From an optimization exercise on the open Yosys and OpenROAD flow, aimed at small area, a short achievable clock period and few clock cycles; shortcuts taken in it are not production practice.
At most, simulation tests tie the RTL to the original design; equivalence was not proved.
Some runs may be left out. An edit can pass the tests and still lose a function that they never use.
Only the layout flow was run in run 12; the RTL was not checked for function there.
Power figures rest on the tool's default switching activity, not on a simulated workload.

$ cat flow/run.sh
#!/bin/bash
set -euo pipefail
MARGIN=$(cat flow/margin.txt)
TNS=$(cat flow/tns.txt)
bash standard.sh SETUP_SLACK_MARGIN=$MARGIN TNS_END_PERCENT=$TNS finish > make_finish.log 2>&1
$ cat flow/margin.txt
11
$ cat flow/tns.txt
100
$ cat standard.sh
#!/bin/bash
# synth_recipe.tcl (not shown) runs the flow's synth.tcl, then flattens the netlist and writes it again
# the make line also repeats each setting of config.mk as NAME=value (left out here)
make -C /OpenROAD-flow-scripts/flow DESIGN_CONFIG=/design/flow/config.mk WORK_HOME=/design/flow/orfs CLKGATE_MAP_FILE= SYNTH_SCRIPT=/design/flow/synth_recipe.tcl "${@:-finish}"
$ cat config.mk
export PLATFORM = sky130hd
export DESIGN_NAME = riscv
export DESIGN_NICKNAME = riscv
export VERILOG_FILES = /design/flow/design.v
export SDC_FILE = /design/flow/constraint.sdc
export NUM_CORES = 4
export LEC_CHECK = 0
export CAP_MARGIN = 20
export CORE_MARGIN = 2
export CORE_UTILIZATION = 40
export SLEW_MARGIN = 20
$ cat constraint.sdc
create_clock -name core_clock -period 16.0 [get_ports {clk}]
set_input_delay 3.2000 -clock core_clock [delete_from_list [all_inputs] [get_ports {clk}]]
set_output_delay 3.2000 -clock core_clock [all_outputs]
set_load 0.01 [all_outputs]
$ cat design.v
module regfile (
    input             clk,
    input             rst_n,
    input             we,
    input      [4:0]  wa,
    input      [31:0] wd,
    input      [4:0]  ra1,
    input      [4:0]  ra2,
    output reg [31:0] rd1,
    output reg [31:0] rd2
);
    reg [31:0] r [1:31];
    reg [31:1] v;
    integer i;
    always @(posedge clk)
        if (we && wa != 5'd0) r[wa] <= wd;
    always @(posedge clk or negedge rst_n)
        if (!rst_n) v <= 31'd0;
        else if (we && wa != 5'd0) v[wa] <= 1'b1;
    always @(*) begin
        rd1 = 32'd0;
        rd2 = 32'd0;
        for (i = 1; i < 32; i = i + 1) begin
            rd1 = rd1 | ({32{ra1 == i && v[i]}} & r[i]);
            rd2 = rd2 | ({32{ra2 == i && v[i]}} & r[i]);
        end
    end
endmodule
module riscv(
    input            clk,
    input            rst_n,
    input    [31:0]  Instr,
    input    [31:0]  ReadData,
    output   [31:0]  PC,
    output           MemWriteEn,
    output   [31:0]  MemDataAdr,
    output   [31:0]  WriteData
);
    reg  [31:2] pc_f;
    reg         d_valid;
    reg  [31:0] d_instr;
    reg  [31:2] d_pc, d_tgt;     
    reg         e_valid, e_kill, e_wen, e_br, e_jalr, e_load, e_store;
    reg         e_alu, e_xsel, e_sub, e_sra, e_pred, e_fa, e_fb, e_fsd;
    reg  [2:0]  e_f3;
    reg  [4:0]  e_rd;
    reg  [31:0] e_a, e_b, e_sd;    
    reg  [31:2] e_x;         
    reg         m_wen, m_load, m_store;
    reg  [4:0]  m_rd;
    reg  [31:0] m_res, m_adr, m_sd;
    wire [31:0] wb_data = m_load ? ReadData : m_res;
    assign MemDataAdr = m_adr;
    assign WriteData  = m_sd;
    assign MemWriteEn = m_store;
    assign PC         = {pc_f, 2'b00};
    wire ev    = e_valid & ~e_kill;
    wire e_wr  = e_wen   & ~e_kill;
    wire [31:0] i   = d_instr;
    wire [4:0]  op  = i[6:2];
    wire [2:0]  f3  = i[14:12];
    wire [4:0]  rd  = i[11:7];
    wire [4:0]  rs1 = i[19:15];
    wire [4:0]  rs2 = i[24:20];
    wire is_lui   = op == 5'b01101;
    wire is_auipc = op == 5'b00101;
    wire is_jal   = op == 5'b11011;
    wire is_jalr  = op == 5'b11001;
    wire is_br    = op == 5'b11000;
    wire is_load  = op == 5'b00000;
    wire is_store = op == 5'b01000;
    wire is_alui  = op == 5'b00100;
    wire is_alur  = op == 5'b01100;
    wire use_rs1  = is_jalr | is_br | is_load | is_store | is_alui | is_alur;
    wire use_rs2  = is_br | is_store | is_alur;
    wire wr_rd    = (is_lui | is_auipc | is_jal | is_jalr | is_load | is_alui | is_alur) && rd != 5'd0;
    wire [31:0] imm_i = {{20{i[31]}}, i[31:20]};
    wire [31:0] imm_s = {{20{i[31]}}, i[31:25], i[11:7]};
    wire [31:2] imm_b = {{20{i[31]}}, i[7], i[30:25], i[11:9]};
    wire [31:2] imm_j = {{12{i[31]}}, i[19:12], i[20], i[30:22]};
    wire jalr_fast = is_jalr & e_wr & e_xsel & (rs1 == e_rd);
    wire [31:2] jalr_tgt = e_x + imm_i[31:2];
    wire [31:2] d_pc4    = d_pc + 30'd1;
    wire [31:12] auipc_hi = d_pc[31:12] + i[31:12];
    wire        d_pred = is_br & i[31];
    wire        d_sub  = is_br | ((is_alui | is_alur) & f3[2:1] == 2'b01) | (is_alur & f3 == 3'b000 & i[30]);
    wire [31:0] rf1, rf2;
    regfile u_rf (
        .clk (clk), .rst_n (rst_n),
        .we  (m_wen), .wa (m_rd), .wd (wb_data),
        .ra1 (rs1), .ra2 (rs2),
        .rd1 (rf1), .rd2 (rf2)
    );
    wire [31:0] rs1v = (m_wen && m_rd == rs1) ? wb_data : rf1;
    wire [31:0] rs2v = (m_wen && m_rd == rs2) ? wb_data : rf2;
    wire stall = d_valid & e_load & e_wr &
                 ((use_rs1 && rs1 == e_rd) || (use_rs2 && rs2 == e_rd));
    wire [31:0] A  = e_fa  ? m_res : e_a;
    wire [31:0] B  = e_fb  ? m_res ^ {32{e_sub}} : e_b;    
    wire [31:0] SD = e_fsd ? m_res : e_sd;
    wire [33:0] sum2 = {1'b0, A, e_sub} + {1'b0, B, e_sub};    
    wire [32:0] sum  = sum2[33:1];
    wire [31:0] x   = A ^ B;
    wire        eq  = &x;                                    
    wire        ltu = ~sum[32];
    wire        lt  = (A[31] ^ ~B[31]) ? A[31] : sum[31];
    wire        shl = ~e_f3[2];
    reg  [31:0] sh_in_r, sh_out_r;
    integer k;
    always @(*) for (k = 0; k < 32; k = k + 1) sh_in_r[k] = A[31-k];
    wire [31:0] sh_in  = shl ? sh_in_r : A;
    wire [31:0] sh_out = $signed({e_sra & A[31], sh_in}) >>> B[4:0];
    always @(*) for (k = 0; k < 32; k = k + 1) sh_out_r[k] = sh_out[31-k];
    wire [31:0] shres = shl ? sh_out_r : sh_out;
    reg  [31:0] alu;
    always @(*) begin
        case (e_f3)
            3'b000:  alu = sum[31:0];
            3'b010:  alu = {31'd0, lt};
            3'b011:  alu = {31'd0, ltu};
            3'b100:  alu = x;
            3'b110:  alu = A | B;
            3'b111:  alu = A & B;
            default: alu = shres;
        endcase
    end
    wire [31:0] e_res = e_xsel ? {e_x, 2'b00} : e_alu ? alu : sum[31:0];
    wire taken = e_f3[2] ? ((e_f3[1] ? ltu : lt) ^ e_f3[0]) : (eq ^ e_f3[0]);
    wire e_redirect = ev & (e_jalr | (e_br & (taken != e_pred)));
    wire [31:2] e_tgt = e_jalr ? sum[31:2] : e_x;
    wire d_redirect = d_valid & ~stall & jalr_fast;
    wire        f_jal = Instr[6:2] == 5'b11011;
    wire        f_bbr = Instr[6:2] == 5'b11000 && Instr[31];
    wire [31:2] f_imm = Instr[3] ? {{12{Instr[31]}}, Instr[19:12], Instr[20], Instr[30:22]} :
                                   {{20{Instr[31]}}, Instr[7], Instr[30:25], Instr[11:9]};
    wire [31:2] f_tgt = pc_f + f_imm;
    wire [31:2] f_pc4 = pc_f + 30'd1;
    always @(posedge clk or negedge rst_n) begin
        if (!rst_n) begin
            pc_f    <= 30'd0;
            d_valid <= 1'b0;
        end else if (e_redirect) begin
            pc_f    <= e_tgt;
            d_valid <= 1'b0;
        end else if (stall) begin
            pc_f    <= d_pc;
            d_valid <= 1'b0;
        end else if (d_redirect) begin
            pc_f    <= jalr_tgt;
            d_valid <= 1'b0;
        end else begin
            pc_f    <= (f_jal | f_bbr) ? f_tgt : f_pc4;
            d_valid <= 1'b1;
        end
    end
    always @(posedge clk) begin
        d_instr <= Instr;
        d_pc    <= pc_f;
        d_tgt   <= f_tgt;
    end
    wire d_go = d_valid & ~stall;
    always @(posedge clk or negedge rst_n) begin
        if (!rst_n) begin
            e_valid <= 1'b0; e_kill <= 1'b0; e_wen <= 1'b0; e_br <= 1'b0; e_jalr <= 1'b0;
            e_load  <= 1'b0; e_store <= 1'b0;
        end else begin
            e_valid <= d_go;
            e_kill  <= e_redirect;
            e_wen   <= d_go & wr_rd;
            e_br    <= d_go & is_br;
            e_jalr  <= d_go & is_jalr & ~jalr_fast;
            e_load  <= d_go & is_load;
            e_store <= d_go & is_store;
        end
    end
    always @(posedge clk) begin
        e_alu  <= is_alui | is_alur;
        e_xsel <= is_lui | is_auipc | is_jal | is_jalr;
        e_sub  <= d_sub;
        e_sra  <= i[30];
        e_pred <= d_pred;
        e_f3   <= f3;
        e_rd   <= rd;
        e_a    <= rs1v;
        e_b    <= ((is_alur | is_br) ? rs2v : is_store ? imm_s : imm_i) ^ {32{d_sub}};
        e_sd   <= rs2v;
        e_x    <= is_lui ? {i[31:12], 10'd0} : is_auipc ? {auipc_hi, d_pc[11:2]} :
                  (is_br & ~d_pred) ? d_tgt : d_pc4;
        e_fa   <= e_wr && use_rs1 && rs1 == e_rd;
        e_fb   <= e_wr && (is_alur | is_br) && rs2 == e_rd;
        e_fsd  <= e_wr && is_store && rs2 == e_rd;
    end
    always @(posedge clk or negedge rst_n) begin
        if (!rst_n) begin
            m_wen   <= 1'b0;
            m_store <= 1'b0;
        end else begin
            m_wen   <= e_wr;
            m_store <= e_store & ~e_kill;
        end
    end
    always @(posedge clk) begin
        m_load <= e_load;
        m_rd   <= e_rd;
        m_res  <= e_res;
        m_adr  <= sum[31:0];
        m_sd   <= SD;
    end
endmodule
Figure 1. Placement view (run 1).
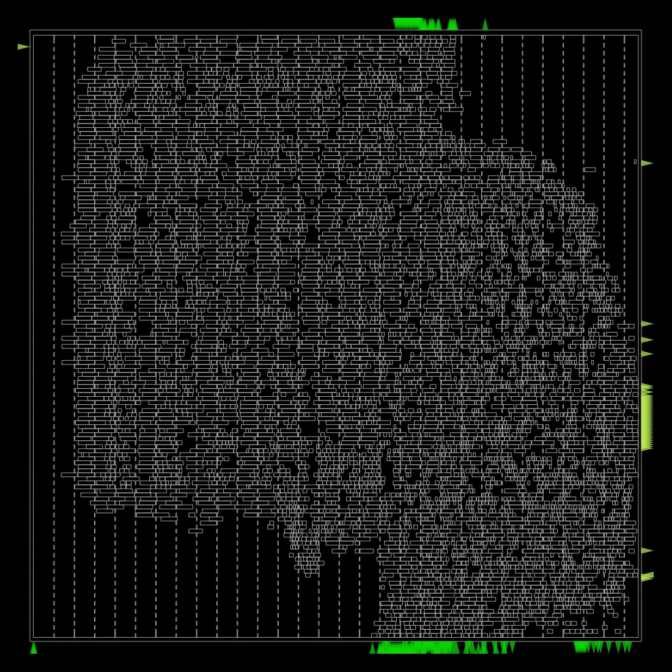
core area: 167000 sq um
fraction of area in registers: 48.7%
# rows: 150

Figure 2. Where the registers sit (run 1).
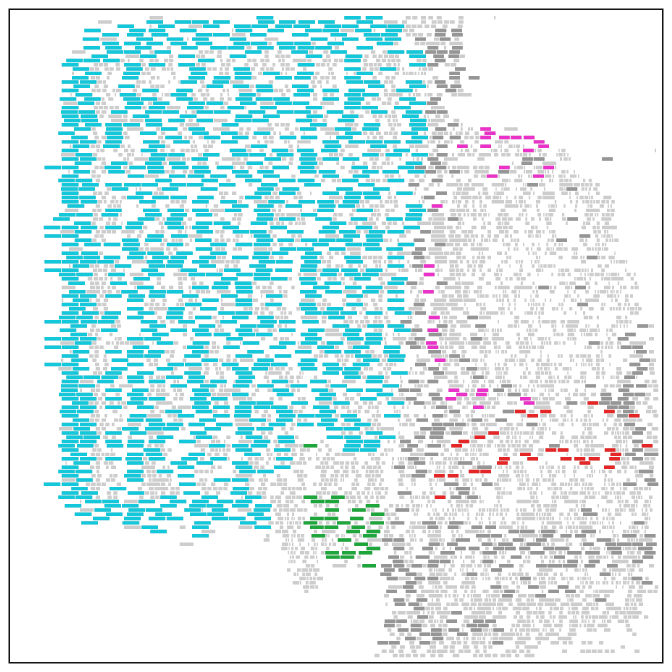
| name in the netlist | color | sequential cells |
|---|---|---|
| e_b | magenta | 32 |
| u_rf.v | green | 31 |
| u_rf.r | cyan | 992 |
| e_x | red | 30 |
not colored: 312

==> flow_summary.toml, run 1 <==
[pwr]
pwr-share-clk_pct = 31.9
power_leader = "registers"
p_sw_mw = 3.75
p_seq_share_pct = 42.3
clk-power_mw = 3.62
sw_frac_of_total_pct = 33.1
powerComb_mw = 2.93
combPwrFrac_pct = 25.8
total_power_mw = 11.4
leakage_nw = 27.5
p_int_mw = 7.60
power.density_nw_per_um2 = 144

[worst_setup_path]
critPathSlowestCell = "or4_4"
r2r_cells = 23
r2r_start = "e_sub$_DFF_P_"
rr_endpoint = "pc_f[27]$_DFF_PN0_"
r2r_slack_ps = 11050
critical-path-top-delay-family = "compound AO/OA/AOI/OAI gates"
worstPathArrival_ps = 6150
worstPathMaxFanout = 5
worstPathRequired_ps = 16710
crit_buf_inv = 2
crit_path_end_kind = "register"
start_kind = "primary input"
cp_cell_sequence = "buf_12 > mux2_4 > ha_4 > inv_4 > fa_2 > nor2b_4 > o31ai_4 > a21oi_4 > or4_4 > a41oi_4 > o21ai_2 > xor2_2 > o311ai_4 > o2111a_1 > o2bb2ai_1"
critPathCapture = "pc_f[30]$_DFF_PN0_"
max_stage_delay_ps = 540
cp-startpoint = "Instr[3]"

[synthesis]
synth-seq-cells = 1397
ys_warn_count = 2
synth_compound_area_share_pct = 21.2
netlist_instances = 5576
synth_area_sq_um = 67300
synth_xor_area_share_pct = 2.98
synth_top_family_by_area = "compound AO/OA/AOI/OAI gates"
synth_ff_type = "edfxtp_1"
synthTopCellsByArea = "edfxtp_1 44%, dfxtp_1 9.9%, a221oi_1 6.0%, a22o_1 5.9%, ha_1 2.9%"
ys_async_sr_fraction_pct = 5.08
synth_top_area_share_pct = 44.2
yosys.area_share.adder_pct = 3.03
synth_edf_count = 992
yosys-top-cells-count = "992 x edfxtp_1, 460 x a221oi_1, 452 x a22o_1"
ys_seq_area_share_pct = 56.8
post_synth_num_cell_types = 98
syn_avg_cell_area_sq_um = 12.1
yosysTopAreaCell = "edfxtp_1"

[grt]
use_met2_pct = 52.3
overflow = 0
grt_pass1_vias = 54100
grt_start_max_net_pins = 75
track_usage_pct = 35.6
grt_most_used_layer = "met2"
antenna_found_initial = 15
grt_first_pass_wirelength_mm = 430
use_met1_pct = 42.3
grt_use_met3_pct = 14.1

[placement]
gp_congestion = 0.980
place_inst = 7638
io_buffer_count = 158
dpl_cell_area_sq_um = 71500
dpl.hpwl_mm = 183
pre_cts_ws_ps = 8560

[timing]
final-setup-viol-count = 0
fin_crit_sh_pct = 34.0
hold_ws_ps = 403
finalSetupTns_ps = 0
drv_slew = 0
timing.final.ws_setup_ps = 10560
fmax_mhz = 184
rsz0062_at_grt = "yes"
hold_viol_final = 0
min_period_ps = 5440
tightestPinTransition_ps = 1270
relSlewSlack_pct = 14.5
fin_skew_ps = 44.5

[route]
dr.pass1.iters = 11
drt-met1-wl_mm = 108
drt_iter0_markers = 12300
wl_met3_mm = 48.1
drt-total-wl_mm = 319
post-route-drc-count = 0
wl_per_cell_microns = 39.9
vias = 58000
highest_layer = "met5"
ant_nets = 0
dr_wl_met2_mm = 134

[flow_run]
drv_cap = 0

[final_layout]
final_cell_mix = "992 x edfxtp_1, 459 x a221oi_1, 452 x a22o_1"
seq_area_sq_um = 38300
syn_to_final_growth_pct = 16.8
seq_cells = 1397
fin_cells = 8010
layout-drive-gt1-share_pct = 15.7
multi_input_area_share_pct = 36.0
nNetsFinal = 5901
final_common_cell = "edfxtp_1"
inverters_excl_clock = 155
n_antenna_cell = 7
multi_input_gates = 3594
n_all_buffers = 379
nonClkBufAreaFrac_pct = 4.51
clkbuf_count = 183
largest_class = "registers"
largest_register_ffs = 992

[die]
io_pins = 163
n_tap_cell = 2204
fp.dieH_microns = 414
start_util_pct = 40.3
die_x_microns = 414

[clock_tree]
postCtsSetupBuffers = 54
clkTransAtPathRegs_ps = 60
cts.sinks = 1397
tritoncts = "yes"
clock_path_buffers = 3
clock_latency_ps = 840
htreeDepth = 4
numCtsBuffers = 148
postCtsHoldBufs = 0

[status]
status = "timing/DRC/antenna clean"

[min_path]
hold_start = "d_instr[10]$_DFF_P_"
min_to = "e_rd[3]$_DFF_P_"
hold_depth = 0
hp-class = "register to register"
Testbench counts for the RTL of run 1, summed over its fixed seeds: cycles 86,983.
Figure 3. M1 wires (run 1).
Scale bar: 100 microns. Supply wires on this layer in gray.
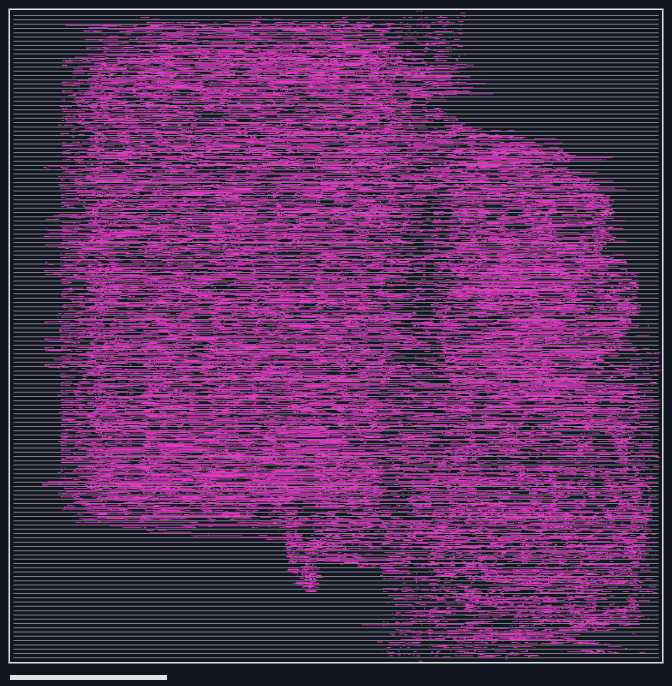
nets with wire on the layer: 5592
wire length on this layer: 108 mm
share of all routed wire: 34%
longest straight run: 107 microns

Figure 4. Clock distribution (run 1).
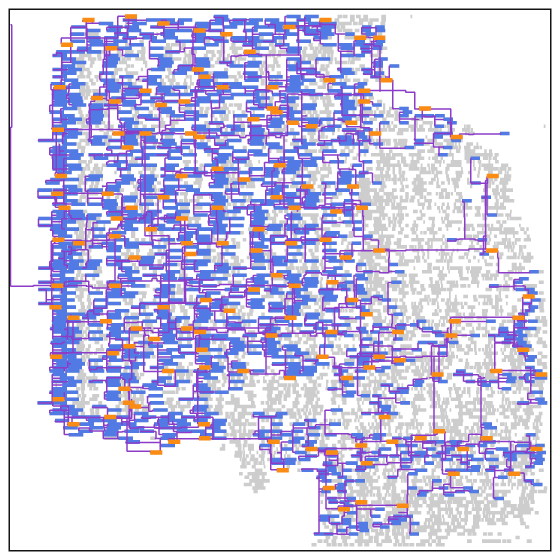
[clock wires] purple | length: 16900 microns
[clock-net drivers] orange | count: 148
[flip-flops] blue | count: 1397
routed clock nets: 149
flops lie: widely spread

--- run 2 (changed files replaced; the others as in run 1) ---
==> design.v <==
module pcnext (
    input      [12:2]  pc_lo,      
    input      [31:13] hi,         
    input      [31:13] hi_inc,     
    input      [31:13] hi_dec,     
    input      [31:0]  instr,      
    input              kill,       
    input      [31:2]  pc_other,   
    output     [31:2]  tgt,        
    output     [31:2]  pc_next
);
    wire s   = instr[31];
    wire jal = instr[6:2] == 5'b11011 && instr[19:12] == {8{s}};
    wire bbr = instr[6:2] == 5'b11000 && s;
    wire [12:2] off = instr[3] ? {instr[12], instr[20], instr[30:22]}
                               : {s, instr[7], instr[30:25], instr[11:9]};
    wire [11:0] lo  = {1'b0, pc_lo} + {1'b0, off};
    wire        c   = lo[11];
    wire [31:13] up = s ? (c ? hi : hi_dec) : (c ? hi_inc : hi);
    assign tgt     = {up, lo[10:0]};
    assign pc_next = ((jal | bbr) & ~kill) ? tgt : pc_other;
endmodule
module riscv(
    input            clk,
    input            rst_n,
    input    [31:0]  Instr,
    input    [31:0]  ReadData,
    output   [31:0]  PC,
    output           MemWriteEn,
    output   [31:0]  MemDataAdr,
    output   [31:0]  WriteData
);
    reg  [31:2] pc_f;
    reg         d_valid;
    reg  [31:0] d_instr;
    reg  [31:2] d_pc, d_tgt;     
    reg         e_valid, e_kill, e_wen, e_br, e_jalr, e_load, e_store;
    reg         e_alu, e_xsel, e_sub, e_sra, e_pred, e_fa, e_fb, e_fsd;
    reg  [2:0]  e_f3;
    reg  [4:0]  e_rd;
    reg  [31:0] e_a, e_b, e_sd;
    reg  [31:2] e_x;         
    reg         m_wen, m_load, m_store;
    reg  [4:0]  m_rd;
    reg  [31:0] m_res, m_adr, m_sd;
    wire [31:0] wb_data = m_load ? ReadData : m_res;
    assign MemDataAdr = m_adr;
    assign WriteData  = m_sd;
    assign MemWriteEn = m_store;
    assign PC         = {pc_f, 2'b00};
    wire ev    = e_valid & ~e_kill;
    wire e_wr  = e_wen   & ~e_kill;
    wire [31:0] i   = d_instr;
    wire [4:0]  op  = i[6:2];
    wire [2:0]  f3  = i[14:12];
    wire [4:0]  rd  = i[11:7];
    wire [4:0]  rs1 = i[19:15];
    wire [4:0]  rs2 = i[24:20];
    wire is_lui   = op == 5'b01101;
    wire is_auipc = op == 5'b00101;
    wire is_jal   = op == 5'b11011;
    wire is_jalr  = op == 5'b11001;
    wire is_br    = op == 5'b11000;
    wire is_load  = op == 5'b00000;
    wire is_store = op == 5'b01000;
    wire is_alui  = op == 5'b00100;
    wire is_alur  = op == 5'b01100;
    wire use_rs1  = is_jalr | is_br | is_load | is_store | is_alui | is_alur;
    wire use_rs2  = is_br | is_store | is_alur;
    wire wr_rd    = (is_lui | is_auipc | is_jal | is_jalr | is_load | is_alui | is_alur) && rd != 5'd0;
    wire [31:0] imm_i = {{20{i[31]}}, i[31:20]};
    wire [31:0] imm_s = {{20{i[31]}}, i[31:25], i[11:7]};
    wire [31:2] imm_b = {{20{i[31]}}, i[7], i[30:25], i[11:9]};
    wire [31:2] imm_j = {{12{i[31]}}, i[19:12], i[20], i[30:22]};
    wire jalr_fast = is_jalr & e_wr & e_xsel & (rs1 == e_rd);
    wire        jal_long = is_jal && i[19:12] != {8{i[31]}};
    wire [31:2] jalr_tgt = (is_jal ? d_pc : e_x) + (is_jal ? imm_j : imm_i[31:2]);
    wire [31:2] d_pc4    = d_pc + 30'd1;
    wire [31:12] auipc_hi = d_pc[31:12] + i[31:12];
    wire        d_pred = is_br & i[31];
    wire        d_sub  = is_alur & f3 == 3'b000 & i[30];
    reg  [31:0] rf [1:31];
    reg  [31:1] rf_v;
    reg  [31:0] rf1, rf2;
    integer n;
    always @(posedge clk)
        if (m_wen) rf[m_rd] <= wb_data;
    always @(posedge clk or negedge rst_n)
        if (!rst_n) rf_v <= 31'd0;
        else if (m_wen) rf_v[m_rd] <= 1'b1;
    always @(*) begin
        rf1 = 32'd0;
        rf2 = 32'd0;
        for (n = 1; n < 32; n = n + 1) begin
            rf1 = rf1 | ({32{rs1 == n && rf_v[n]}} & rf[n]);
            rf2 = rf2 | ({32{rs2 == n && rf_v[n]}} & rf[n]);
        end
    end
    wire [31:0] rs1v = (m_wen && m_rd == rs1) ? wb_data : rf1;
    wire [31:0] rs2v = (m_wen && m_rd == rs2) ? wb_data : rf2;
    wire stall = d_valid & e_load & e_wr &
                 ((use_rs1 && rs1 == e_rd) || (use_rs2 && rs2 == e_rd));
    wire [31:0] A  = e_fa  ? m_res : e_a;
    wire [31:0] B  = e_fb  ? m_res : e_b;
    wire [31:0] SD = e_fsd ? m_res : e_sd;
    wire [33:0] sum2 = {1'b0, A, e_sub} + {1'b0, B ^ {32{e_sub}}, e_sub};    
    wire [31:0] sum  = sum2[32:1];
    wire [31:0] x   = A ^ B;
    wire        eq  = A == B;
    wire        ltu = A < B;
    wire        lt  = $signed(A) < $signed(B);
    wire        shl = ~e_f3[2];
    reg  [31:0] sh_in_r, sh_out_r;
    integer k;
    always @(*) for (k = 0; k < 32; k = k + 1) sh_in_r[k] = A[31-k];
    wire [31:0] sh_in  = shl ? sh_in_r : A;
    wire [31:0] sh_out = $signed({e_sra & A[31], sh_in}) >>> B[4:0];
    always @(*) for (k = 0; k < 32; k = k + 1) sh_out_r[k] = sh_out[31-k];
    wire [31:0] shres = shl ? sh_out_r : sh_out;
    reg  [31:0] alu;
    always @(*) begin
        case (e_f3)
            3'b000:  alu = sum;
            3'b010:  alu = {31'd0, lt};
            3'b011:  alu = {31'd0, ltu};
            3'b100:  alu = x;
            3'b110:  alu = A | B;
            3'b111:  alu = A & B;
            default: alu = shres;
        endcase
    end
    wire [31:0] e_res = e_xsel ? {e_x, 2'b00} : e_alu ? alu : sum;
    wire taken = e_f3[2] ? ((e_f3[1] ? ltu : lt) ^ e_f3[0]) : (eq ^ e_f3[0]);
    wire e_redirect = ev & (e_jalr | (e_br & (taken != e_pred)));
    wire [31:2] e_tgt = e_jalr ? sum[31:2] : e_x;
    wire d_redirect = d_valid & ~stall & (jalr_fast | jal_long);
    wire [31:2] f_pc4 = pc_f + 30'd1;
    wire [31:2] pc_other = stall ? d_pc : d_redirect ? jalr_tgt : f_pc4;
    wire [31:2] f_tgt, pc_fd;
    wire [31:13] hi_inc = pc_f[31:13] + 19'd1;
    wire [31:13] hi_dec = pc_f[31:13] - 19'd1;
    pcnext u_pcn (
        .pc_lo (pc_f[12:2]), .hi (pc_f[31:13]), .hi_inc (hi_inc), .hi_dec (hi_dec),
        .instr (Instr), .kill (stall | d_redirect),
        .pc_other (pc_other), .tgt (f_tgt), .pc_next (pc_fd)
    );
    wire [31:2] pc_next = e_redirect ? e_tgt : pc_fd;
    always @(posedge clk or negedge rst_n) begin
        if (!rst_n) begin
            pc_f    <= 30'd0;
            d_valid <= 1'b0;
        end else begin
            pc_f    <= pc_next;
            d_valid <= ~(e_redirect | stall | d_redirect);
        end
    end
    always @(posedge clk) begin
        d_instr <= Instr;
        d_pc    <= pc_f;
        d_tgt   <= f_tgt;
    end
    wire d_go = d_valid & ~stall;
    always @(posedge clk or negedge rst_n) begin
        if (!rst_n) begin
            e_valid <= 1'b0; e_kill <= 1'b0; e_wen <= 1'b0; e_br <= 1'b0; e_jalr <= 1'b0;
            e_load  <= 1'b0; e_store <= 1'b0;
        end else begin
            e_valid <= d_go;
            e_kill  <= e_redirect;
            e_wen   <= d_go & wr_rd;
            e_br    <= d_go & is_br;
            e_jalr  <= d_go & is_jalr & ~jalr_fast;
            e_load  <= d_go & is_load;
            e_store <= d_go & is_store;
        end
    end
    always @(posedge clk) begin
        e_alu  <= is_alui | is_alur;
        e_xsel <= is_lui | is_auipc | is_jal | is_jalr;
        e_sub  <= d_sub;
        e_sra  <= i[30];
        e_pred <= d_pred;
        e_f3   <= f3;
        e_rd   <= rd;
        e_a    <= rs1v;
        e_b    <= (is_alur | is_br) ? rs2v : is_store ? imm_s : imm_i;
        e_sd   <= rs2v;
        e_x    <= is_lui ? {i[31:12], 10'd0} : is_auipc ? {auipc_hi, d_pc[11:2]} :
                  (is_br & ~d_pred) ? d_tgt : d_pc4;
        e_fa   <= e_wr && use_rs1 && rs1 == e_rd;
        e_fb   <= e_wr && (is_alur | is_br) && rs2 == e_rd;
        e_fsd  <= e_wr && is_store && rs2 == e_rd;
    end
    always @(posedge clk or negedge rst_n) begin
        if (!rst_n) begin
            m_wen   <= 1'b0;
            m_store <= 1'b0;
        end else begin
            m_wen   <= e_wr;
            m_store <= e_store & ~e_kill;
        end
    end
    always @(posedge clk) begin
        m_load <= e_load;
        m_rd   <= e_rd;
        m_res  <= e_res;
        m_adr  <= sum;
        m_sd   <= SD;
    end
endmodule
==> flow/run.sh <==
#!/bin/bash
set -euo pipefail
MARGIN=$(cat flow/margin.txt)
TNS=$(cat flow/tns.txt)
bash standard.sh SETUP_SLACK_MARGIN=$MARGIN TNS_END_PERCENT=$TNS \
  "BUFFER_PORTS_ARGS=-buffer_cell sky130_fd_sc_hd__buf_4" finish > make_finish.log 2>&1
==> config.mk <==
export PLATFORM = sky130hd
export DESIGN_NAME = riscv
export DESIGN_NICKNAME = riscv
export VERILOG_FILES = /design/flow/design.v
export SDC_FILE = /design/flow/constraint.sdc
export NUM_CORES = 4
export LEC_CHECK = 0
export CAP_MARGIN = 20
export CORE_MARGIN = 2
export CORE_UTILIZATION = 40
export SLEW_MARGIN = 20
export SYNTH_HIERARCHICAL = 1
Figure 5. Clock distribution (run 2).
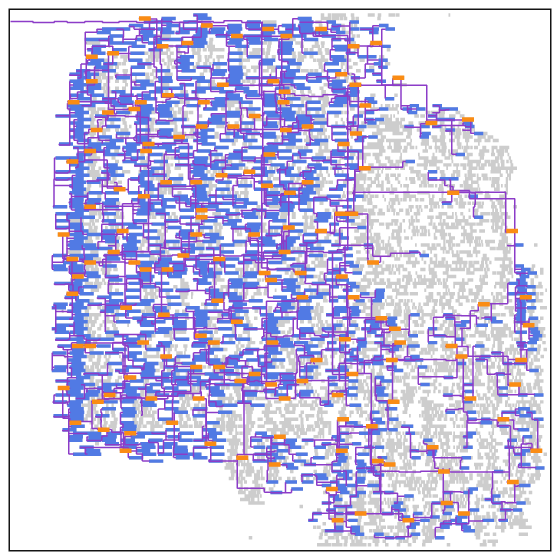
[clock wires] purple | length: 18000 microns
[flip-flops] blue | count: 1397
[clock-net drivers] orange | count: 150
flops lie: widely spread
routed clock nets: 151

Figure 6. Where the registers sit (run 2).
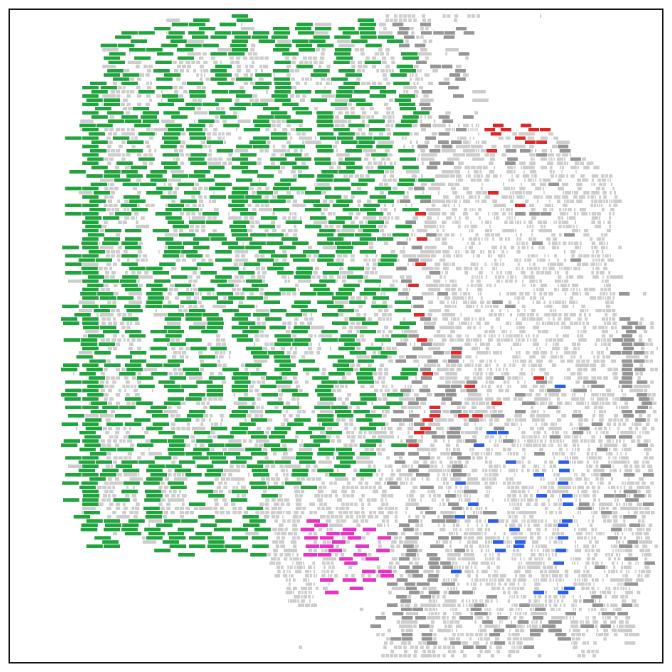
| name in the netlist | color | sequential cells |
|---|---|---|
| e_b | red | 32 |
| rf_v | magenta | 31 |
| rf | green | 992 |
| e_x | blue | 30 |
not colored: 312

==> flow_summary.toml, run 2 <==
[final_layout]
n_antenna_cell = 11
final_common_cell = "edfxtp_1"
seq_share_pct = 48.1
nonClkBufAreaFrac_pct = 3.42
largest_register_ffs = 992
clkbuf_count = 178
fin_cells = 8401
syn_to_final_growth_pct = 14.1
fin_area_sq_um = 79600
nNetsFinal = 6211
multi_input_area_share_pct = 37.5
multi_input_gates = 3897
largest_class = "registers"
inverters_excl_clock = 166

[route]
ant_nets = 0
post-route-drc-count = 0
drt-met1-wl_mm = 110
vias = 60200
drt-total-wl_mm = 325
wl_per_cell_microns = 38.7
highest_layer = "met5"
drt_iter0_markers = 12700
wl_met3_mm = 47.1

[worst_setup_path]
crit_path_end_kind = "register"
max_stage_delay_ps = 710
r2r_slack_ps = 11040
critPathSlowestCell = "mux2i_1"
worstPathRequired_ps = 16710
start_kind = "register"
worstPathMaxFanout = 37
worstPathArrival_ps = 5660
crit_buf_inv = 3
r2r_start = "e_fb$_DFF_P_"
cp_cell_sequence = "buf_8 > mux2i_1 > ha_1 > inv_1 > a221oi_1 > nor3_1 > o21ai_0 > a31oi_2 > a2111oi_1 > o31a_1 > nor3_4 > buf_6 > a221o_1"

[synthesis]
yosysTopAreaCell = "edfxtp_1"
post_synth_num_cell_types = 100
synth_edf_count = 992
ys_warn_count = 7
synth_ff_type = "edfxtp_1"
ys_seq_area_share_pct = 54.9
synth-seq-cells = 1397
synth_top_family_by_area = "compound AO/OA/AOI/OAI gates"
synth_xor_area_share_pct = 2.68
ys_async_sr_fraction_pct = 5.08
synthTopCellsByArea = "edfxtp_1 43%, dfxtp_1 9.6%, a221oi_1 5.9%, a22o_1 5.6%, ha_1 3.6%"
syn_avg_cell_area_sq_um = 11.8
synth_area_sq_um = 69700
yosys.area_share.adder_pct = 3.71
yosys-top-cells-count = "992 x edfxtp_1, 469 x a221oi_1, 449 x a22o_1"

[timing]
fmax_mhz = 202
finalSetupTns_ps = 0
hold_ws_ps = 395
relSlewSlack_pct = 5.22
min_period_ps = 4960
drv_slew = 0
hold_viol_final = 0
final-setup-viol-count = 0
fin_crit_sh_pct = 31.0
fin_skew_ps = 39.5
tightestPinTransition_ps = 1410

[clock_tree]
postCtsSetupBuffers = 9
tritoncts = "yes"
clock_path_buffers = 3
numCtsBuffers = 150
cts.sinks = 1397
clkTransAtPathRegs_ps = 60
htreeDepth = 4
clock_latency_ps = 830

[grt]
grt_start_max_net_pins = 61
track_usage_pct = 35.0
antenna_found_initial = 11
use_met1_pct = 41.6
grt_most_used_layer = "met2"
grt_first_pass_wirelength_mm = 442
use_met2_pct = 52.0
grt_pass1_vias = 56000
overflow = 0

[flow_run]
drv_cap = 0

[die]
fp.dieH_microns = 421
die_x_microns = 421
rows = 153
coreArea_sq_um = 173000
start_util_pct = 40.2
n_tap_cell = 2325
io_pins = 163

[pwr]
total_power_mw = 11.2
leakage_nw = 29.0
p_seq_share_pct = 43.4
combPwrFrac_pct = 23.3
p_sw_mw = 3.66
power.density_nw_per_um2 = 141
pwr-share-clk_pct = 33.4
sw_frac_of_total_pct = 32.7
powerComb_mw = 2.60
p_int_mw = 7.53

[min_path]
min_to = "m_rd[2]$_DFF_P_"
hp-class = "register to register"
hold_start = "e_rd[2]$_DFF_P_"
hold_depth = 0

[status]
status = "timing/DRC/antenna clean"

[placement]
dpl_cell_area_sq_um = 73600
io_buffer_count = 158
place_inst = 8076
gp_congestion = 0.984
Testbench counts for the RTL of run 2, summed over its fixed seeds: cycles 86,983.
Figure 7. M1 wires (run 2).
Scale bar: 100 microns. Supply wires on this layer in gray.
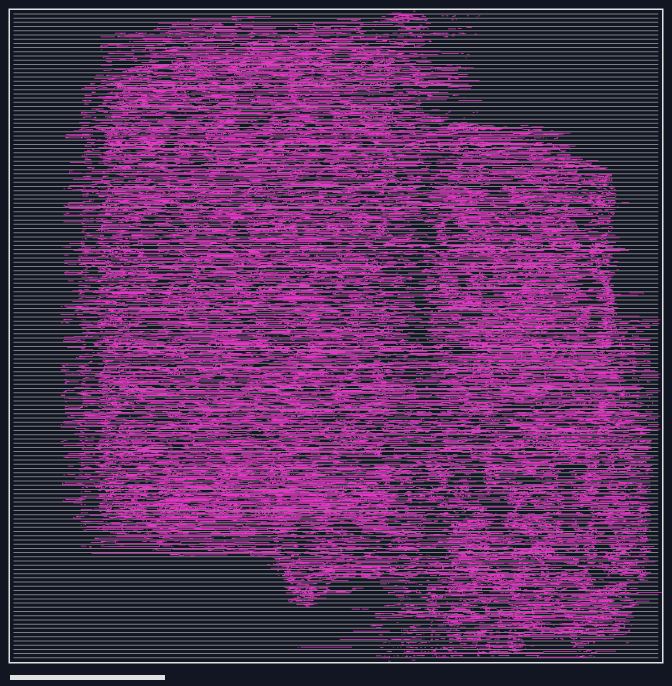

==> inputs of run 3 (changes only) <==
--- a/design.v
+++ b/design.v
@@ -11,7 +11,7 @@
 );
     wire s   = instr[31];
     wire jal = instr[6:2] == 5'b11011 && instr[19:12] == {8{s}};
-    wire bbr = instr[6:2] == 5'b11000 && s;
+    wire bbr = instr[6:2] == 5'b11000 && (instr[19:15] == instr[24:20] ? ~(instr[12] ^ instr[14]) : (s | instr[12]));
     wire [12:2] off = instr[3] ? {instr[12], instr[20], instr[30:22]}
                                : {s, instr[7], instr[30:25], instr[11:9]};
     wire [11:0] lo  = {1'b0, pc_lo} + {1'b0, off};
@@ -33,7 +33,7 @@
     reg  [31:2] pc_f;
     reg         d_valid;
     reg  [31:0] d_instr;
-    reg  [31:2] d_pc, d_tgt;     
+    reg  [31:2] d_pc;
     reg         e_valid, e_kill, e_wen, e_br, e_jalr, e_load, e_store;
     reg         e_alu, e_xsel, e_sub, e_sra, e_pred, e_fa, e_fb, e_fsd;
     reg  [2:0]  e_f3;
@@ -74,10 +74,10 @@
     wire [31:2] imm_j = {{12{i[31]}}, i[19:12], i[20], i[30:22]};
     wire jalr_fast = is_jalr & e_wr & e_xsel & (rs1 == e_rd);
     wire        jal_long = is_jal && i[19:12] != {8{i[31]}};
-    wire [31:2] jalr_tgt = (is_jal ? d_pc : e_x) + (is_jal ? imm_j : imm_i[31:2]);
+    wire [31:2] jalr_tgt = (is_jal | is_br ? d_pc : e_x) + (is_jal ? imm_j : is_br ? imm_b : imm_i[31:2]);
     wire [31:2] d_pc4    = d_pc + 30'd1;
     wire [31:12] auipc_hi = d_pc[31:12] + i[31:12];
-    wire        d_pred = is_br & i[31];
+    wire        d_pred = is_br & (rs1 == rs2 ? ~(i[12] ^ i[14]) : (i[31] | i[12]));
     wire        d_sub  = is_alur & f3 == 3'b000 & i[30];
     reg  [31:0] rf [1:31];
     reg  [31:1] rf_v;
@@ -157,7 +157,6 @@
     always @(posedge clk) begin
         d_instr <= Instr;
         d_pc    <= pc_f;
-        d_tgt   <= f_tgt;
     end
     wire d_go = d_valid & ~stall;
     always @(posedge clk or negedge rst_n) begin
@@ -186,7 +185,7 @@
         e_b    <= (is_alur | is_br) ? rs2v : is_store ? imm_s : imm_i;
         e_sd   <= rs2v;
         e_x    <= is_lui ? {i[31:12], 10'd0} : is_auipc ? {auipc_hi, d_pc[11:2]} :
-                  (is_br & ~d_pred) ? d_tgt : d_pc4;
+                  (is_br & ~d_pred) ? jalr_tgt : d_pc4;
         e_fa   <= e_wr && use_rs1 && rs1 == e_rd;
         e_fb   <= e_wr && (is_alur | is_br) && rs2 == e_rd;
         e_fsd  <= e_wr && is_store && rs2 == e_rd;
Figure 8. M1 wires (run 3).
Scale bar: 100 microns. Supply wires on this layer in gray.
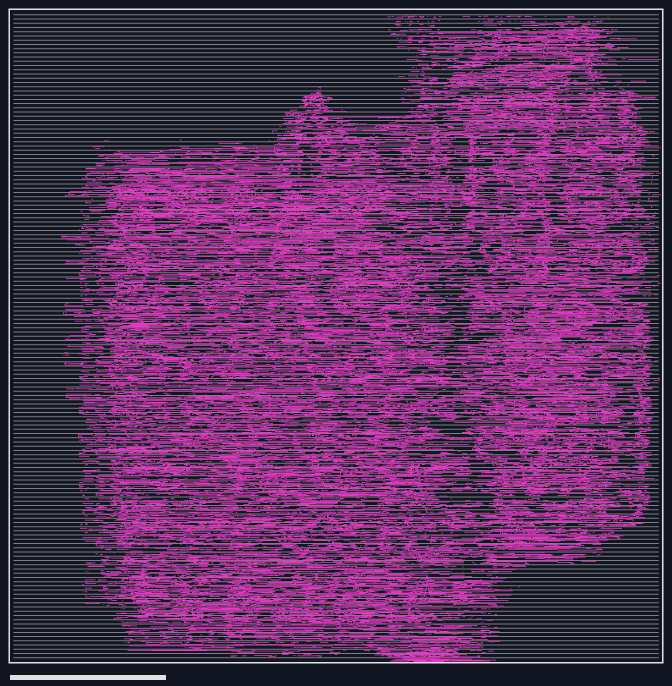
longest straight run: 121 microns
main direction: horizontal
nets with wire on the layer: 5729

==> flow_summary.toml, run 3 <==
[pwr]
ir_drop_uv = 116
clk-power_mw = 3.47
leakage_nw = 28.1
sw_frac_of_total_pct = 33.1
power_leader = "registers"
pwr-share-clk_pct = 32.4
total_power_mw = 10.7
combPwrFrac_pct = 23.6
powerComb_mw = 2.52
p_int_mw = 7.16

[synthesis]
syn_avg_cell_area_sq_um = 11.9
synth_ff_type = "edfxtp_1"
post_synth_num_cell_types = 101
synth_edf_count = 992
yosys-top-cells-count = "992 x edfxtp_1, 463 x a221oi_1, 449 x a22o_1"
yosys.area_share.adder_pct = 3.79
ys_seq_area_share_pct = 54.6
yosysTopAreaCell = "edfxtp_1"
netlist_instances = 5797
synth_area_sq_um = 69000
synthTopCellsByArea = "edfxtp_1 43%, dfxtp_1 8.8%, a221oi_1 5.9%, a22o_1 5.7%, ha_1 3.7%"
synth_compound_area_share_pct = 20.6
ys_async_sr_fraction_pct = 5.19
synth-seq-cells = 1367
synth_top_area_share_pct = 43.2
synth_top_family_by_area = "compound AO/OA/AOI/OAI gates"

[final_layout]
seq_cells = 1367
layout-drive-gt1-share_pct = 15.4
syn_to_final_growth_pct = 13.5
multi_input_gates = 3803
fin_cells = 8247
largest_class = "registers"
seq_area_sq_um = 37700
seq_share_pct = 48.1
fin_area_sq_um = 78300
nNetsFinal = 6080
final_cell_mix = "992 x edfxtp_1, 460 x a221oi_1, 449 x a22o_1"
n_all_buffers = 326
largest_register_ffs = 992
final_common_cell = "edfxtp_1"
nonClkBufAreaFrac_pct = 3.46
n_antenna_cell = 13
inverters_excl_clock = 164

[timing]
min_period_ps = 5100
drv_slew = 0
rsz0062_at_grt = "yes"
relSlewSlack_pct = 7.04
tightestPinTransition_ps = 1380
timing.final.ws_setup_ps = 10900
fin_skew_ps = 50.5
final-setup-viol-count = 0
hold_viol_final = 0
hold_ws_ps = 382
finalSetupTns_ps = 0
fmax_mhz = 196
fin_crit_sh_pct = 31.9

[worst_setup_path]
critPathCapture = "pc_f[27]$_DFF_PN0_"
crit_buf_inv = 4
r2r_cells = 15
r2r_start = "e_fb$_DFF_P_"
cp-startpoint = "e_fb$_DFF_P_"
worstPathMaxFanout = 56
worstPathArrival_ps = 5790
start_kind = "register"
cp_cell_sequence = "buf_12 > mux2i_2 > ha_1 > nor3_1 > nand4_1 > buf_4 > nor3_4 > o311ai_0 > nand4_1 > mux2i_4 > mux2_2 > a221oi_4 > buf_12 > clkinv_2 > a2bb2oi_1"
crit_path_end_kind = "register"
worstPathRequired_ps = 16690
critical_path_cell_count = 15
max_stage_delay_ps = 520
rr_endpoint = "pc_f[27]$_DFF_PN0_"
critical-path-top-delay-family = "multiplexers"

[min_path]
hp-class = "register to register"
hold_start = "e_load$_DFF_PN0_"
hold_depth = 0

[route]
drt-total-wl_mm = 323
dr.pass1.iters = 11
wl_per_cell_microns = 39.2
drt-met1-wl_mm = 110
dr_wl_met2_mm = 135
post-route-drc-count = 0
ant_nets = 0
wl_met3_mm = 48.1
vias = 59000
highest_layer = "met5"

[grt]
use_met2_pct = 52.1
antenna_found_initial = 13
use_met1_pct = 41.9
overflow = 0
grt_most_used_layer = "met2"
grt_pass1_vias = 55300
track_usage_pct = 35.6
grt_use_met3_pct = 14.8
grt_first_pass_wirelength_mm = 438

[placement]
gp_congestion = 0.988
io_buffer_count = 158
pre_cts_ws_ps = 9080
place_inst = 7939
dpl_cell_area_sq_um = 72600

[clock_tree]
postCtsHoldBufs = 0
cts_root_buf = "clkbuf_16"
clock_latency_ps = 830
clkTransAtPathRegs_ps = 70
clock_path_buffers = 3
postCtsSetupBuffers = 10
numCtsBuffers = 145
cts.sinks = 1367

[die]
die_x_microns = 419
io_pins = 163
fp.dieH_microns = 419
coreArea_sq_um = 172000
start_util_pct = 40.2
rows = 152

[status]
status = "timing/DRC/antenna clean"

[flow_run]
drv_cap = 0
Testbench counts for the RTL of run 3, summed over its fixed seeds: cycles 83,013.
Figure 9. Where the registers sit (run 3).
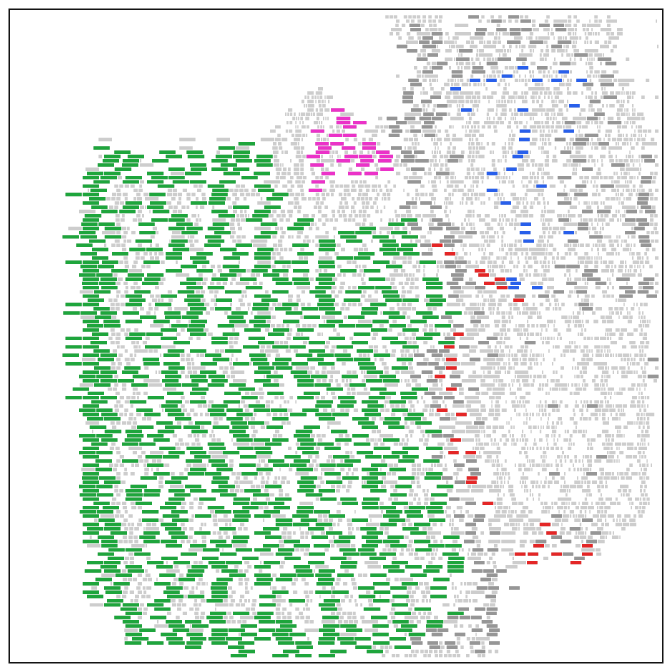
| name in the netlist | color | sequential cells |
|---|---|---|
| rf | green | 992 |
| e_b | red | 32 |
| rf_v | magenta | 31 |
| e_x | blue | 30 |
not colored: 282

Figure 10. Placement view (run 3).
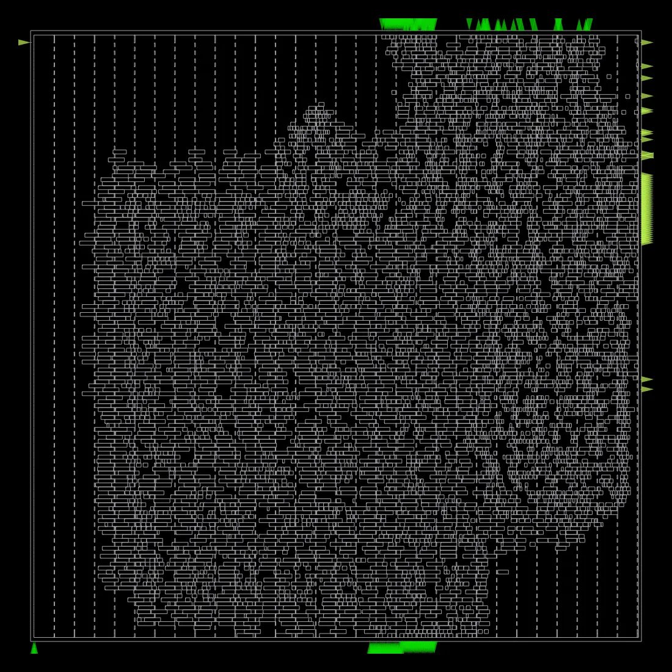

==> inputs of run 4 (changes only) <==
==> flow/margin.txt (replaced) <==
11.3
--- a/config.mk
+++ b/config.mk
@@ -7,6 +7,7 @@
 export LEC_CHECK = 0
 export CAP_MARGIN = 20
 export CORE_MARGIN = 2
-export CORE_UTILIZATION = 40
+export CORE_UTILIZATION = 50
+export CTS_BUF_LIST = sky130_fd_sc_hd__clkbuf_8
 export SLEW_MARGIN = 20
 export SYNTH_HIERARCHICAL = 1
Figure 11. Placement view (run 4).
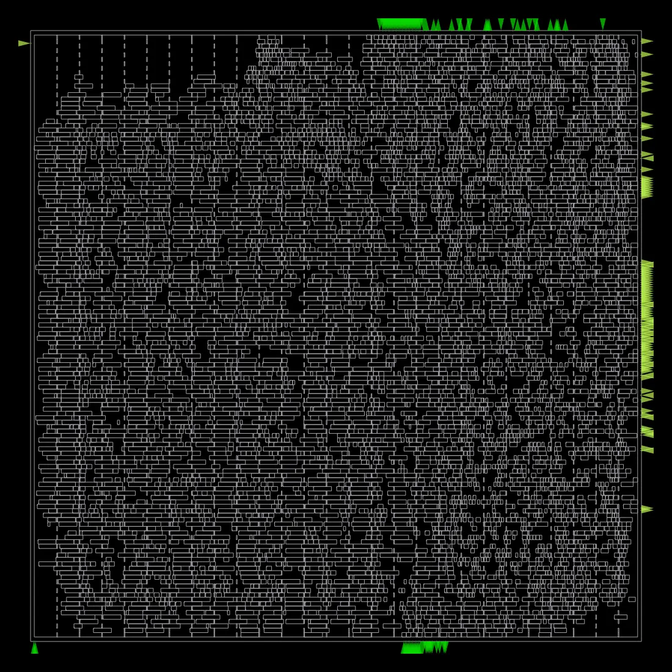
fraction of area in registers: 47.8%
tap cells: 1794
sequential cell count: 1367
Final Util: 57.5%

Figure 12. M1 wires (run 4).
Scale bar: 100 microns. Supply wires on this layer in gray.
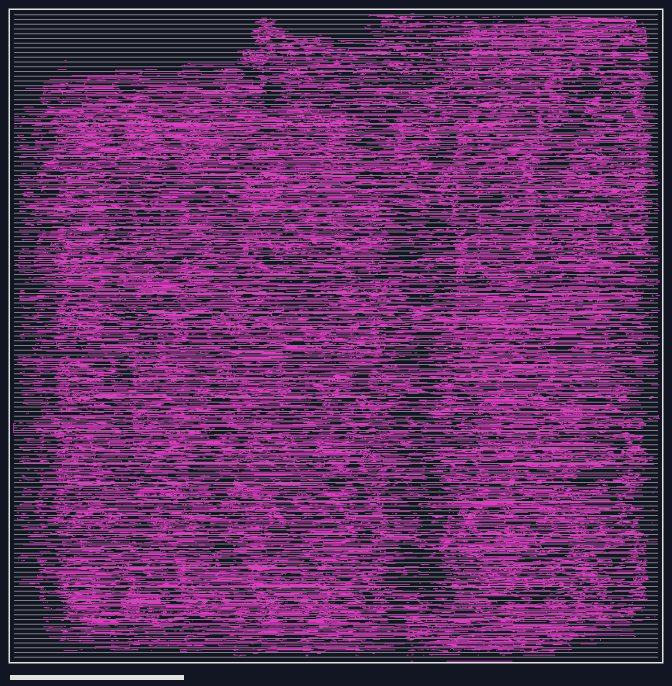
main direction: horizontal
wire length on this layer: 112 mm
nets with wire on the layer: 5850
longest straight run: 155 microns

==> flow_summary.toml, run 4 <==
[status]
status = "timing/DRC/antenna clean"

[timing]
tightestPinTransition_ps = 1270
fin_skew_ps = 54.5
drv_slew = 0
finalSetupTns_ps = 0
relSlewSlack_pct = 14.5
hold_viol_final = 0
final-setup-viol-count = 0

[final_layout]
nNetsFinal = 6239
multi_input_area_share_pct = 37.9
multi_input_gates = 3803
n_antenna_cell = 11
final_common_cell = "edfxtp_1"
syn_to_final_growth_pct = 14.4
n_all_buffers = 409
largest_register_ffs = 992
inverters_excl_clock = 165
layout-drive-gt1-share_pct = 19.3
largest_class = "registers"

[clock_tree]
clock_path_buffers = 3
postCtsSetupBuffers = 55
tritoncts = "yes"
cts.sinks = 1367
postCtsHoldBufs = 0
htreeDepth = 4
cts_root_buf = "clkbuf_8"

[route]
post-route-drc-count = 0
ant_nets = 0
dr.pass1.iters = 10
wl_per_cell_microns = 40.9
dr_wl_met2_mm = 135
wl_met3_mm = 48.6

[worst_setup_path]
critPathCapture = "pc_f[20]$_DFF_PN0_"
crit_path_end_kind = "register"
worstPathRequired_ps = 16840
critical_path_cell_count = 14
crit_buf_inv = 4
worstPathMaxFanout = 5
cp-startpoint = "Instr[3]"
critPathSlowestCell = "a311o_1"

[die]
coreArea_sq_um = 137000
start_util_pct = 50.3
die_x_microns = 375
io_pins = 163

[grt]
track_usage_pct = 44.6
use_met2_pct = 64.3
grt_first_pass_wirelength_mm = 439
grt_start_max_net_pins = 64
antenna_found_initial = 8

[synthesis]
netlist_instances = 5797
syn_avg_cell_area_sq_um = 11.9
synth-seq-cells = 1367
synth_area_sq_um = 69000
synth_top_family_by_area = "compound AO/OA/AOI/OAI gates"
synth_ff_type = "edfxtp_1"
synthTopCellsByArea = "edfxtp_1 43%, dfxtp_1 8.8%, a221oi_1 5.9%, a22o_1 5.7%, ha_1 3.7%"

[placement]
place_inst = 7436
gp_congestion = 0.994

[pwr]
power_leader = "registers"
total_power_mw = 10.7
p_seq_share_pct = 43.2
pwr-share-clk_pct = 30.5
combPwrFrac_pct = 26.3
clk-power_mw = 3.27
powerComb_mw = 2.83

[min_path]
hold_start = "e_load$_DFF_PN0_"
min_to = "m_load$_DFF_P_"
hold_depth = 0
hp-class = "register to register"

[flow_run]
drv_cap = 0
Figure 13. Clock distribution (run 4).
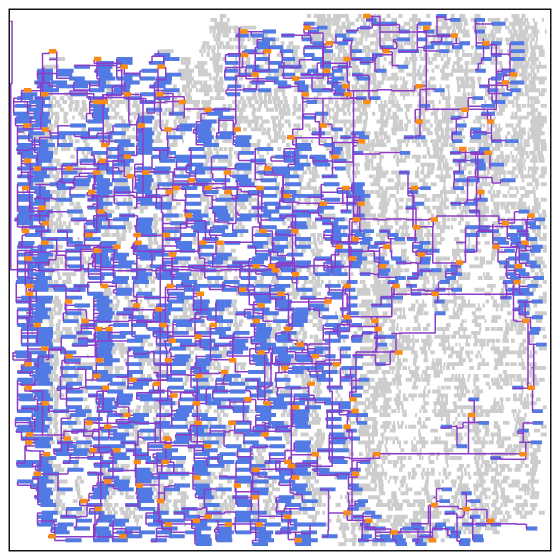

==> inputs of run 5 (changes only) <==
--- a/design.v
+++ b/design.v
@@ -74,9 +74,9 @@
     wire [31:2] imm_j = {{12{i[31]}}, i[19:12], i[20], i[30:22]};
     wire jalr_fast = is_jalr & e_wr & e_xsel & (rs1 == e_rd);
     wire        jal_long = is_jal && i[19:12] != {8{i[31]}};
-    wire [31:2] jalr_tgt = (is_jal | is_br ? d_pc : e_x) + (is_jal ? imm_j : is_br ? imm_b : imm_i[31:2]);
+    wire [31:2] jalr_tgt = (jalr_fast ? e_x : d_pc) +
+                           (is_jal ? imm_j : is_br ? imm_b : is_auipc ? {i[31:12], 10'd0} : imm_i[31:2]);
     wire [31:2] d_pc4    = d_pc + 30'd1;
-    wire [31:12] auipc_hi = d_pc[31:12] + i[31:12];
     wire        d_pred = is_br & (rs1 == rs2 ? ~(i[12] ^ i[14]) : (i[31] | i[12]));
     wire        d_sub  = is_alur & f3 == 3'b000 & i[30];
     reg  [31:0] rf [1:31];
@@ -184,8 +184,7 @@
         e_a    <= rs1v;
         e_b    <= (is_alur | is_br) ? rs2v : is_store ? imm_s : imm_i;
         e_sd   <= rs2v;
-        e_x    <= is_lui ? {i[31:12], 10'd0} : is_auipc ? {auipc_hi, d_pc[11:2]} :
-                  (is_br & ~d_pred) ? jalr_tgt : d_pc4;
+        e_x    <= is_lui ? {i[31:12], 10'd0} : (is_auipc | (is_br & ~d_pred)) ? jalr_tgt : d_pc4;
         e_fa   <= e_wr && use_rs1 && rs1 == e_rd;
         e_fb   <= e_wr && (is_alur | is_br) && rs2 == e_rd;
         e_fsd  <= e_wr && is_store && rs2 == e_rd;
Figure 14. Clock distribution (run 5).
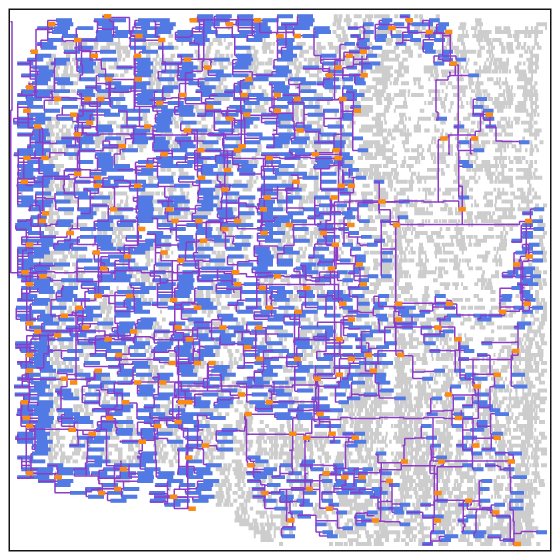
[clock wires] purple | length: 18000 microns
[flip-flops] blue | count: 1367
[clock-net drivers] orange | count: 221
routed clock nets: 222
flops lie: widely spread

Figure 15. Placement view (run 5).
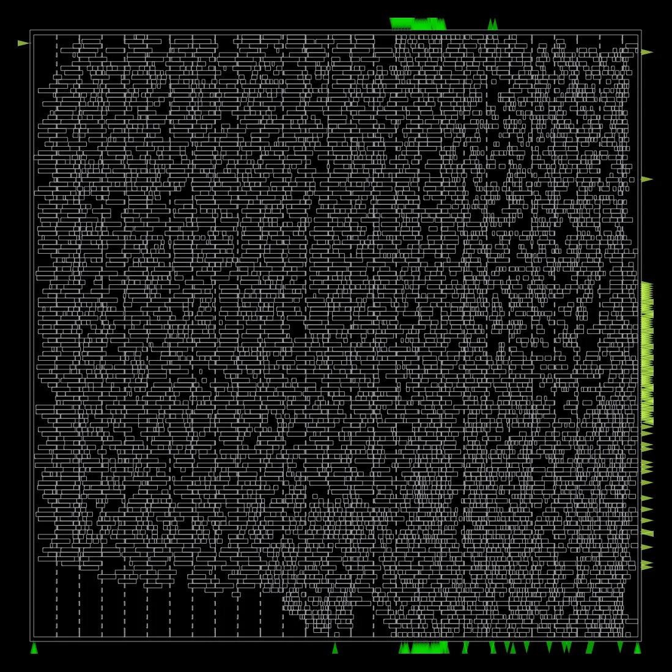
fraction of area in registers: 48.1%
core area: 135000 sq um
Final Util: 58.0%

==> flow_summary.toml, run 5 <==
[grt]
use_met2_pct = 64.9
overflow = 0
grt_pass1_vias = 55500
grt_first_pass_wirelength_mm = 438
grt_start_max_net_pins = 70
grt_use_met3_pct = 18.0
track_usage_pct = 44.8
antenna_found_initial = 22
grt_most_used_layer = "met2"
use_met1_pct = 54.5

[synthesis]
ys_async_sr_fraction_pct = 5.19
synth_top_family_by_area = "compound AO/OA/AOI/OAI gates"
synth-simple-area-share_pct = 8.03
yosys.area_share.adder_pct = 3.48
synthMostInstantiatedCell = "edfxtp_1"
ys_warn_count = 7
synthTopCellsByArea = "edfxtp_1 44%, dfxtp_1 8.9%, a221oi_1 5.9%, a22o_1 5.8%, ha_1 3.4%"
synth-seq-cells = 1367
synth_edf_count = 992
synth_xor_area_share_pct = 2.88
yosys-top-cells-count = "992 x edfxtp_1, 456 x a221oi_1, 449 x a22o_1"
synth_top_area_share_pct = 43.8
synthMuxAreaShare_pct = 6.09
synth_ff_type = "edfxtp_1"
synth_compound_area_share_pct = 20.3
syn_avg_cell_area_sq_um = 12.1
yosysTopAreaCell = "edfxtp_1"
post_synth_num_cell_types = 106
netlist_instances = 5641
ys_seq_area_share_pct = 55.3
synth_area_sq_um = 68000

[pwr]
power.density_nw_per_um2 = 139
combPwrFrac_pct = 27.6
power_leader = "registers"
p_seq_share_pct = 43.5
pwr-share-clk_pct = 28.9
seq_cell_power_mw = 4.73
leakage_nw = 28.8
powerComb_mw = 3.01
clk-power_mw = 3.14
total_power_mw = 10.9
ir_drop_uv = 92.7
sw_frac_of_total_pct = 34.6
p_int_mw = 7.11
p_sw_mw = 3.76

[placement]
io_buffer_count = 158
dpl.hpwl_mm = 187
gp_congestion = 0.993
pre_cts_ws_ps = 9320
dpl_cell_area_sq_um = 71200
place_inst = 7276

[final_layout]
largest_class = "registers"
seq_cells = 1367
multi_input_gates = 3645
fin_cells = 7849
nonClkBufAreaFrac_pct = 5.15
layout-drive-gt1-share_pct = 20.9
multi_input_area_share_pct = 37.3
inverters_excl_clock = 173
n_antenna_cell = 11
n_all_buffers = 462
seq_area_sq_um = 37800
final_cell_mix = "992 x edfxtp_1, 454 x a221oi_1, 449 x a22o_1"
final.fill_count = 11100
final_common_cell = "edfxtp_1"
regMostFlops = "rf"
clock_area_share_pct = 5.71
clkbuf_count = 240
fin_area_sq_um = 78500
syn_to_final_growth_pct = 15.3
nNetsFinal = 6124
largest_register_ffs = 992

[clock_tree]
clkTransAtPathRegs_ps = 60
tritoncts = "yes"
postCtsSetupBuffers = 108
cts_root_buf = "clkbuf_8"
postCtsHoldBufs = 0
numCtsBuffers = 221
htreeDepth = 4
clock_path_buffers = 3
clock_latency_ps = 1010
cts.sinks = 1367
cts_resized = 244

[die]
rows = 135
die_x_microns = 373
n_tap_cell = 1781
die_area_sq_um = 139000
fp.dieH_microns = 373
start_util_pct = 50.3
io_pins = 163

[min_path]
hold_start = "e_load$_DFF_PN0_"
min_to = "m_load$_DFF_P_"
hp-class = "register to register"
hold_depth = 0

[route]
drt-met1-wl_mm = 111
drt-total-wl_mm = 322
wl_per_cell_microns = 41.0
wl_met3_mm = 48.9
vias = 59200
ant_nets = 0
post-route-drc-count = 0
avgViaCountPerCell = 7.54
drt_iter0_markers = 12400
highest_layer = "met5"
dr_wl_met2_mm = 135
dr.pass1.iters = 11

[worst_setup_path]
r2r_slack_ps = 11110
critical-path-top-delay-family = "compound AO/OA/AOI/OAI gates"
crit_buf_inv = 4
start_kind = "primary input"
worstSetupPathType = "primary input to register"
critPathSlowestCell = "a311o_1"
critical_path_cell_count = 13
worstPathArrival_ps = 5780
crit_path_end_kind = "register"
critPathCapture = "pc_f[28]$_DFF_PN0_"
cp_cell_sequence = "buf_12 > mux2_4 > ha_4 > nand4_1 > buf_6 > a211oi_4 > buf_4 > buf_8 > a211oi_2 > a311o_1 > mux2_4 > o22a_1 > o21a_1"
worstPathRequired_ps = 16850
r2r_start = "d_instr[18]$_DFF_P_"
rr_endpoint = "pc_f[28]$_DFF_PN0_"
max_stage_delay_ps = 360
cp-startpoint = "Instr[3]"
worstPathMaxFanout = 6
cpMostUsedCell = "mux2_4"
r2r_cells = 20

[timing]
hold_ws_ps = 397
drv_slew = 0
hold_viol_final = 0
fin_skew_ps = 76.4
finalSetupTns_ps = 0
tightestPinTransition_ps = 1300
final-setup-viol-count = 0
fin_crit_sh_pct = 30.8
min_period_ps = 4930
fmax_mhz = 203
timing.final.ws_setup_ps = 11070
relSlewSlack_pct = 12.8
rsz0062_at_grt = "yes"

[flow_run]
drv_cap = 0

[status]
status = "timing/DRC/antenna clean"
Testbench counts for the RTL of run 5, summed over its fixed seeds: cycles 83,013.
Figure 16. Where the registers sit (run 5).
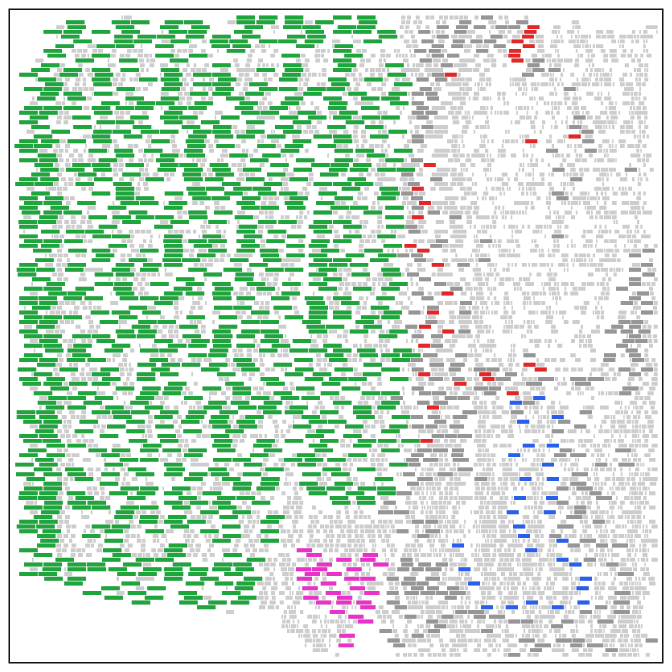

==> inputs of run 6 (changes only) <==
--- a/config.mk
+++ b/config.mk
@@ -8,6 +8,8 @@
 export CAP_MARGIN = 20
 export CORE_MARGIN = 2
 export CORE_UTILIZATION = 50
-export CTS_BUF_LIST = sky130_fd_sc_hd__clkbuf_8
+export CTS_BUF_LIST = sky130_fd_sc_hd__clkbuf_16
+export CTS_CLUSTER_DIAMETER = 80
+export CTS_CLUSTER_SIZE = 25
 export SLEW_MARGIN = 20
 export SYNTH_HIERARCHICAL = 1
Figure 17. Where the registers sit (run 6).
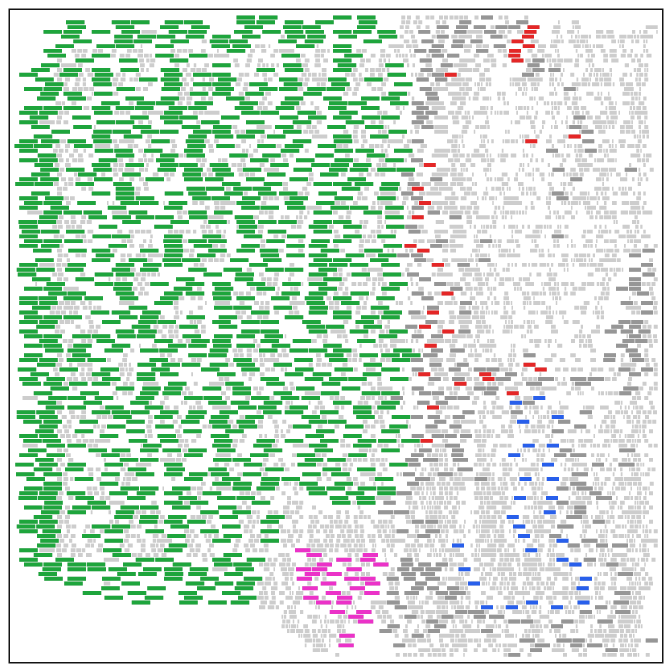
| name in the netlist | color | sequential cells |
|---|---|---|
| e_x | blue | 30 |
| rf | green | 992 |
| e_b | red | 32 |
| rf_v | magenta | 31 |
not colored: 282

==> flow_summary.toml, run 6 <==
[route]
drt-met1-wl_mm = 110
avgViaCountPerCell = 7.67
ant_nets = 0
wl_per_cell_microns = 42.2
wl_met3_mm = 47.8
drt_iter0_markers = 12400
drt-total-wl_mm = 318
highest_layer = "met5"
dr_wl_met2_mm = 133

[final_layout]
clkbuf_count = 78
largest_class = "registers"
largest_register_ffs = 992
clock_area_share_pct = 3.27
seq_area_sq_um = 37700
n_all_buffers = 438
inverters_excl_clock = 173
regMostFlops = "rf"
syn_to_final_growth_pct = 11.6
fin_area_sq_um = 76000

[worst_setup_path]
critPathCapture = "e_wen$_DFF_PN0_"
max_stage_delay_ps = 360
worstPathMaxFanout = 2
cp-startpoint = "d_instr[4]$_DFF_P_"
start_kind = "register"
crit_buf_inv = 34
worstPathRequired_ps = 16680
critPathSlowestCell = "dfxtp_4"
worstSetupPathType = "register to register"
r2r_slack_ps = 10950
r2r_start = "d_instr[4]$_DFF_P_"
critical_path_cell_count = 38
critical-path-top-delay-family = "buffers and inverters"

[timing]
min_period_ps = 5050
finalSetupTns_ps = 0
timing.final.ws_setup_ps = 10950
drv_slew = 0
hold_viol_final = 0
hold_ws_ps = 408
fmax_mhz = 198
relSlewSlack_pct = 8.43
final-setup-viol-count = 0
tightestPinTransition_ps = 1340

[clock_tree]
cts_root_buf = "clkbuf_16"
postCtsHoldBufs = 0
clock_path_buffers = 3
postCtsSetupBuffers = 76
htreeDepth = 3
clock_latency_ps = 770
clkTransAtPathRegs_ps = 110
cts_resized = 147

[synthesis]
ys_async_sr_fraction_pct = 5.19
synth-seq-cells = 1367
yosys-top-cells-count = "992 x edfxtp_1, 456 x a221oi_1, 449 x a22o_1"
post_synth_num_cell_types = 106
synth_compound_area_share_pct = 20.3
synth_edf_count = 992
synth_xor_area_share_pct = 2.88
synthMuxAreaShare_pct = 6.09
yosysTopAreaCell = "edfxtp_1"
synthTopCellsByArea = "edfxtp_1 44%, dfxtp_1 8.9%, a221oi_1 5.9%, a22o_1 5.8%, ha_1 3.4%"
ys_seq_area_share_pct = 55.3
netlist_instances = 5641
yosys.area_share.adder_pct = 3.48
syn_avg_cell_area_sq_um = 12.1
synthMostInstantiatedCell = "edfxtp_1"

[pwr]
power_leader = "registers"
power.density_nw_per_um2 = 130
combPwrFrac_pct = 28.2
leakage_nw = 27.3
total_power_mw = 9.84
pwr-share-clk_pct = 23.1
p_sw_mw = 3.51
ir_drop_uv = 131
p_int_mw = 6.33
sw_frac_of_total_pct = 35.6
seq_cell_power_mw = 4.79

[status]
status = "timing/DRC/antenna clean"

[grt]
overflow = 0
use_met2_pct = 64.1
use_met1_pct = 54.3
grt_pass1_vias = 53600
antenna_found_initial = 17
grt_start_max_net_pins = 70
grt_use_met3_pct = 16.7

[die]
start_util_pct = 50.3
fp.dieH_microns = 373
n_tap_cell = 1781
io_pins = 163
die_x_microns = 373

[placement]
pre_cts_ws_ps = 9320
dpl.hpwl_mm = 187
place_inst = 7276
io_buffer_count = 158
gp_congestion = 0.993

[min_path]
hp-class = "register to register"
min_to = "m_rd[4]$_DFF_P_"
hold_start = "e_rd[4]$_DFF_P_"
Figure 18. Placement view (run 6).
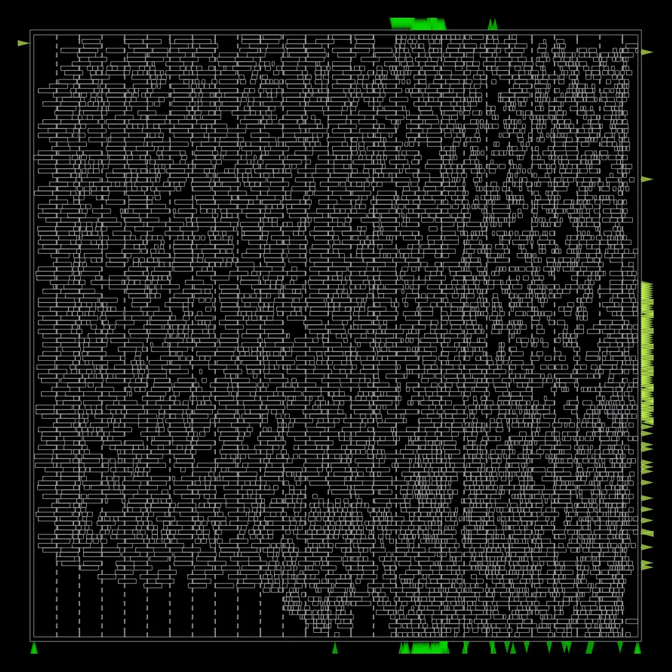
Post-Layout Cell Count: 7541
Final Util: 56.1%
# fillers: 11300
fraction of area in registers: 49.7%

Figure 19. Clock distribution (run 6).
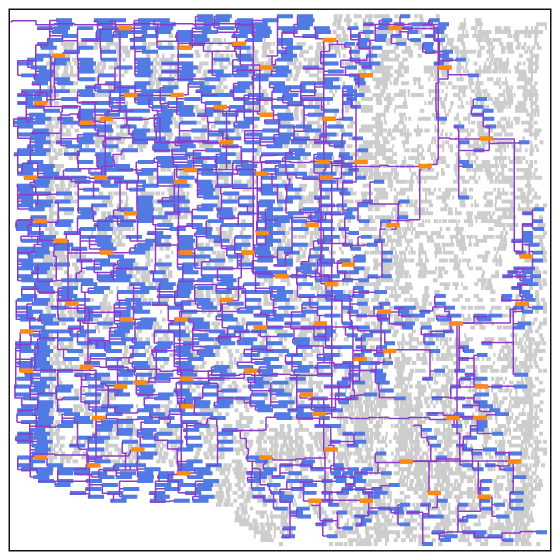

==> inputs of run 7 (changes only) <==
==> flow/margin.txt (replaced) <==
11.5
Figure 20. Clock distribution (run 7).
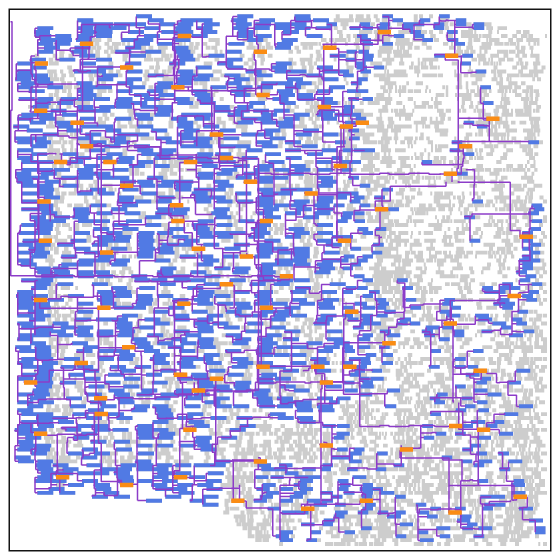
[clock-net drivers] orange | count: 77
[clock wires] purple | length: 15300 microns
[flip-flops] blue | count: 1367
routed clock nets: 78

Figure 21. M1 wires (run 7).
Scale bar: 100 microns. Supply wires on this layer in gray.
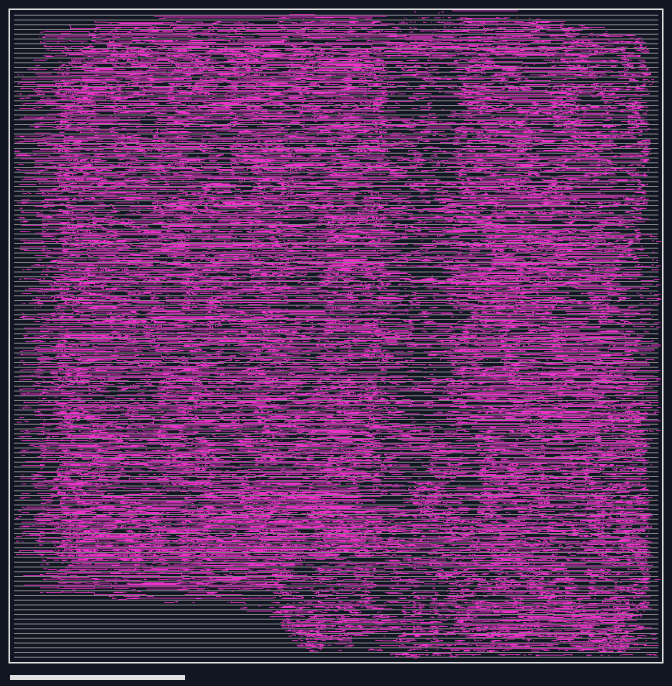
share of all routed wire: 35%
wire length on this layer: 110 mm
nets with wire on the layer: 5593
longest straight run: 133 microns
main direction: horizontal

==> flow_summary.toml, run 7 <==
[route]
wl_met3_mm = 47.7
wl_per_cell_microns = 42.3
drt-total-wl_mm = 318
avgViaCountPerCell = 7.69
drt_iter0_markers = 12000
post-route-drc-count = 0
vias = 57800
ant_nets = 0
drt-met1-wl_mm = 110
dr_wl_met2_mm = 133
dr.pass1.iters = 10

[synthesis]
ys_warn_count = 7
synth_ff_type = "edfxtp_1"
synth_edf_count = 992
synth_compound_area_share_pct = 20.3
synth_area_sq_um = 68000
yosysTopAreaCell = "edfxtp_1"
netlist_instances = 5641
post_synth_num_cell_types = 106
synthMuxAreaShare_pct = 6.09
synthTopCellsByArea = "edfxtp_1 44%, dfxtp_1 8.9%, a221oi_1 5.9%, a22o_1 5.8%, ha_1 3.4%"
synthMostInstantiatedCell = "edfxtp_1"
synth-seq-cells = 1367
yosys.area_share.adder_pct = 3.48
ys_async_sr_fraction_pct = 5.19
syn_avg_cell_area_sq_um = 12.1
yosys-top-cells-count = "992 x edfxtp_1, 456 x a221oi_1, 449 x a22o_1"
synth_top_family_by_area = "compound AO/OA/AOI/OAI gates"
synth-simple-area-share_pct = 8.03
ys_seq_area_share_pct = 55.3

[placement]
dpl_cell_area_sq_um = 71100
pre_cts_ws_ps = 9310
dpl.hpwl_mm = 185
gp_congestion = 0.979
place_inst = 7266

[timing]
fmax_mhz = 199
fin_crit_sh_pct = 31.4
min_period_ps = 5020
fin_skew_ps = 81.1
finalSetupTns_ps = 0
timing.final.ws_setup_ps = 10980
hold_ws_ps = 397
drv_slew = 0
tightestPinTransition_ps = 1360
rsz0062_at_grt = "yes"
hold_viol_final = 0
relSlewSlack_pct = 8.56
final-setup-viol-count = 0

[worst_setup_path]
max_stage_delay_ps = 370
rr_endpoint = "pc_f[30]$_DFF_PN0_"
r2r_cells = 21
r2r_start = "d_instr[19]$_DFF_P_"
worstPathArrival_ps = 5670
r2r_slack_ps = 11100
worstPathRequired_ps = 16650
start_kind = "primary input"
cpMostUsedCell = "buf_4"
crit_path_end_kind = "register"
worstSetupPathType = "primary input to register"
critical_path_cell_count = 14
crit_buf_inv = 5
critPathSlowestCell = "a311o_1"
cp-startpoint = "Instr[31]"
cp_cell_sequence = "buf_16 > clkinv_16 > o21ai_4 > ha_4 > nand4_1 > buf_4 > buf_4 > a211o_4 > buf_12 > a21oi_2 > a311o_1 > mux2_4 > o22a_1 > o21a_1"

[grt]
antenna_found_initial = 21
use_met1_pct = 54.8
track_usage_pct = 44.0
grt_first_pass_wirelength_mm = 430
grt_start_max_net_pins = 59
overflow = 0
use_met2_pct = 64.7

[pwr]
powerComb_mw = 2.90
total_power_mw = 9.96
seq_cell_power_mw = 4.72
p_sw_mw = 3.50
clk-power_mw = 2.34
p_int_mw = 6.45
sw_frac_of_total_pct = 35.2
power.density_nw_per_um2 = 131
p_seq_share_pct = 47.4
pwr-share-clk_pct = 23.5
power_leader = "registers"
combPwrFrac_pct = 29.1
ir_drop_uv = 95.2
leakage_nw = 27.2

[clock_tree]
numCtsBuffers = 77
clock_path_buffers = 3
htreeDepth = 3
cts_resized = 195
tritoncts = "yes"
clock_latency_ps = 780
clkTransAtPathRegs_ps = 90
cts.sinks = 1367
cts_root_buf = "clkbuf_16"
postCtsHoldBufs = 0

[final_layout]
final_common_cell = "edfxtp_1"
seq_share_pct = 49.8
syn_to_final_growth_pct = 11.5
n_all_buffers = 406
seq_area_sq_um = 37700
seq_cells = 1367
clock_area_share_pct = 3.44
fin_cells = 7514
inverters_excl_clock = 176
multi_input_area_share_pct = 38.3
layout-drive-gt1-share_pct = 17.6
nonClkBufAreaFrac_pct = 4.60
multi_input_gates = 3644
regMostFlops = "rf"
n_antenna_cell = 11
final.fill_count = 11300
nNetsFinal = 5926
largest_class = "registers"
fin_util_pct = 56.1
fin_area_sq_um = 75800
final_cell_mix = "992 x edfxtp_1, 455 x a221oi_1, 449 x a22o_1"
largest_register_ffs = 992
clkbuf_count = 78

[min_path]
hold_start = "e_rd[3]$_DFF_P_"
hp-class = "register to register"
hold_depth = 0
min_to = "m_rd[3]$_DFF_P_"

[die]
fp.dieH_microns = 373
io_pins = 163
coreArea_sq_um = 135000
die_area_sq_um = 139000
rows = 135
die_x_microns = 373
start_util_pct = 50.3
n_tap_cell = 1781

[flow_run]
drv_cap = 0

[status]
status = "timing/DRC/antenna clean"
Figure 22. Where the registers sit (run 7).
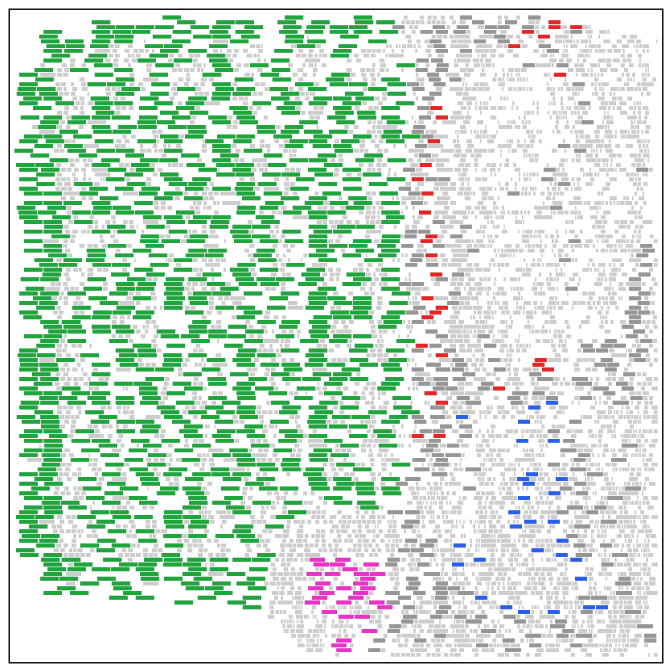

==> inputs of run 8 (changes only) <==
--- a/design.v
+++ b/design.v
@@ -12,12 +12,11 @@
     wire s   = instr[31];
     wire jal = instr[6:2] == 5'b11011 && instr[19:12] == {8{s}};
     wire bbr = instr[6:2] == 5'b11000 && (instr[19:15] == instr[24:20] ? ~(instr[12] ^ instr[14]) : (s | instr[12]));
-    wire [12:2] off = instr[3] ? {instr[12], instr[20], instr[30:22]}
-                               : {s, instr[7], instr[30:25], instr[11:9]};
-    wire [11:0] lo  = {1'b0, pc_lo} + {1'b0, off};
-    wire        c   = lo[11];
-    wire [31:13] up = s ? (c ? hi : hi_dec) : (c ? hi_inc : hi);
-    assign tgt     = {up, lo[10:0]};
+    wire [11:0] lo_j = {1'b0, pc_lo} + {1'b0, instr[12], instr[20], instr[30:22]};
+    wire [11:0] lo_b = {1'b0, pc_lo} + {1'b0, s, instr[7], instr[30:25], instr[11:9]};
+    wire [31:13] up_j = s ? (lo_j[11] ? hi : hi_dec) : (lo_j[11] ? hi_inc : hi);
+    wire [31:13] up_b = s ? (lo_b[11] ? hi : hi_dec) : (lo_b[11] ? hi_inc : hi);
+    assign tgt     = instr[3] ? {up_j, lo_j[10:0]} : {up_b, lo_b[10:0]};
     assign pc_next = ((jal | bbr) & ~kill) ? tgt : pc_other;
 endmodule
 module riscv(
==> flow/margin.txt (replaced) <==
11.3
Figure 23. Where the registers sit (run 8).
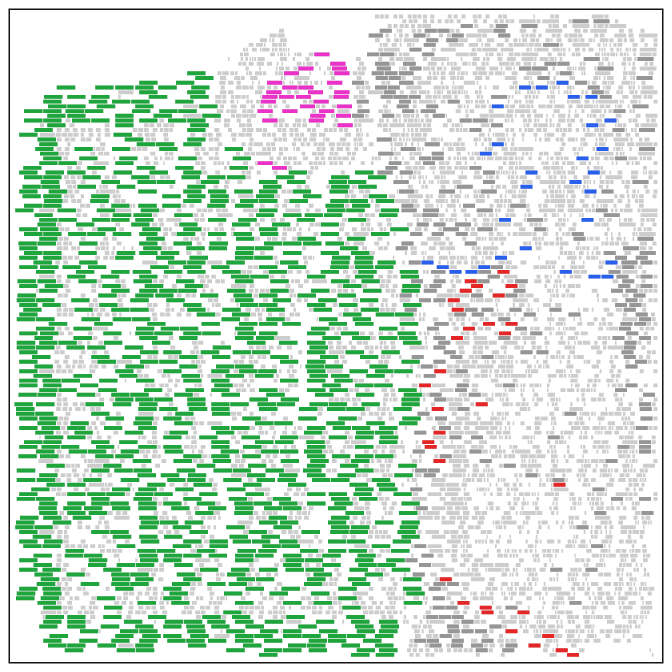
| name in the netlist | color | sequential cells |
|---|---|---|
| e_x | blue | 30 |
| rf | green | 992 |
| e_b | red | 32 |
| rf_v | magenta | 31 |
not colored: 282

Figure 24. Placement view (run 8).
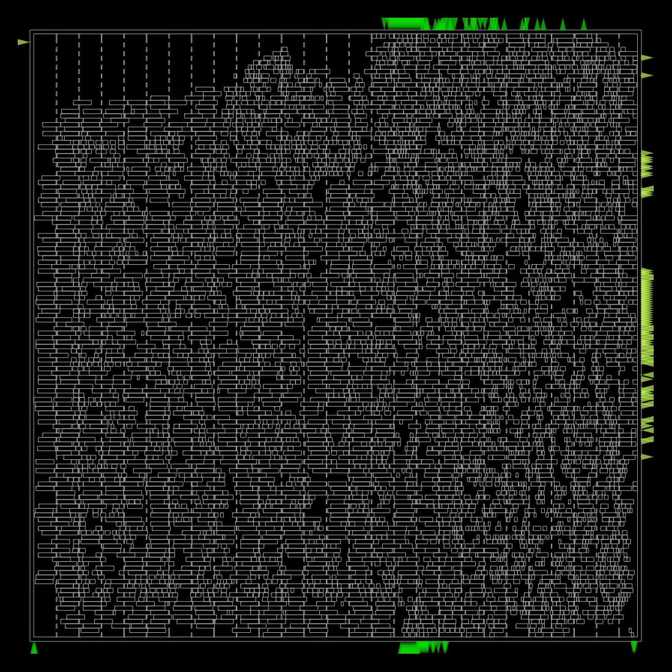
Post-Layout Cell Count: 7571
core area: 137000 sq um
# rows: 136
# fillers: 11400
fraction of area in registers: 49.1%

==> flow_summary.toml, run 8 <==
[status]
status = "timing/DRC/antenna clean"

[final_layout]
clkbuf_count = 85
seq_cells = 1367
multi_input_area_sq_um = 30200
largest_class = "registers"
final_common_cell = "edfxtp_1"
multi_input_area_share_pct = 39.4
nonClkBufAreaFrac_pct = 4.14
n_all_buffers = 370
regMostFlops = "rf"
final_cell_mix = "992 x edfxtp_1, 473 x a221oi_1, 455 x a22o_1"
inverters_excl_clock = 166
multi_input_gates = 3727
largest_register_ffs = 992
syn_to_final_growth_pct = 11.6
clock_area_share_pct = 3.53
seq_area_sq_um = 37700
layout-drive-gt1-share_pct = 17.5
n_antenna_cell = 5
fin_area_sq_um = 76800
fin_util_pct = 56.1
nNetsFinal = 5975

[pwr]
p_int_mw = 6.48
ir_drop_uv = 101
power_leader = "registers"
pwr-share-clk_pct = 23.9
combPwrFrac_pct = 29.0
leakage_nw = 27.5
sw_frac_of_total_pct = 35.8
seq_cell_power_mw = 4.76
clk-power_mw = 2.42
p_seq_share_pct = 47.1
power.density_nw_per_um2 = 132
powerComb_mw = 2.93
p_sw_mw = 3.62
total_power_mw = 10.1

[timing]
timing.final.ws_setup_ps = 11150
min_period_ps = 4850
finalSetupTns_ps = 0
hold_viol_final = 0
fmax_mhz = 206
fin_skew_ps = 55.3
hold_ws_ps = 418
final-setup-viol-count = 0
relSlewSlack_pct = 7.16
drv_slew = 0
rsz0062_at_grt = "yes"
tightestPinTransition_ps = 1380
fin_crit_sh_pct = 30.3

[route]
drt_iter0_markers = 12600
post-route-drc-count = 0
wl_per_cell_microns = 43.5
wl_met3_mm = 47.8
highest_layer = "met5"
vias = 59100
drt-met1-wl_mm = 111
drt-total-wl_mm = 329
dr_wl_met2_mm = 138
ant_nets = 0
dr.pass1.iters = 11
avgViaCountPerCell = 7.80

[grt]
grt_pass1_vias = 55200
track_usage_pct = 45.1
grt_use_met3_pct = 16.0
overflow = 0
grt_start_max_net_pins = 53
use_met1_pct = 54.5
antenna_found_initial = 15
grt_first_pass_wirelength_mm = 444
grt_most_used_layer = "met2"
use_met2_pct = 66.1

[placement]
dpl_cell_area_sq_um = 72200
io_buffer_count = 158
gp_congestion = 1.02
pre_cts_ws_ps = 9900
dpl.hpwl_mm = 192
place_inst = 7345

[flow_run]
drv_cap = 0

[worst_setup_path]
crit_path_end_kind = "register"
start_kind = "primary input"
worstPathArrival_ps = 5480
worstPathMaxFanout = 2
critPathCapture = "pc_f[12]$_DFF_PN0_"
r2r_start = "e_fb$_DFF_P_"
critical-path-top-delay-family = "multiplexers"
cpMostUsedCell = "mux2_4"
rr_endpoint = "pc_f[19]$_DFF_PN0_"
critPathSlowestCell = "fa_2"
cp-startpoint = "Instr[9]"
max_stage_delay_ps = 390
r2r_slack_ps = 11240
cp_cell_sequence = "buf_8 > ha_4 > fa_2 > a21oi_4 > o211ai_1 > a221o_1 > xor2_1 > mux2_4 > mux2_4 > mux2_4"
crit_buf_inv = 1
critical_path_cell_count = 10
worstSetupPathType = "primary input to register"
worstPathRequired_ps = 16640
r2r_cells = 13

[synthesis]
netlist_instances = 5719
synth_area_sq_um = 68800
syn_avg_cell_area_sq_um = 12.0
ys_warn_count = 7

[min_path]
hold_depth = 0
hold_start = "e_rd[2]$_DFF_P_"
hp-class = "register to register"
min_to = "m_rd[2]$_DFF_P_"

[clock_tree]
postCtsHoldBufs = 0
postCtsSetupBuffers = 22
tritoncts = "yes"
htreeDepth = 3
clock_latency_ps = 770
clock_path_buffers = 3
numCtsBuffers = 83
cts_resized = 120
cts_root_buf = "clkbuf_16"
clkTransAtPathRegs_ps = 90
cts.sinks = 1367

[die]
io_pins = 163
die_x_microns = 375
die_area_sq_um = 141000
start_util_pct = 50.2
n_tap_cell = 1794
fp.dieH_microns = 375
Testbench counts for the RTL of run 8, summed over its fixed seeds: cycles 83,013.
Figure 25. Clock distribution (run 8).
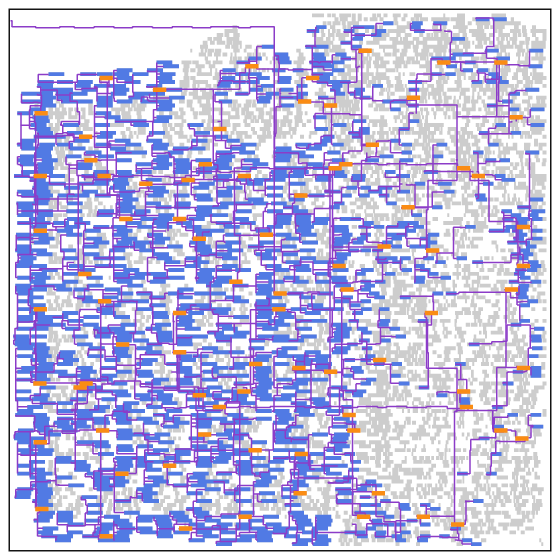

==> inputs of run 9 (changes only) <==
--- a/config.mk
+++ b/config.mk
@@ -7,7 +7,7 @@
 export LEC_CHECK = 0
 export CAP_MARGIN = 20
 export CORE_MARGIN = 2
-export CORE_UTILIZATION = 50
+export CORE_UTILIZATION = 55
 export CTS_BUF_LIST = sky130_fd_sc_hd__clkbuf_16
 export CTS_CLUSTER_DIAMETER = 80
 export CTS_CLUSTER_SIZE = 25
Figure 26. Clock distribution (run 9).
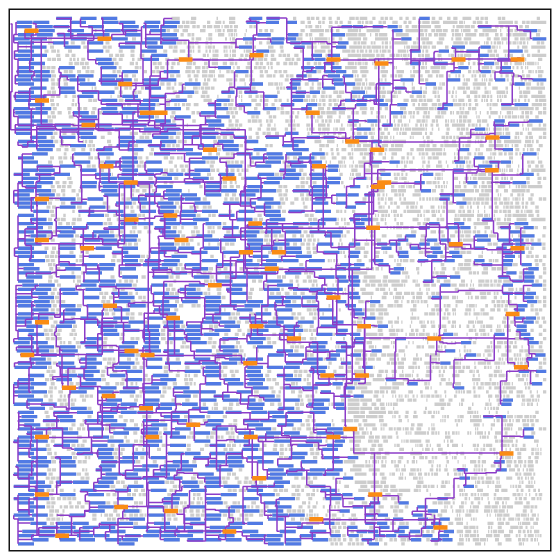
[clock-net drivers] orange | count: 74
[flip-flops] blue | count: 1367
[clock wires] purple | length: 15300 microns
flops lie: widely spread
routed clock nets: 75

Figure 27. Where the registers sit (run 9).
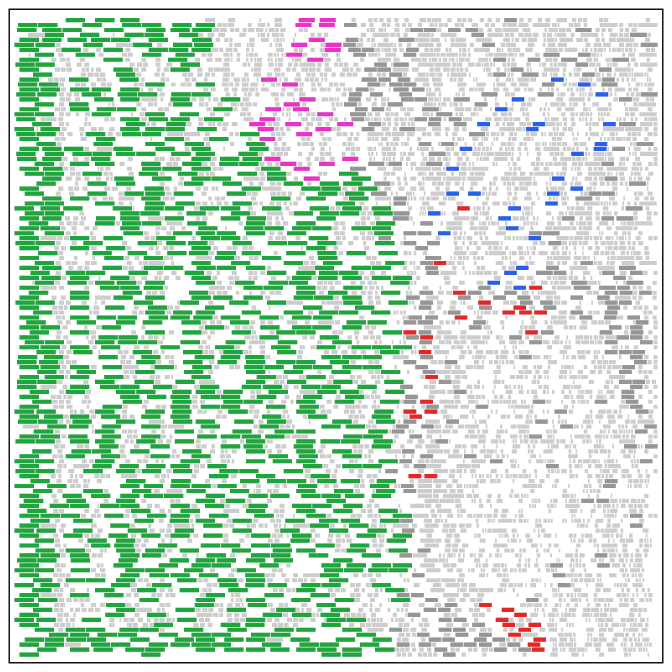
| name in the netlist | color | sequential cells |
|---|---|---|
| rf | green | 992 |
| e_x | blue | 30 |
| rf_v | magenta | 31 |
| e_b | red | 32 |

==> flow_summary.toml, run 9 <==
[min_path]
min_to = "m_rd[3]$_DFF_P_"
hold_depth = 0
hp-class = "register to register"
hold_start = "e_rd[3]$_DFF_P_"

[worst_setup_path]
start_kind = "primary input"
cp-startpoint = "Instr[9]"
r2r_slack_ps = 11240
cpMostUsedCell = "mux2_4"
cp_cell_sequence = "buf_8 > ha_4 > fa_2 > a21oi_4 > o211ai_1 > a221o_1 > xor2_1 > mux2_4 > mux2_4 > mux2_4"
crit_path_end_kind = "register"
worstPathMaxFanout = 2
critPathCapture = "pc_f[12]$_DFF_PN0_"
rr_endpoint = "pc_f[18]$_DFF_PN0_"
worstPathRequired_ps = 16580
crit_buf_inv = 1
critPathSlowestCell = "fa_2"
critical-path-top-delay-family = "multiplexers"
max_stage_delay_ps = 370
worstSetupPathType = "primary input to register"
critical_path_cell_count = 10
r2r_cells = 14
r2r_start = "e_fa$_DFF_P_"
worstPathArrival_ps = 5430

[flow_run]
drv_cap = 0

[pwr]
p_int_mw = 6.44
power.density_nw_per_um2 = 131
power_leader = "registers"
seq_cell_power_mw = 4.76
pwr-share-clk_pct = 22.2
p_seq_share_pct = 47.4
sw_frac_of_total_pct = 35.9
leakage_nw = 27.5
ir_drop_uv = 120
total_power_mw = 10.0
combPwrFrac_pct = 30.4
powerComb_mw = 3.06
p_sw_mw = 3.61
clk-power_mw = 2.23

[die]
die_x_microns = 358
coreArea_sq_um = 124000
fp.dieH_microns = 358
n_tap_cell = 1637
io_pins = 163
die_area_sq_um = 128000
start_util_pct = 55.5
rows = 129

[final_layout]
seq_cells = 1367
clkbuf_count = 78
n_all_buffers = 411
nNetsFinal = 6009
largest_register_ffs = 992
multi_input_gates = 3729
multi_input_area_share_pct = 39.6
syn_to_final_growth_pct = 11.3
largest_class = "registers"
seq_share_pct = 49.2
seq_area_sq_um = 37700
fin_area_sq_um = 76600
nonClkBufAreaFrac_pct = 4.53
n_antenna_cell = 13
multi_input_area_sq_um = 30400
final_cell_mix = "992 x edfxtp_1, 476 x a221oi_1, 455 x a22o_1"
regMostFlops = "rf"
layout-drive-gt1-share_pct = 17.5
inverters_excl_clock = 166
fin_util_pct = 61.8
fin_cells = 7444
final_common_cell = "edfxtp_1"
final.fill_count = 9801
clock_area_share_pct = 3.07

[timing]
hold_ws_ps = 405
hold_viol_final = 0
finalSetupTns_ps = 0
tightestPinTransition_ps = 1340
fin_crit_sh_pct = 30.3
drv_slew = 0
timing.final.ws_setup_ps = 11150
min_period_ps = 4850
rsz0062_at_grt = "yes"
fin_skew_ps = 38.5
final-setup-viol-count = 0
relSlewSlack_pct = 10.4
fmax_mhz = 206

[route]
vias = 59900
ant_nets = 0
dr_wl_met2_mm = 135
drt-met1-wl_mm = 110
dr.pass1.iters = 11
highest_layer = "met5"
wl_per_cell_microns = 43.9
wl_met3_mm = 51.9
avgViaCountPerCell = 8.05
drt_iter0_markers = 13000
post-route-drc-count = 0
drt-total-wl_mm = 327

[grt]
overflow = 0
antenna_found_initial = 19
grt_first_pass_wirelength_mm = 440
grt_start_max_net_pins = 51
grt_use_met3_pct = 19.4
track_usage_pct = 49.4
grt_pass1_vias = 54800
grt_most_used_layer = "met2"
use_met1_pct = 60.9
use_met2_pct = 71.2

[clock_tree]
cts.sinks = 1367
numCtsBuffers = 74
clock_latency_ps = 710
postCtsHoldBufs = 0
htreeDepth = 3
clock_path_buffers = 3
tritoncts = "yes"
cts_root_buf = "clkbuf_16"
postCtsSetupBuffers = 47
clkTransAtPathRegs_ps = 100
cts_resized = 128

[placement]
gp_congestion = 1.01
pre_cts_ws_ps = 9880
dpl.hpwl_mm = 192
place_inst = 7198
io_buffer_count = 158
dpl_cell_area_sq_um = 72100

[status]
status = "timing/DRC/antenna clean"

[synthesis]
ys_warn_count = 7
netlist_instances = 5719
syn_avg_cell_area_sq_um = 12.0
synth_area_sq_um = 68800
Figure 28. M1 wires (run 9).
Scale bar: 100 microns. Supply wires on this layer in gray.
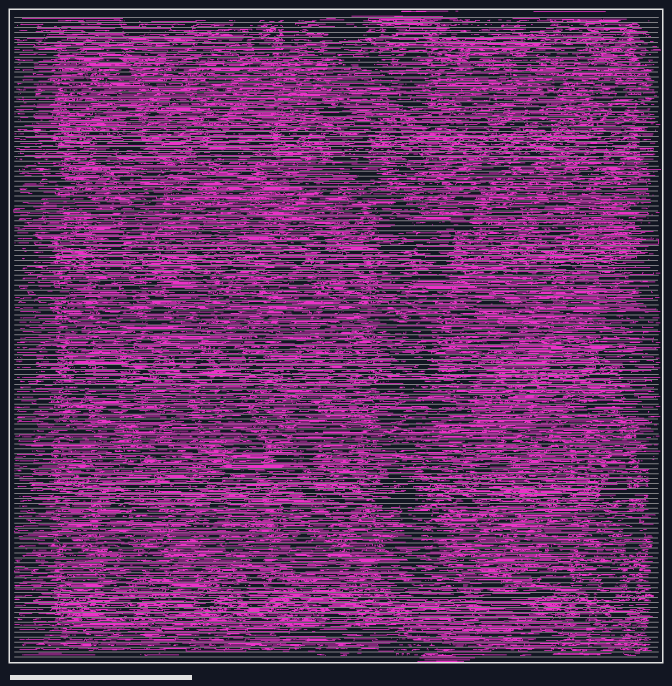

==> inputs of run 10 (changes only) <==
==> config.mk (replaced) <==
export PLATFORM = sky130hd
export DESIGN_NAME = riscv
export DESIGN_NICKNAME = riscv
export VERILOG_FILES = /design/flow/design.v
export SDC_FILE = /design/flow/constraint.sdc
export NUM_CORES = 4
export LEC_CHECK = 0
export CAP_MARGIN = 20
export CORE_MARGIN = 2
export CORE_UTILIZATION = 50
export CTS_BUF_LIST = sky130_fd_sc_hd__clkbuf_8
export SLEW_MARGIN = 20
export SYNTH_HIERARCHICAL = 1
Figure 29. M1 wires (run 10).
Scale bar: 100 microns. Supply wires on this layer in gray.
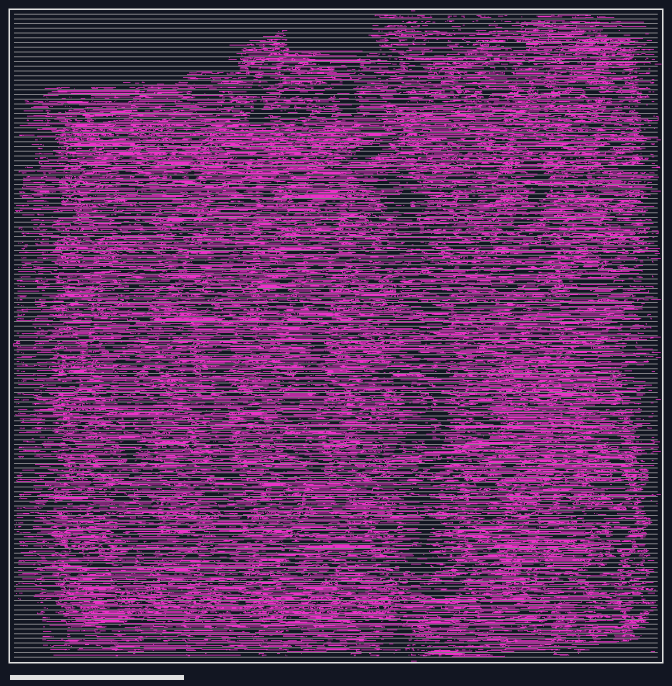
longest straight run: 138 microns
wire length on this layer: 111 mm

Figure 30. Placement view (run 10).
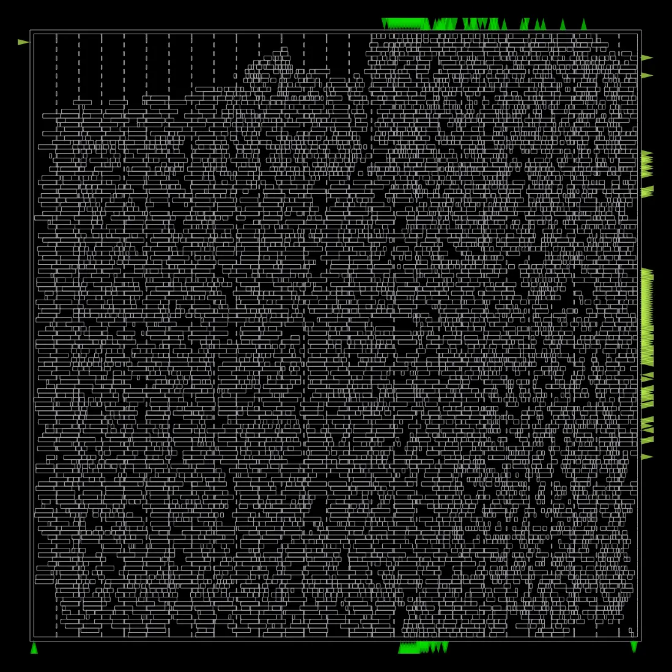
Post-Layout Cell Count: 7864
# fillers: 11400
Final Util: 57.4%
fraction of area in registers: 48.0%

==> flow_summary.toml, run 10 <==
[status]
status = "timing/DRC/antenna clean"

[pwr]
leakage_nw = 28.8
clk-power_mw = 3.19
ir_drop_uv = 84.2
p_seq_share_pct = 43.0
combPwrFrac_pct = 27.7
powerComb_mw = 3.03
pwr-share-clk_pct = 29.2
power_leader = "registers"
seq_cell_power_mw = 4.70
sw_frac_of_total_pct = 34.9
power.density_nw_per_um2 = 139
p_int_mw = 7.10
p_sw_mw = 3.81
total_power_mw = 10.9

[final_layout]
nNetsFinal = 6119
clkbuf_count = 236
multi_input_gates = 3724
multi_input_area_sq_um = 30100
largest_register_ffs = 992
final_common_cell = "edfxtp_1"
n_all_buffers = 379
fin_area_sq_um = 78700
seq_area_sq_um = 37800
layout-drive-gt1-share_pct = 19.9
largest_class = "registers"
n_antenna_cell = 16
multi_input_area_share_pct = 38.3
final_cell_mix = "992 x edfxtp_1, 480 x a221oi_1, 455 x a22o_1"
regMostFlops = "rf"
seq_cells = 1367
syn_to_final_growth_pct = 14.3
clock_area_share_pct = 5.83

[timing]
hold_ws_ps = 410
drv_slew = 0
tightestPinTransition_ps = 1350
finalSetupTns_ps = 0
fin_skew_ps = 64.2
min_period_ps = 4830
fin_crit_sh_pct = 30.2
hold_viol_final = 0
relSlewSlack_pct = 9.36
rsz0062_at_grt = "yes"
timing.final.ws_setup_ps = 11170
final-setup-viol-count = 0
fmax_mhz = 207

[grt]
grt_start_max_net_pins = 63
overflow = 0
use_met1_pct = 54.0
antenna_found_initial = 19
track_usage_pct = 45.5
grt_first_pass_wirelength_mm = 448
grt_use_met3_pct = 17.6
use_met2_pct = 66.3
grt_most_used_layer = "met2"

[placement]
pre_cts_ws_ps = 9900
place_inst = 7345
dpl.hpwl_mm = 192
gp_congestion = 1.02
dpl_cell_area_sq_um = 72200
io_buffer_count = 158

[route]
vias = 60300
dr_wl_met2_mm = 138
highest_layer = "met5"
wl_met3_mm = 49.3
drt_iter0_markers = 12200
drt-met1-wl_mm = 111
dr.pass1.iters = 12
post-route-drc-count = 0
avgViaCountPerCell = 7.67
ant_nets = 0
drt-total-wl_mm = 331
wl_per_cell_microns = 42.1

[synthesis]
synth_area_sq_um = 68800
netlist_instances = 5719
ys_warn_count = 7
syn_avg_cell_area_sq_um = 12.0

[worst_setup_path]
critical_path_cell_count = 1
worstPathMaxFanout = 2
rr_endpoint = "pc_f[19]$_DFF_PN0_"
critPathSlowestCell = "dfrtp_2"
start_kind = "register"
critPathCapture = "PC[5]"
cp-startpoint = "pc_f[5]$_DFF_PN0_"
worstPathArrival_ps = 1630
crit_path_end_kind = "output pin"
cp_cell_sequence = "buf_6"
r2r_slack_ps = 11200
r2r_cells = 13
worstSetupPathType = "register to output pin"
critical-path-top-delay-family = "flip-flops"
crit_buf_inv = 1
worstPathRequired_ps = 12800
max_stage_delay_ps = 480
r2r_start = "e_fb$_DFF_P_"

[clock_tree]
tritoncts = "yes"
postCtsHoldBufs = 0
numCtsBuffers = 222
cts_resized = 210
cts_root_buf = "clkbuf_8"
clock_latency_ps = 1020
clkTransAtPathRegs_ps = 70
htreeDepth = 4
clock_path_buffers = 3
cts.sinks = 1367
postCtsSetupBuffers = 47

[die]
io_pins = 163
rows = 136
start_util_pct = 50.2
fp.dieH_microns = 375
n_tap_cell = 1794
coreArea_sq_um = 137000
die_x_microns = 375
die_area_sq_um = 141000

[min_path]
min_to = "m_rd[2]$_DFF_P_"
hp-class = "register to register"
hold_start = "e_rd[2]$_DFF_P_"
hold_depth = 0

[flow_run]
drv_cap = 0
Figure 31. Clock distribution (run 10).
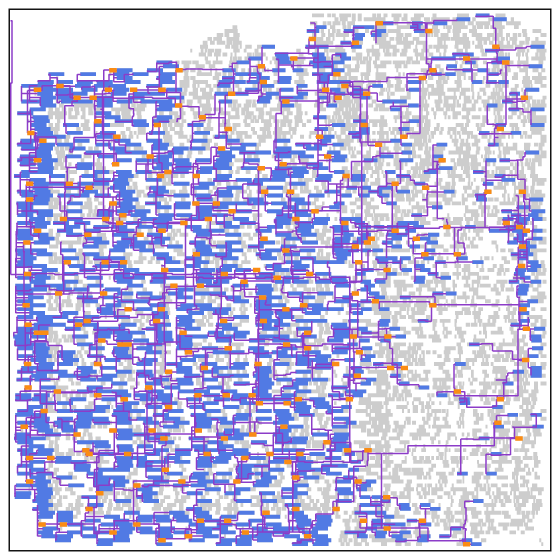

==> inputs of run 11 (changes only) <==
==> flow/run.sh (replaced) <==
#!/bin/bash
set -euo pipefail
MARGIN=$(cat flow/margin.txt)
TNS=$(cat flow/tns.txt)
bash standard.sh SETUP_SLACK_MARGIN=$MARGIN TNS_END_PERCENT=$TNS \
  "BUFFER_PORTS_ARGS=-buffer_cell sky130_fd_sc_hd__buf_2" finish > make_finish.log 2>&1
--- a/config.mk
+++ b/config.mk
@@ -8,6 +8,8 @@
 export CAP_MARGIN = 20
 export CORE_MARGIN = 2
 export CORE_UTILIZATION = 50
-export CTS_BUF_LIST = sky130_fd_sc_hd__clkbuf_8
+export CTS_BUF_LIST = sky130_fd_sc_hd__clkbuf_16
+export CTS_CLUSTER_DIAMETER = 80
+export CTS_CLUSTER_SIZE = 25
 export SLEW_MARGIN = 20
 export SYNTH_HIERARCHICAL = 1
Figure 32. Clock distribution (run 11).
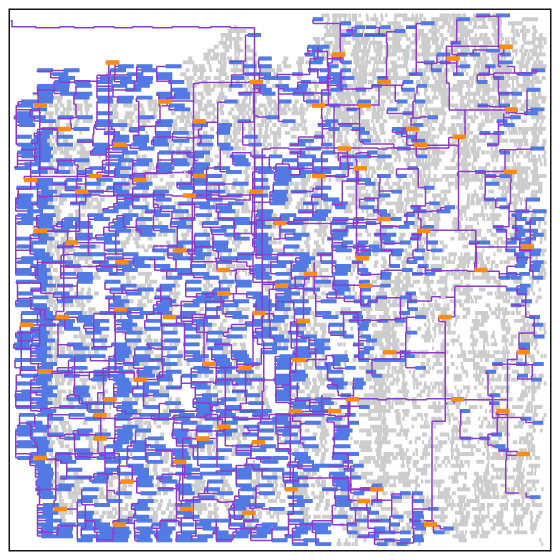
[clock-net drivers] orange | count: 80
[flip-flops] blue | count: 1367
[clock wires] purple | length: 15800 microns
routed clock nets: 81
flops lie: widely spread

==> flow_summary.toml, run 11 <==
[route]
drt-met1-wl_mm = 112
highest_layer = "met5"
drt_iter0_markers = 12500
wl_met3_mm = 50.1
wl_per_cell_microns = 43.4
avgViaCountPerCell = 7.83
post-route-drc-count = 0
dr_wl_met2_mm = 137
dr.pass1.iters = 12
ant_nets = 0
vias = 59500

[pwr]
total_power_mw = 10.1
p_int_mw = 6.44
ir_drop_uv = 119
clk-power_mw = 2.38
leakage_nw = 27.5
p_seq_share_pct = 47.0
powerComb_mw = 2.97
pwr-share-clk_pct = 23.5
seq_cell_power_mw = 4.74

[worst_setup_path]
worstPathArrival_ps = 5180
worstPathRequired_ps = 16280
r2r_cells = 16
critPathCapture = "rf[2][3]$_DFFE_PP_"
crit_path_end_kind = "register"
critical-path-top-delay-family = "multiplexers"
critPathSlowestCell = "mux2i_1"
critical_path_cell_count = 3
rr_endpoint = "pc_f[6]$_DFF_PN0_"
worstPathMaxFanout = 31
max_stage_delay_ps = 1010
crit_buf_inv = 2
worstSetupPathType = "primary input to register"

[final_layout]
nNetsFinal = 6012
fin_util_pct = 56.1
fin_cells = 7608
final.fill_count = 11400
multi_input_gates = 3733
n_all_buffers = 404
nonClkBufAreaFrac_pct = 3.89
syn_to_final_growth_pct = 11.6
seq_share_pct = 49.1
fin_area_sq_um = 76800
regMostFlops = "rf"
clkbuf_count = 84
multi_input_area_sq_um = 30500
largest_register_ffs = 992
inverters_excl_clock = 166
final_common_cell = "edfxtp_1"
n_antenna_cell = 9
multi_input_area_share_pct = 39.7
seq_area_sq_um = 37700
final_cell_mix = "992 x edfxtp_1, 474 x a221oi_1, 454 x a22o_1"
clock_area_share_pct = 3.46

[clock_tree]
postCtsSetupBuffers = 54
cts.sinks = 1367
cts_root_buf = "clkbuf_16"
htreeDepth = 3
clkTransAtPathRegs_ps = 100

[grt]
grt_use_met3_pct = 16.9
overflow = 0
track_usage_pct = 45.1
grt_first_pass_wirelength_mm = 443
use_met1_pct = 54.8
grt_start_max_net_pins = 56
antenna_found_initial = 13
grt_pass1_vias = 55000
grt_most_used_layer = "met2"

[placement]
io_buffer_count = 158
dpl.hpwl_mm = 193
pre_cts_ws_ps = 9650
gp_congestion = 1.02

[min_path]
hold_depth = 0
min_to = "m_rd[4]$_DFF_P_"
hp-class = "register to register"
hold_start = "e_rd[4]$_DFF_P_"

[die]
die_area_sq_um = 141000
io_pins = 163
rows = 136
start_util_pct = 50.2

[timing]
final-setup-viol-count = 0
relSlewSlack_pct = 10.8
hold_ws_ps = 408
drv_slew = 0
finalSetupTns_ps = 0
fin_crit_sh_pct = 30.7
fmax_mhz = 204
rsz0062_at_grt = "yes"

[synthesis]
ys_warn_count = 7
synth_area_sq_um = 68800

[flow_run]
drv_cap = 0

[status]
status = "timing/DRC/antenna clean"
Figure 33. Where the registers sit (run 11).
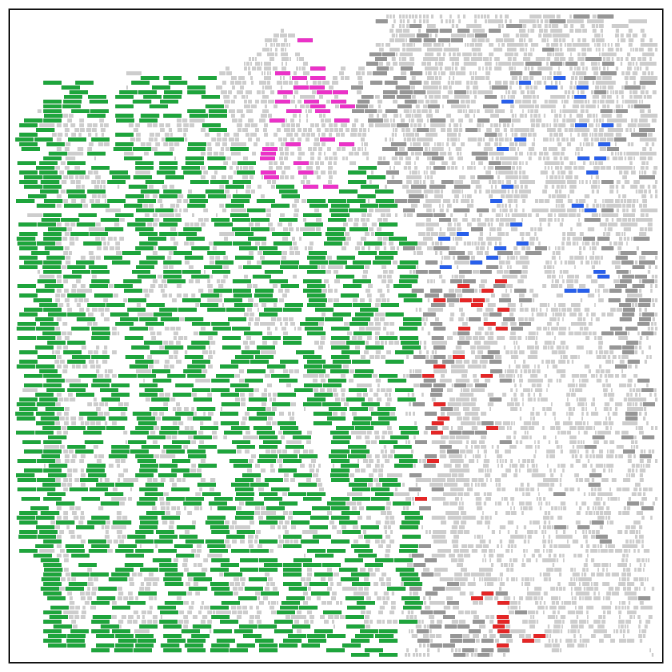
| name in the netlist | color | sequential cells |
|---|---|---|
| e_b | red | 32 |
| rf_v | magenta | 31 |
| rf | green | 992 |
| e_x | blue | 30 |
not colored: 282

Figure 34. M1 wires (run 11).
Scale bar: 100 microns. Supply wires on this layer in gray.
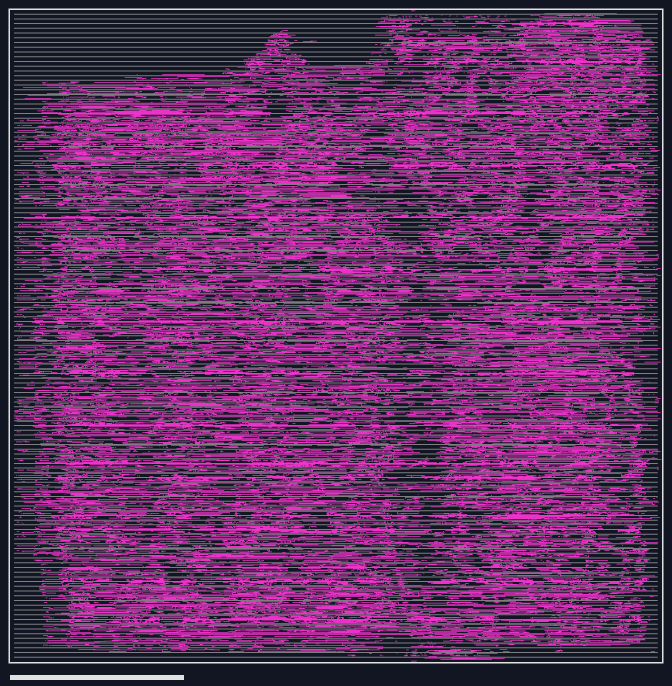

==> run 12: too many edits to list; what changed since run 11 <==
design.v: 207 -> 309 lines; modules unchanged: 0
  alu: new, 28 lines
  extend: new, 23 lines
  regfile: new, 23 lines
  decode: new, 112 lines
  datapath: new, 80 lines
  riscv: edited, 186 -> 43 lines
  removed: pcnext
==> module extend as of run 12 <==
module extend (
    input       [31:7] instr,
    input       [2:0 ] immSrc,
    output reg  [31:0] immExt
);
    always @(*)
    begin
        case(immSrc)
            3'b000: 
                immExt = {{20{instr[31]}}, instr[31:20]};                                        
            3'b001: 
                immExt = {{20{instr[31]}}, instr[31:25], instr[11:7]};                           
            3'b010: 
                immExt = {{20{instr[31]}}, instr[7], instr[30:25], instr[11:8], 1'b0};           
            3'b100:
                immExt = {instr[31], instr[30:12], {12{1'b0}}};                                  
            3'b011: 
                immExt = {{12{instr[31]}}, instr[19:12], instr[20], instr[30:21], 1'b0};         
            default:
                immExt = 32'b0;                                                                  
        endcase
    end
endmodule
==> module regfile as of run 12 <==
module regfile (
    input           clk,
    input           rst_n,
    input   [4 :0]  addr3,
    input           wirte_enable3,
    input   [31:0]  write_data3,
    input   [4 :0]  addr1, addr2,
    output  [31:0]  read_data1, read_data2
);
    reg [31:0] reg_files[31:0];    
    integer i;
    always @(posedge clk or negedge rst_n)
    begin
        if(!rst_n) begin
                for ( i = 0; i < 32; i = i + 1)
                    reg_files[i] <= 32'd0;
        end
        else if (wirte_enable3)
                reg_files[addr3] <= write_data3;
    end
    assign read_data1 = (addr1 != 0) ? reg_files[addr1] : 0;
    assign read_data2 = (addr2 != 0) ? reg_files[addr2] : 0;
endmodule
==> module riscv as of run 12 <==
module riscv(
    input            clk,
    input            rst_n,
    input    [31:0]  Instr,
    input    [31:0]  ReadData,
    output   [31:0]  PC,
    output           MemWriteEn,
    output   [31:0]  MemDataAdr,
    output   [31:0]  WriteData
);
    wire ALUSrcB, ALUSrcA, RegWriteEn;
    wire [1:0] ResultSrc;
    wire [2:0] ImmSrc;
    wire [3:0] ALUControl;
    wire [2:0] TransferCtrl;
    decode U_decode (
        .Instr          (Instr          ),
        .ImmSrc         (ImmSrc         ),
        .ALUSrcB        (ALUSrcB        ),
        .ALUSrcA        (ALUSrcA        ),
        .ALUControl     (ALUControl     ),
        .RegWriteEn     (RegWriteEn     ),
        .RegResultSrc   (ResultSrc      ),
        .TransferCtrl   (TransferCtrl   ),
        .MemWriteEn     (MemWriteEn     )
    );
    datapath U_datapath (
        .clk                (clk            ),
        .rst_n              (rst_n          ),
        .Instr              (Instr          ),
        .ImmSrc             (ImmSrc         ),
        .ALUSrcB            (ALUSrcB        ),
        .ALUSrcA            (ALUSrcA        ),
        .ALUControl         (ALUControl     ),
        .RegWriteEn         (RegWriteEn     ),
        .RegResultSrc       (ResultSrc      ),
        .TransferCtrl       (TransferCtrl   ),
        .MemDataAdr         (MemDataAdr     ),
        .MemWriteData       (WriteData      ),
        .MemReadData        (ReadData       ),
        .PC                 (PC             )
    );
endmodule
==> run.sh (new file) <==
#!/bin/bash
# synth_recipe.tcl (not shown) runs the flow's synth.tcl, then flattens the netlist and writes it again
# the make line also repeats each setting of config.mk as NAME=value (left out here)
make -C /OpenROAD-flow-scripts/flow DESIGN_CONFIG=/design/flow/config.mk WORK_HOME=/design/flow/orfs CLKGATE_MAP_FILE= SYNTH_SCRIPT=/design/flow/synth_recipe.tcl finish
==> config.mk (replaced) <==
export PLATFORM = sky130hd
export DESIGN_NAME = riscv
export DESIGN_NICKNAME = riscv
export VERILOG_FILES = /design/flow/design.v
export SDC_FILE = /design/flow/constraint.sdc
export NUM_CORES = 4
export LEC_CHECK = 0
export CAP_MARGIN = 20
export CORE_MARGIN = 2
export CORE_UTILIZATION = 30
export SETUP_SLACK_MARGIN = 0.5
export SLEW_MARGIN = 20
removed: flow/run.sh
removed: flow/margin.txt
removed: flow/tns.txt
removed: standard.sh
Figure 35. M1 wires (run 12).
Scale bar: 100 microns. Supply wires on this layer in gray.
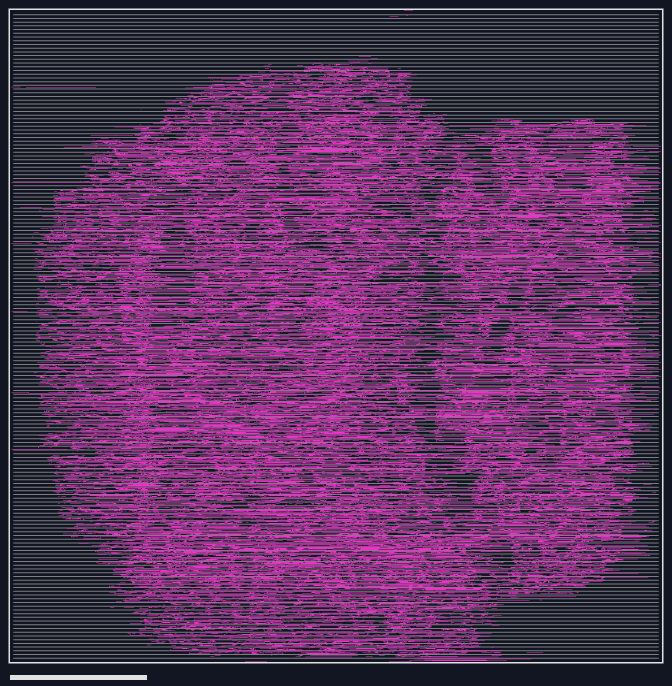
main direction: horizontal
nets with wire on the layer: 7555
wire length on this layer: 169 mm

==> flow_summary.toml, run 12 <==
[final_layout]
final_common_cell = "dfrtp_1"
seq_cells = 1024
multi_input_area_sq_um = 38600
multi_input_area_share_pct = 49.8
clock_area_share_pct = 5.26
fin_area_sq_um = 77400
seq_share_pct = 33.1
seq_area_sq_um = 25600
nonClkBufAreaFrac_pct = 6.23
final.fill_count = 23100
fin_cells = 10900
regMostFlops = "U_datapath.U_regfile.reg_files"
layout-drive-gt1-share_pct = 12.7
multi_input_gates = 5963
final_cell_mix = "1024 x dfrtp_1, 807 x nand2_1, 742 x a22oi_1"
fin_util_pct = 34.9

[synthesis]
yosys-top-cells-count = "1024 x dfrtp_1, 843 x nand2_1, 745 x a22oi_1"
synth_area_sq_um = 67000
synthTopCellsByArea = "dfrtp_1 38%, a22oi_1 8.3%, nand2_1 4.7%, o21ai_0 4.0%, nor2_1 3.8%"
synthMostInstantiatedCell = "dfrtp_1"
synth_top_area_share_pct = 38.2
synth-seq-cells = 1024
post_synth_num_cell_types = 103
syn_avg_cell_area_sq_um = 8.47
synth_edf_count = 0
synth_compound_area_share_pct = 29.1
yosysTopAreaCell = "dfrtp_1"
synth_top_family_by_area = "compound AO/OA/AOI/OAI gates"
ys_async_sr_fraction_pct = 100
yosys.area_share.adder_pct = 2.52
netlist_instances = 7914
synth-simple-area-share_pct = 19.0

[clock_tree]
htreeDepth = 3
cts_root_buf = "clkbuf_16"
cts.sinks = 1024
tritoncts = "yes"
clkTransAtPathRegs_ps = 60
clock_path_buffers = 3
postCtsHoldBufs = 0
clock_latency_ps = 820

[worst_setup_path]
worstSetupPathType = "primary input to output pin"
crit_path_end_kind = "output pin"
rr_endpoint = "U_datapath.U_regfile.reg_files[20][31]$_DFFE_PN0P_"
critical_path_cell_count = 23
max_stage_delay_ps = 1000
crit_buf_inv = 4
critical-path-top-delay-family = "compound AO/OA/AOI/OAI gates"
cpMostUsedCell = "o21ai_0"
worstPathMaxFanout = 14
cp-startpoint = "Instr[22]"
critPathCapture = "MemDataAdr[31]"
cp_cell_sequence = "clkdlybuf4s50_1 > or3b_1 > nor2_4 > buf_4 > a22oi_1 > nand2_1 > or4_1 > nor2_1 > a21oi_1 > inv_1 > ha_1 > nor2b_1 > o21ai_0 > a31oi_1 > nor3_1 > o21ai_0 > a31oi_1 > nor3_1 > a2111oi_0 > o21ai_0 > a221oi_1 > nand3_1 > clkdlybuf4s50_1"
r2r_cells = 21
r2r_slack_ps = 7320
start_kind = "primary input"
r2r_start = "U_datapath.U_regfile.reg_files[3][8]$_DFFE_PN0P_"

[placement]
dpl_cell_area_sq_um = 73100
place_inst = 10600
gp_congestion = 1.10
pre_cts_ws_ps = 1150
io_buffer_count = 162

[pwr]
p_int_mw = 4.87
power_leader = "the clock network"
combPwrFrac_pct = 23.0
clk-power_mw = 2.93
seq_cell_power_mw = 2.89
sw_frac_of_total_pct = 35.6
ir_drop_uv = 86.7
pwr-share-clk_pct = 38.7
leakage_nw = 33.0
powerComb_mw = 1.74
p_sw_mw = 2.69

[timing]
drv_slew = 0
relSlewSlack_pct = 7.07
finalSetupTns_ps = 0
fmax_mhz = 64.8
final-setup-viol-count = 0
timing.final.ws_setup_ps = 556
tightestPinTransition_ps = 1390
hold_viol_final = 0
rsz0062_at_grt = "no"

[grt]
grt_start_max_net_pins = 166
use_met1_pct = 48.2
antenna_found_initial = 62
grt_pass1_vias = 70700
grt_first_pass_wirelength_mm = 643

[die]
coreArea_sq_um = 222000
die_area_sq_um = 227000
n_tap_cell = 2975
io_pins = 163
start_util_pct = 30.2

[route]
wl_met3_mm = 71.9
wl_per_cell_microns = 44.2
dr_wl_met2_mm = 188
post-route-drc-count = 0
dr.pass1.iters = 10
highest_layer = "met5"
drt-met1-wl_mm = 169
ant_nets = 0
drt_iter0_markers = 15600

[min_path]
hp-class = "register to register"
min_to = "U_datapath.U_regfile.reg_files[12][4]$_DFFE_PN0P_"
hold_start = "U_datapath.U_regfile.reg_files[12][4]$_DFFE_PN0P_"

[flow_run]
drv_cap = 0

[status]
status = "timing/DRC/antenna clean"
Figure 36. Clock distribution (run 12).
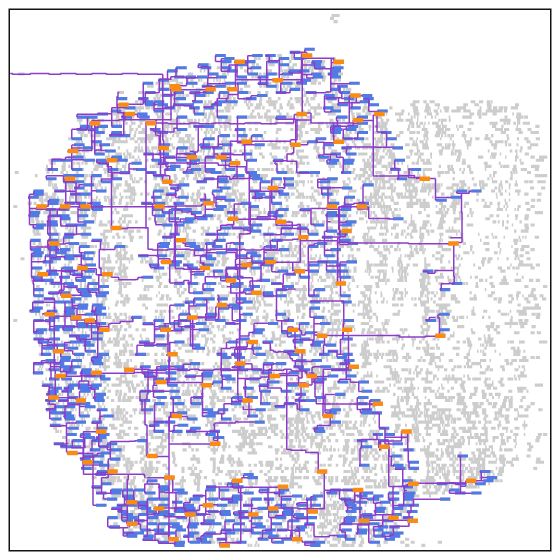
[clock-net drivers] orange | count: 116
[flip-flops] blue | count: 1024
[clock wires] purple | length: 15500 microns
routed clock nets: 117


## Gallery

M1 wires.
Scale bar: 100 microns. Supply wires on this layer in gray.
picture 1
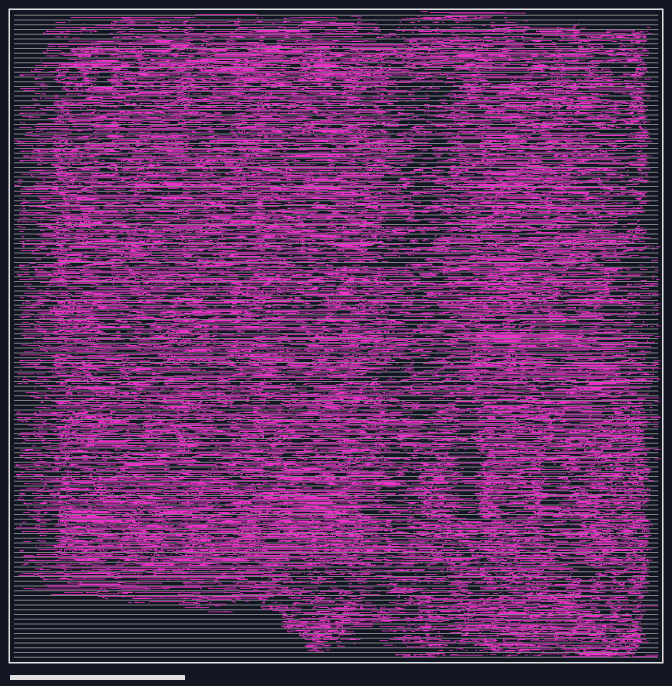
picture 2
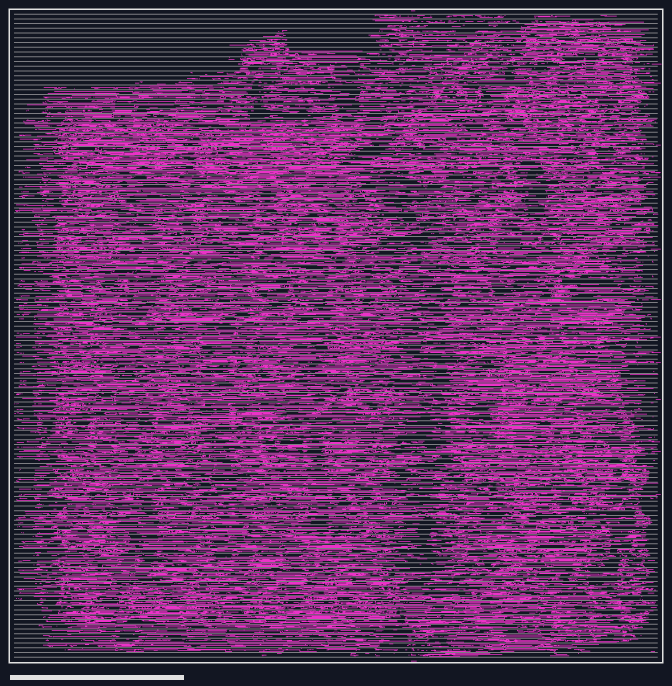
picture 1 -> run 5
picture 2 -> run 8

Key to picture 1:
main direction: horizontal
longest straight run: 97.1 microns
share of all routed wire: 35%
nets with wire on the layer: 5771
wire length on this layer: 111 mm


==> gallery <==
Placement view.
panel A
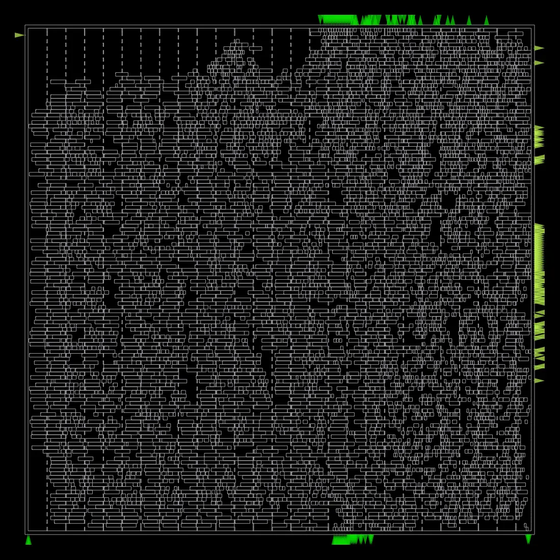
panel B
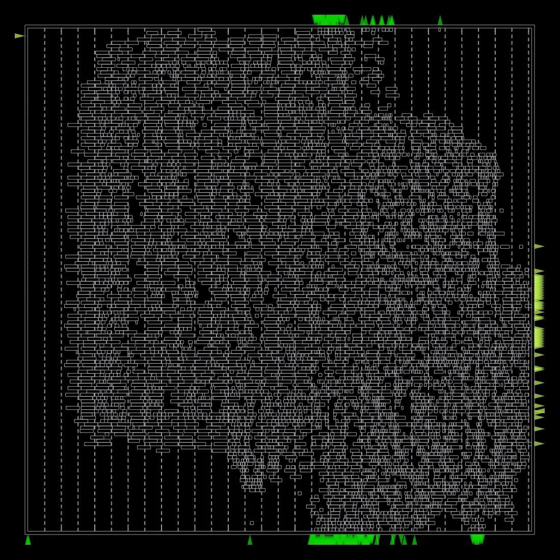
panel C
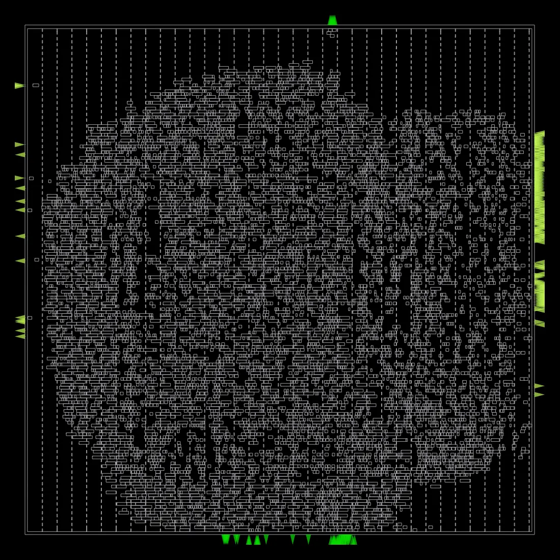
The one with the fewest sequential cells is panel C.
The one with the most cells is panel C.
Panel B comes from run 2.
Panel C comes from run 12.
Panel A comes from run 11.

-- afterwards: timing with drivers on the ports --
How much do the figures lean on ideal ports? The routed layouts below were timed once more, with nothing changed but the port constraints. Step 1 (the two cells are an assumption about what drives the block):
set clk [get_ports {clk}]
set_driving_cell -lib_cell sky130_fd_sc_hd__clkbuf_16 $clk
set_driving_cell -lib_cell sky130_fd_sc_hd__buf_2 [delete_from_list [all_inputs] $clk]
Step 2, shift: input delay + t, output delay - t, t = (earliest + latest rising clock arrival at the registers) / 2. This alone moves slack from input paths to output paths. Three values: ideal ports, drivers, drivers and shift; two values: the first two.
run	t (ns)	slack for setup (ns)	hold WS [ns]	worst setup path at the end	worst data-port slew with drivers (ns)
run 1	0.910	10.565 / 10.603 / 9.693	0.403 / 0.403 / 0.403	input to register	0.06
run 2	0.909	11.043 / 10.956 / 10.180	0.395 / 0.395 / 0.395	input to register	0.06
run 3	0.895	10.903 / 10.903 / 10.090	0.382 / 0.382 / 0.382	input to register	0.16
run 4	1.073	11.212 / 11.145 / 10.093	0.379 / 0.379 / 0.379	input to register	0.18
run 5	1.048	11.069 / 11.074 / 10.026	0.397 / 0.397 / 0.397	input to register	0.17
run 6	0.827	10.945 / 10.945 / 10.159	0.408 / 0.408 / 0.408	input to register	0.12
run 7	0.817	10.976 / 10.807 / 9.990	0.397 / 0.397 / 0.397	input to register	0.26
run 8	0.822	11.155 / 11.193 / 10.372	0.418 / 0.418 / 0.418	input to register	0.21
run 9	0.773	11.147 / 11.183 / 10.410	0.405 / 0.405 / 0.405	input to register	0.20
run 10	1.066	11.172 / 11.097 / 10.244	0.410 / 0.410 / 0.410	input to register	0.19
run 11	0.821	11.093 / 11.155 / 10.334	0.408 / 0.408 / 0.408	input to register	0.06
run 12	0.886	0.556 / 0.529 / 0.529	0.503 / 0.503 / 0.503	input to output	0.20
After both steps setup and hold are still met in every run listed. The setup slack of run 4, which loses most, moves by -0.067 ns with the drivers and by -1.119 ns with both steps.
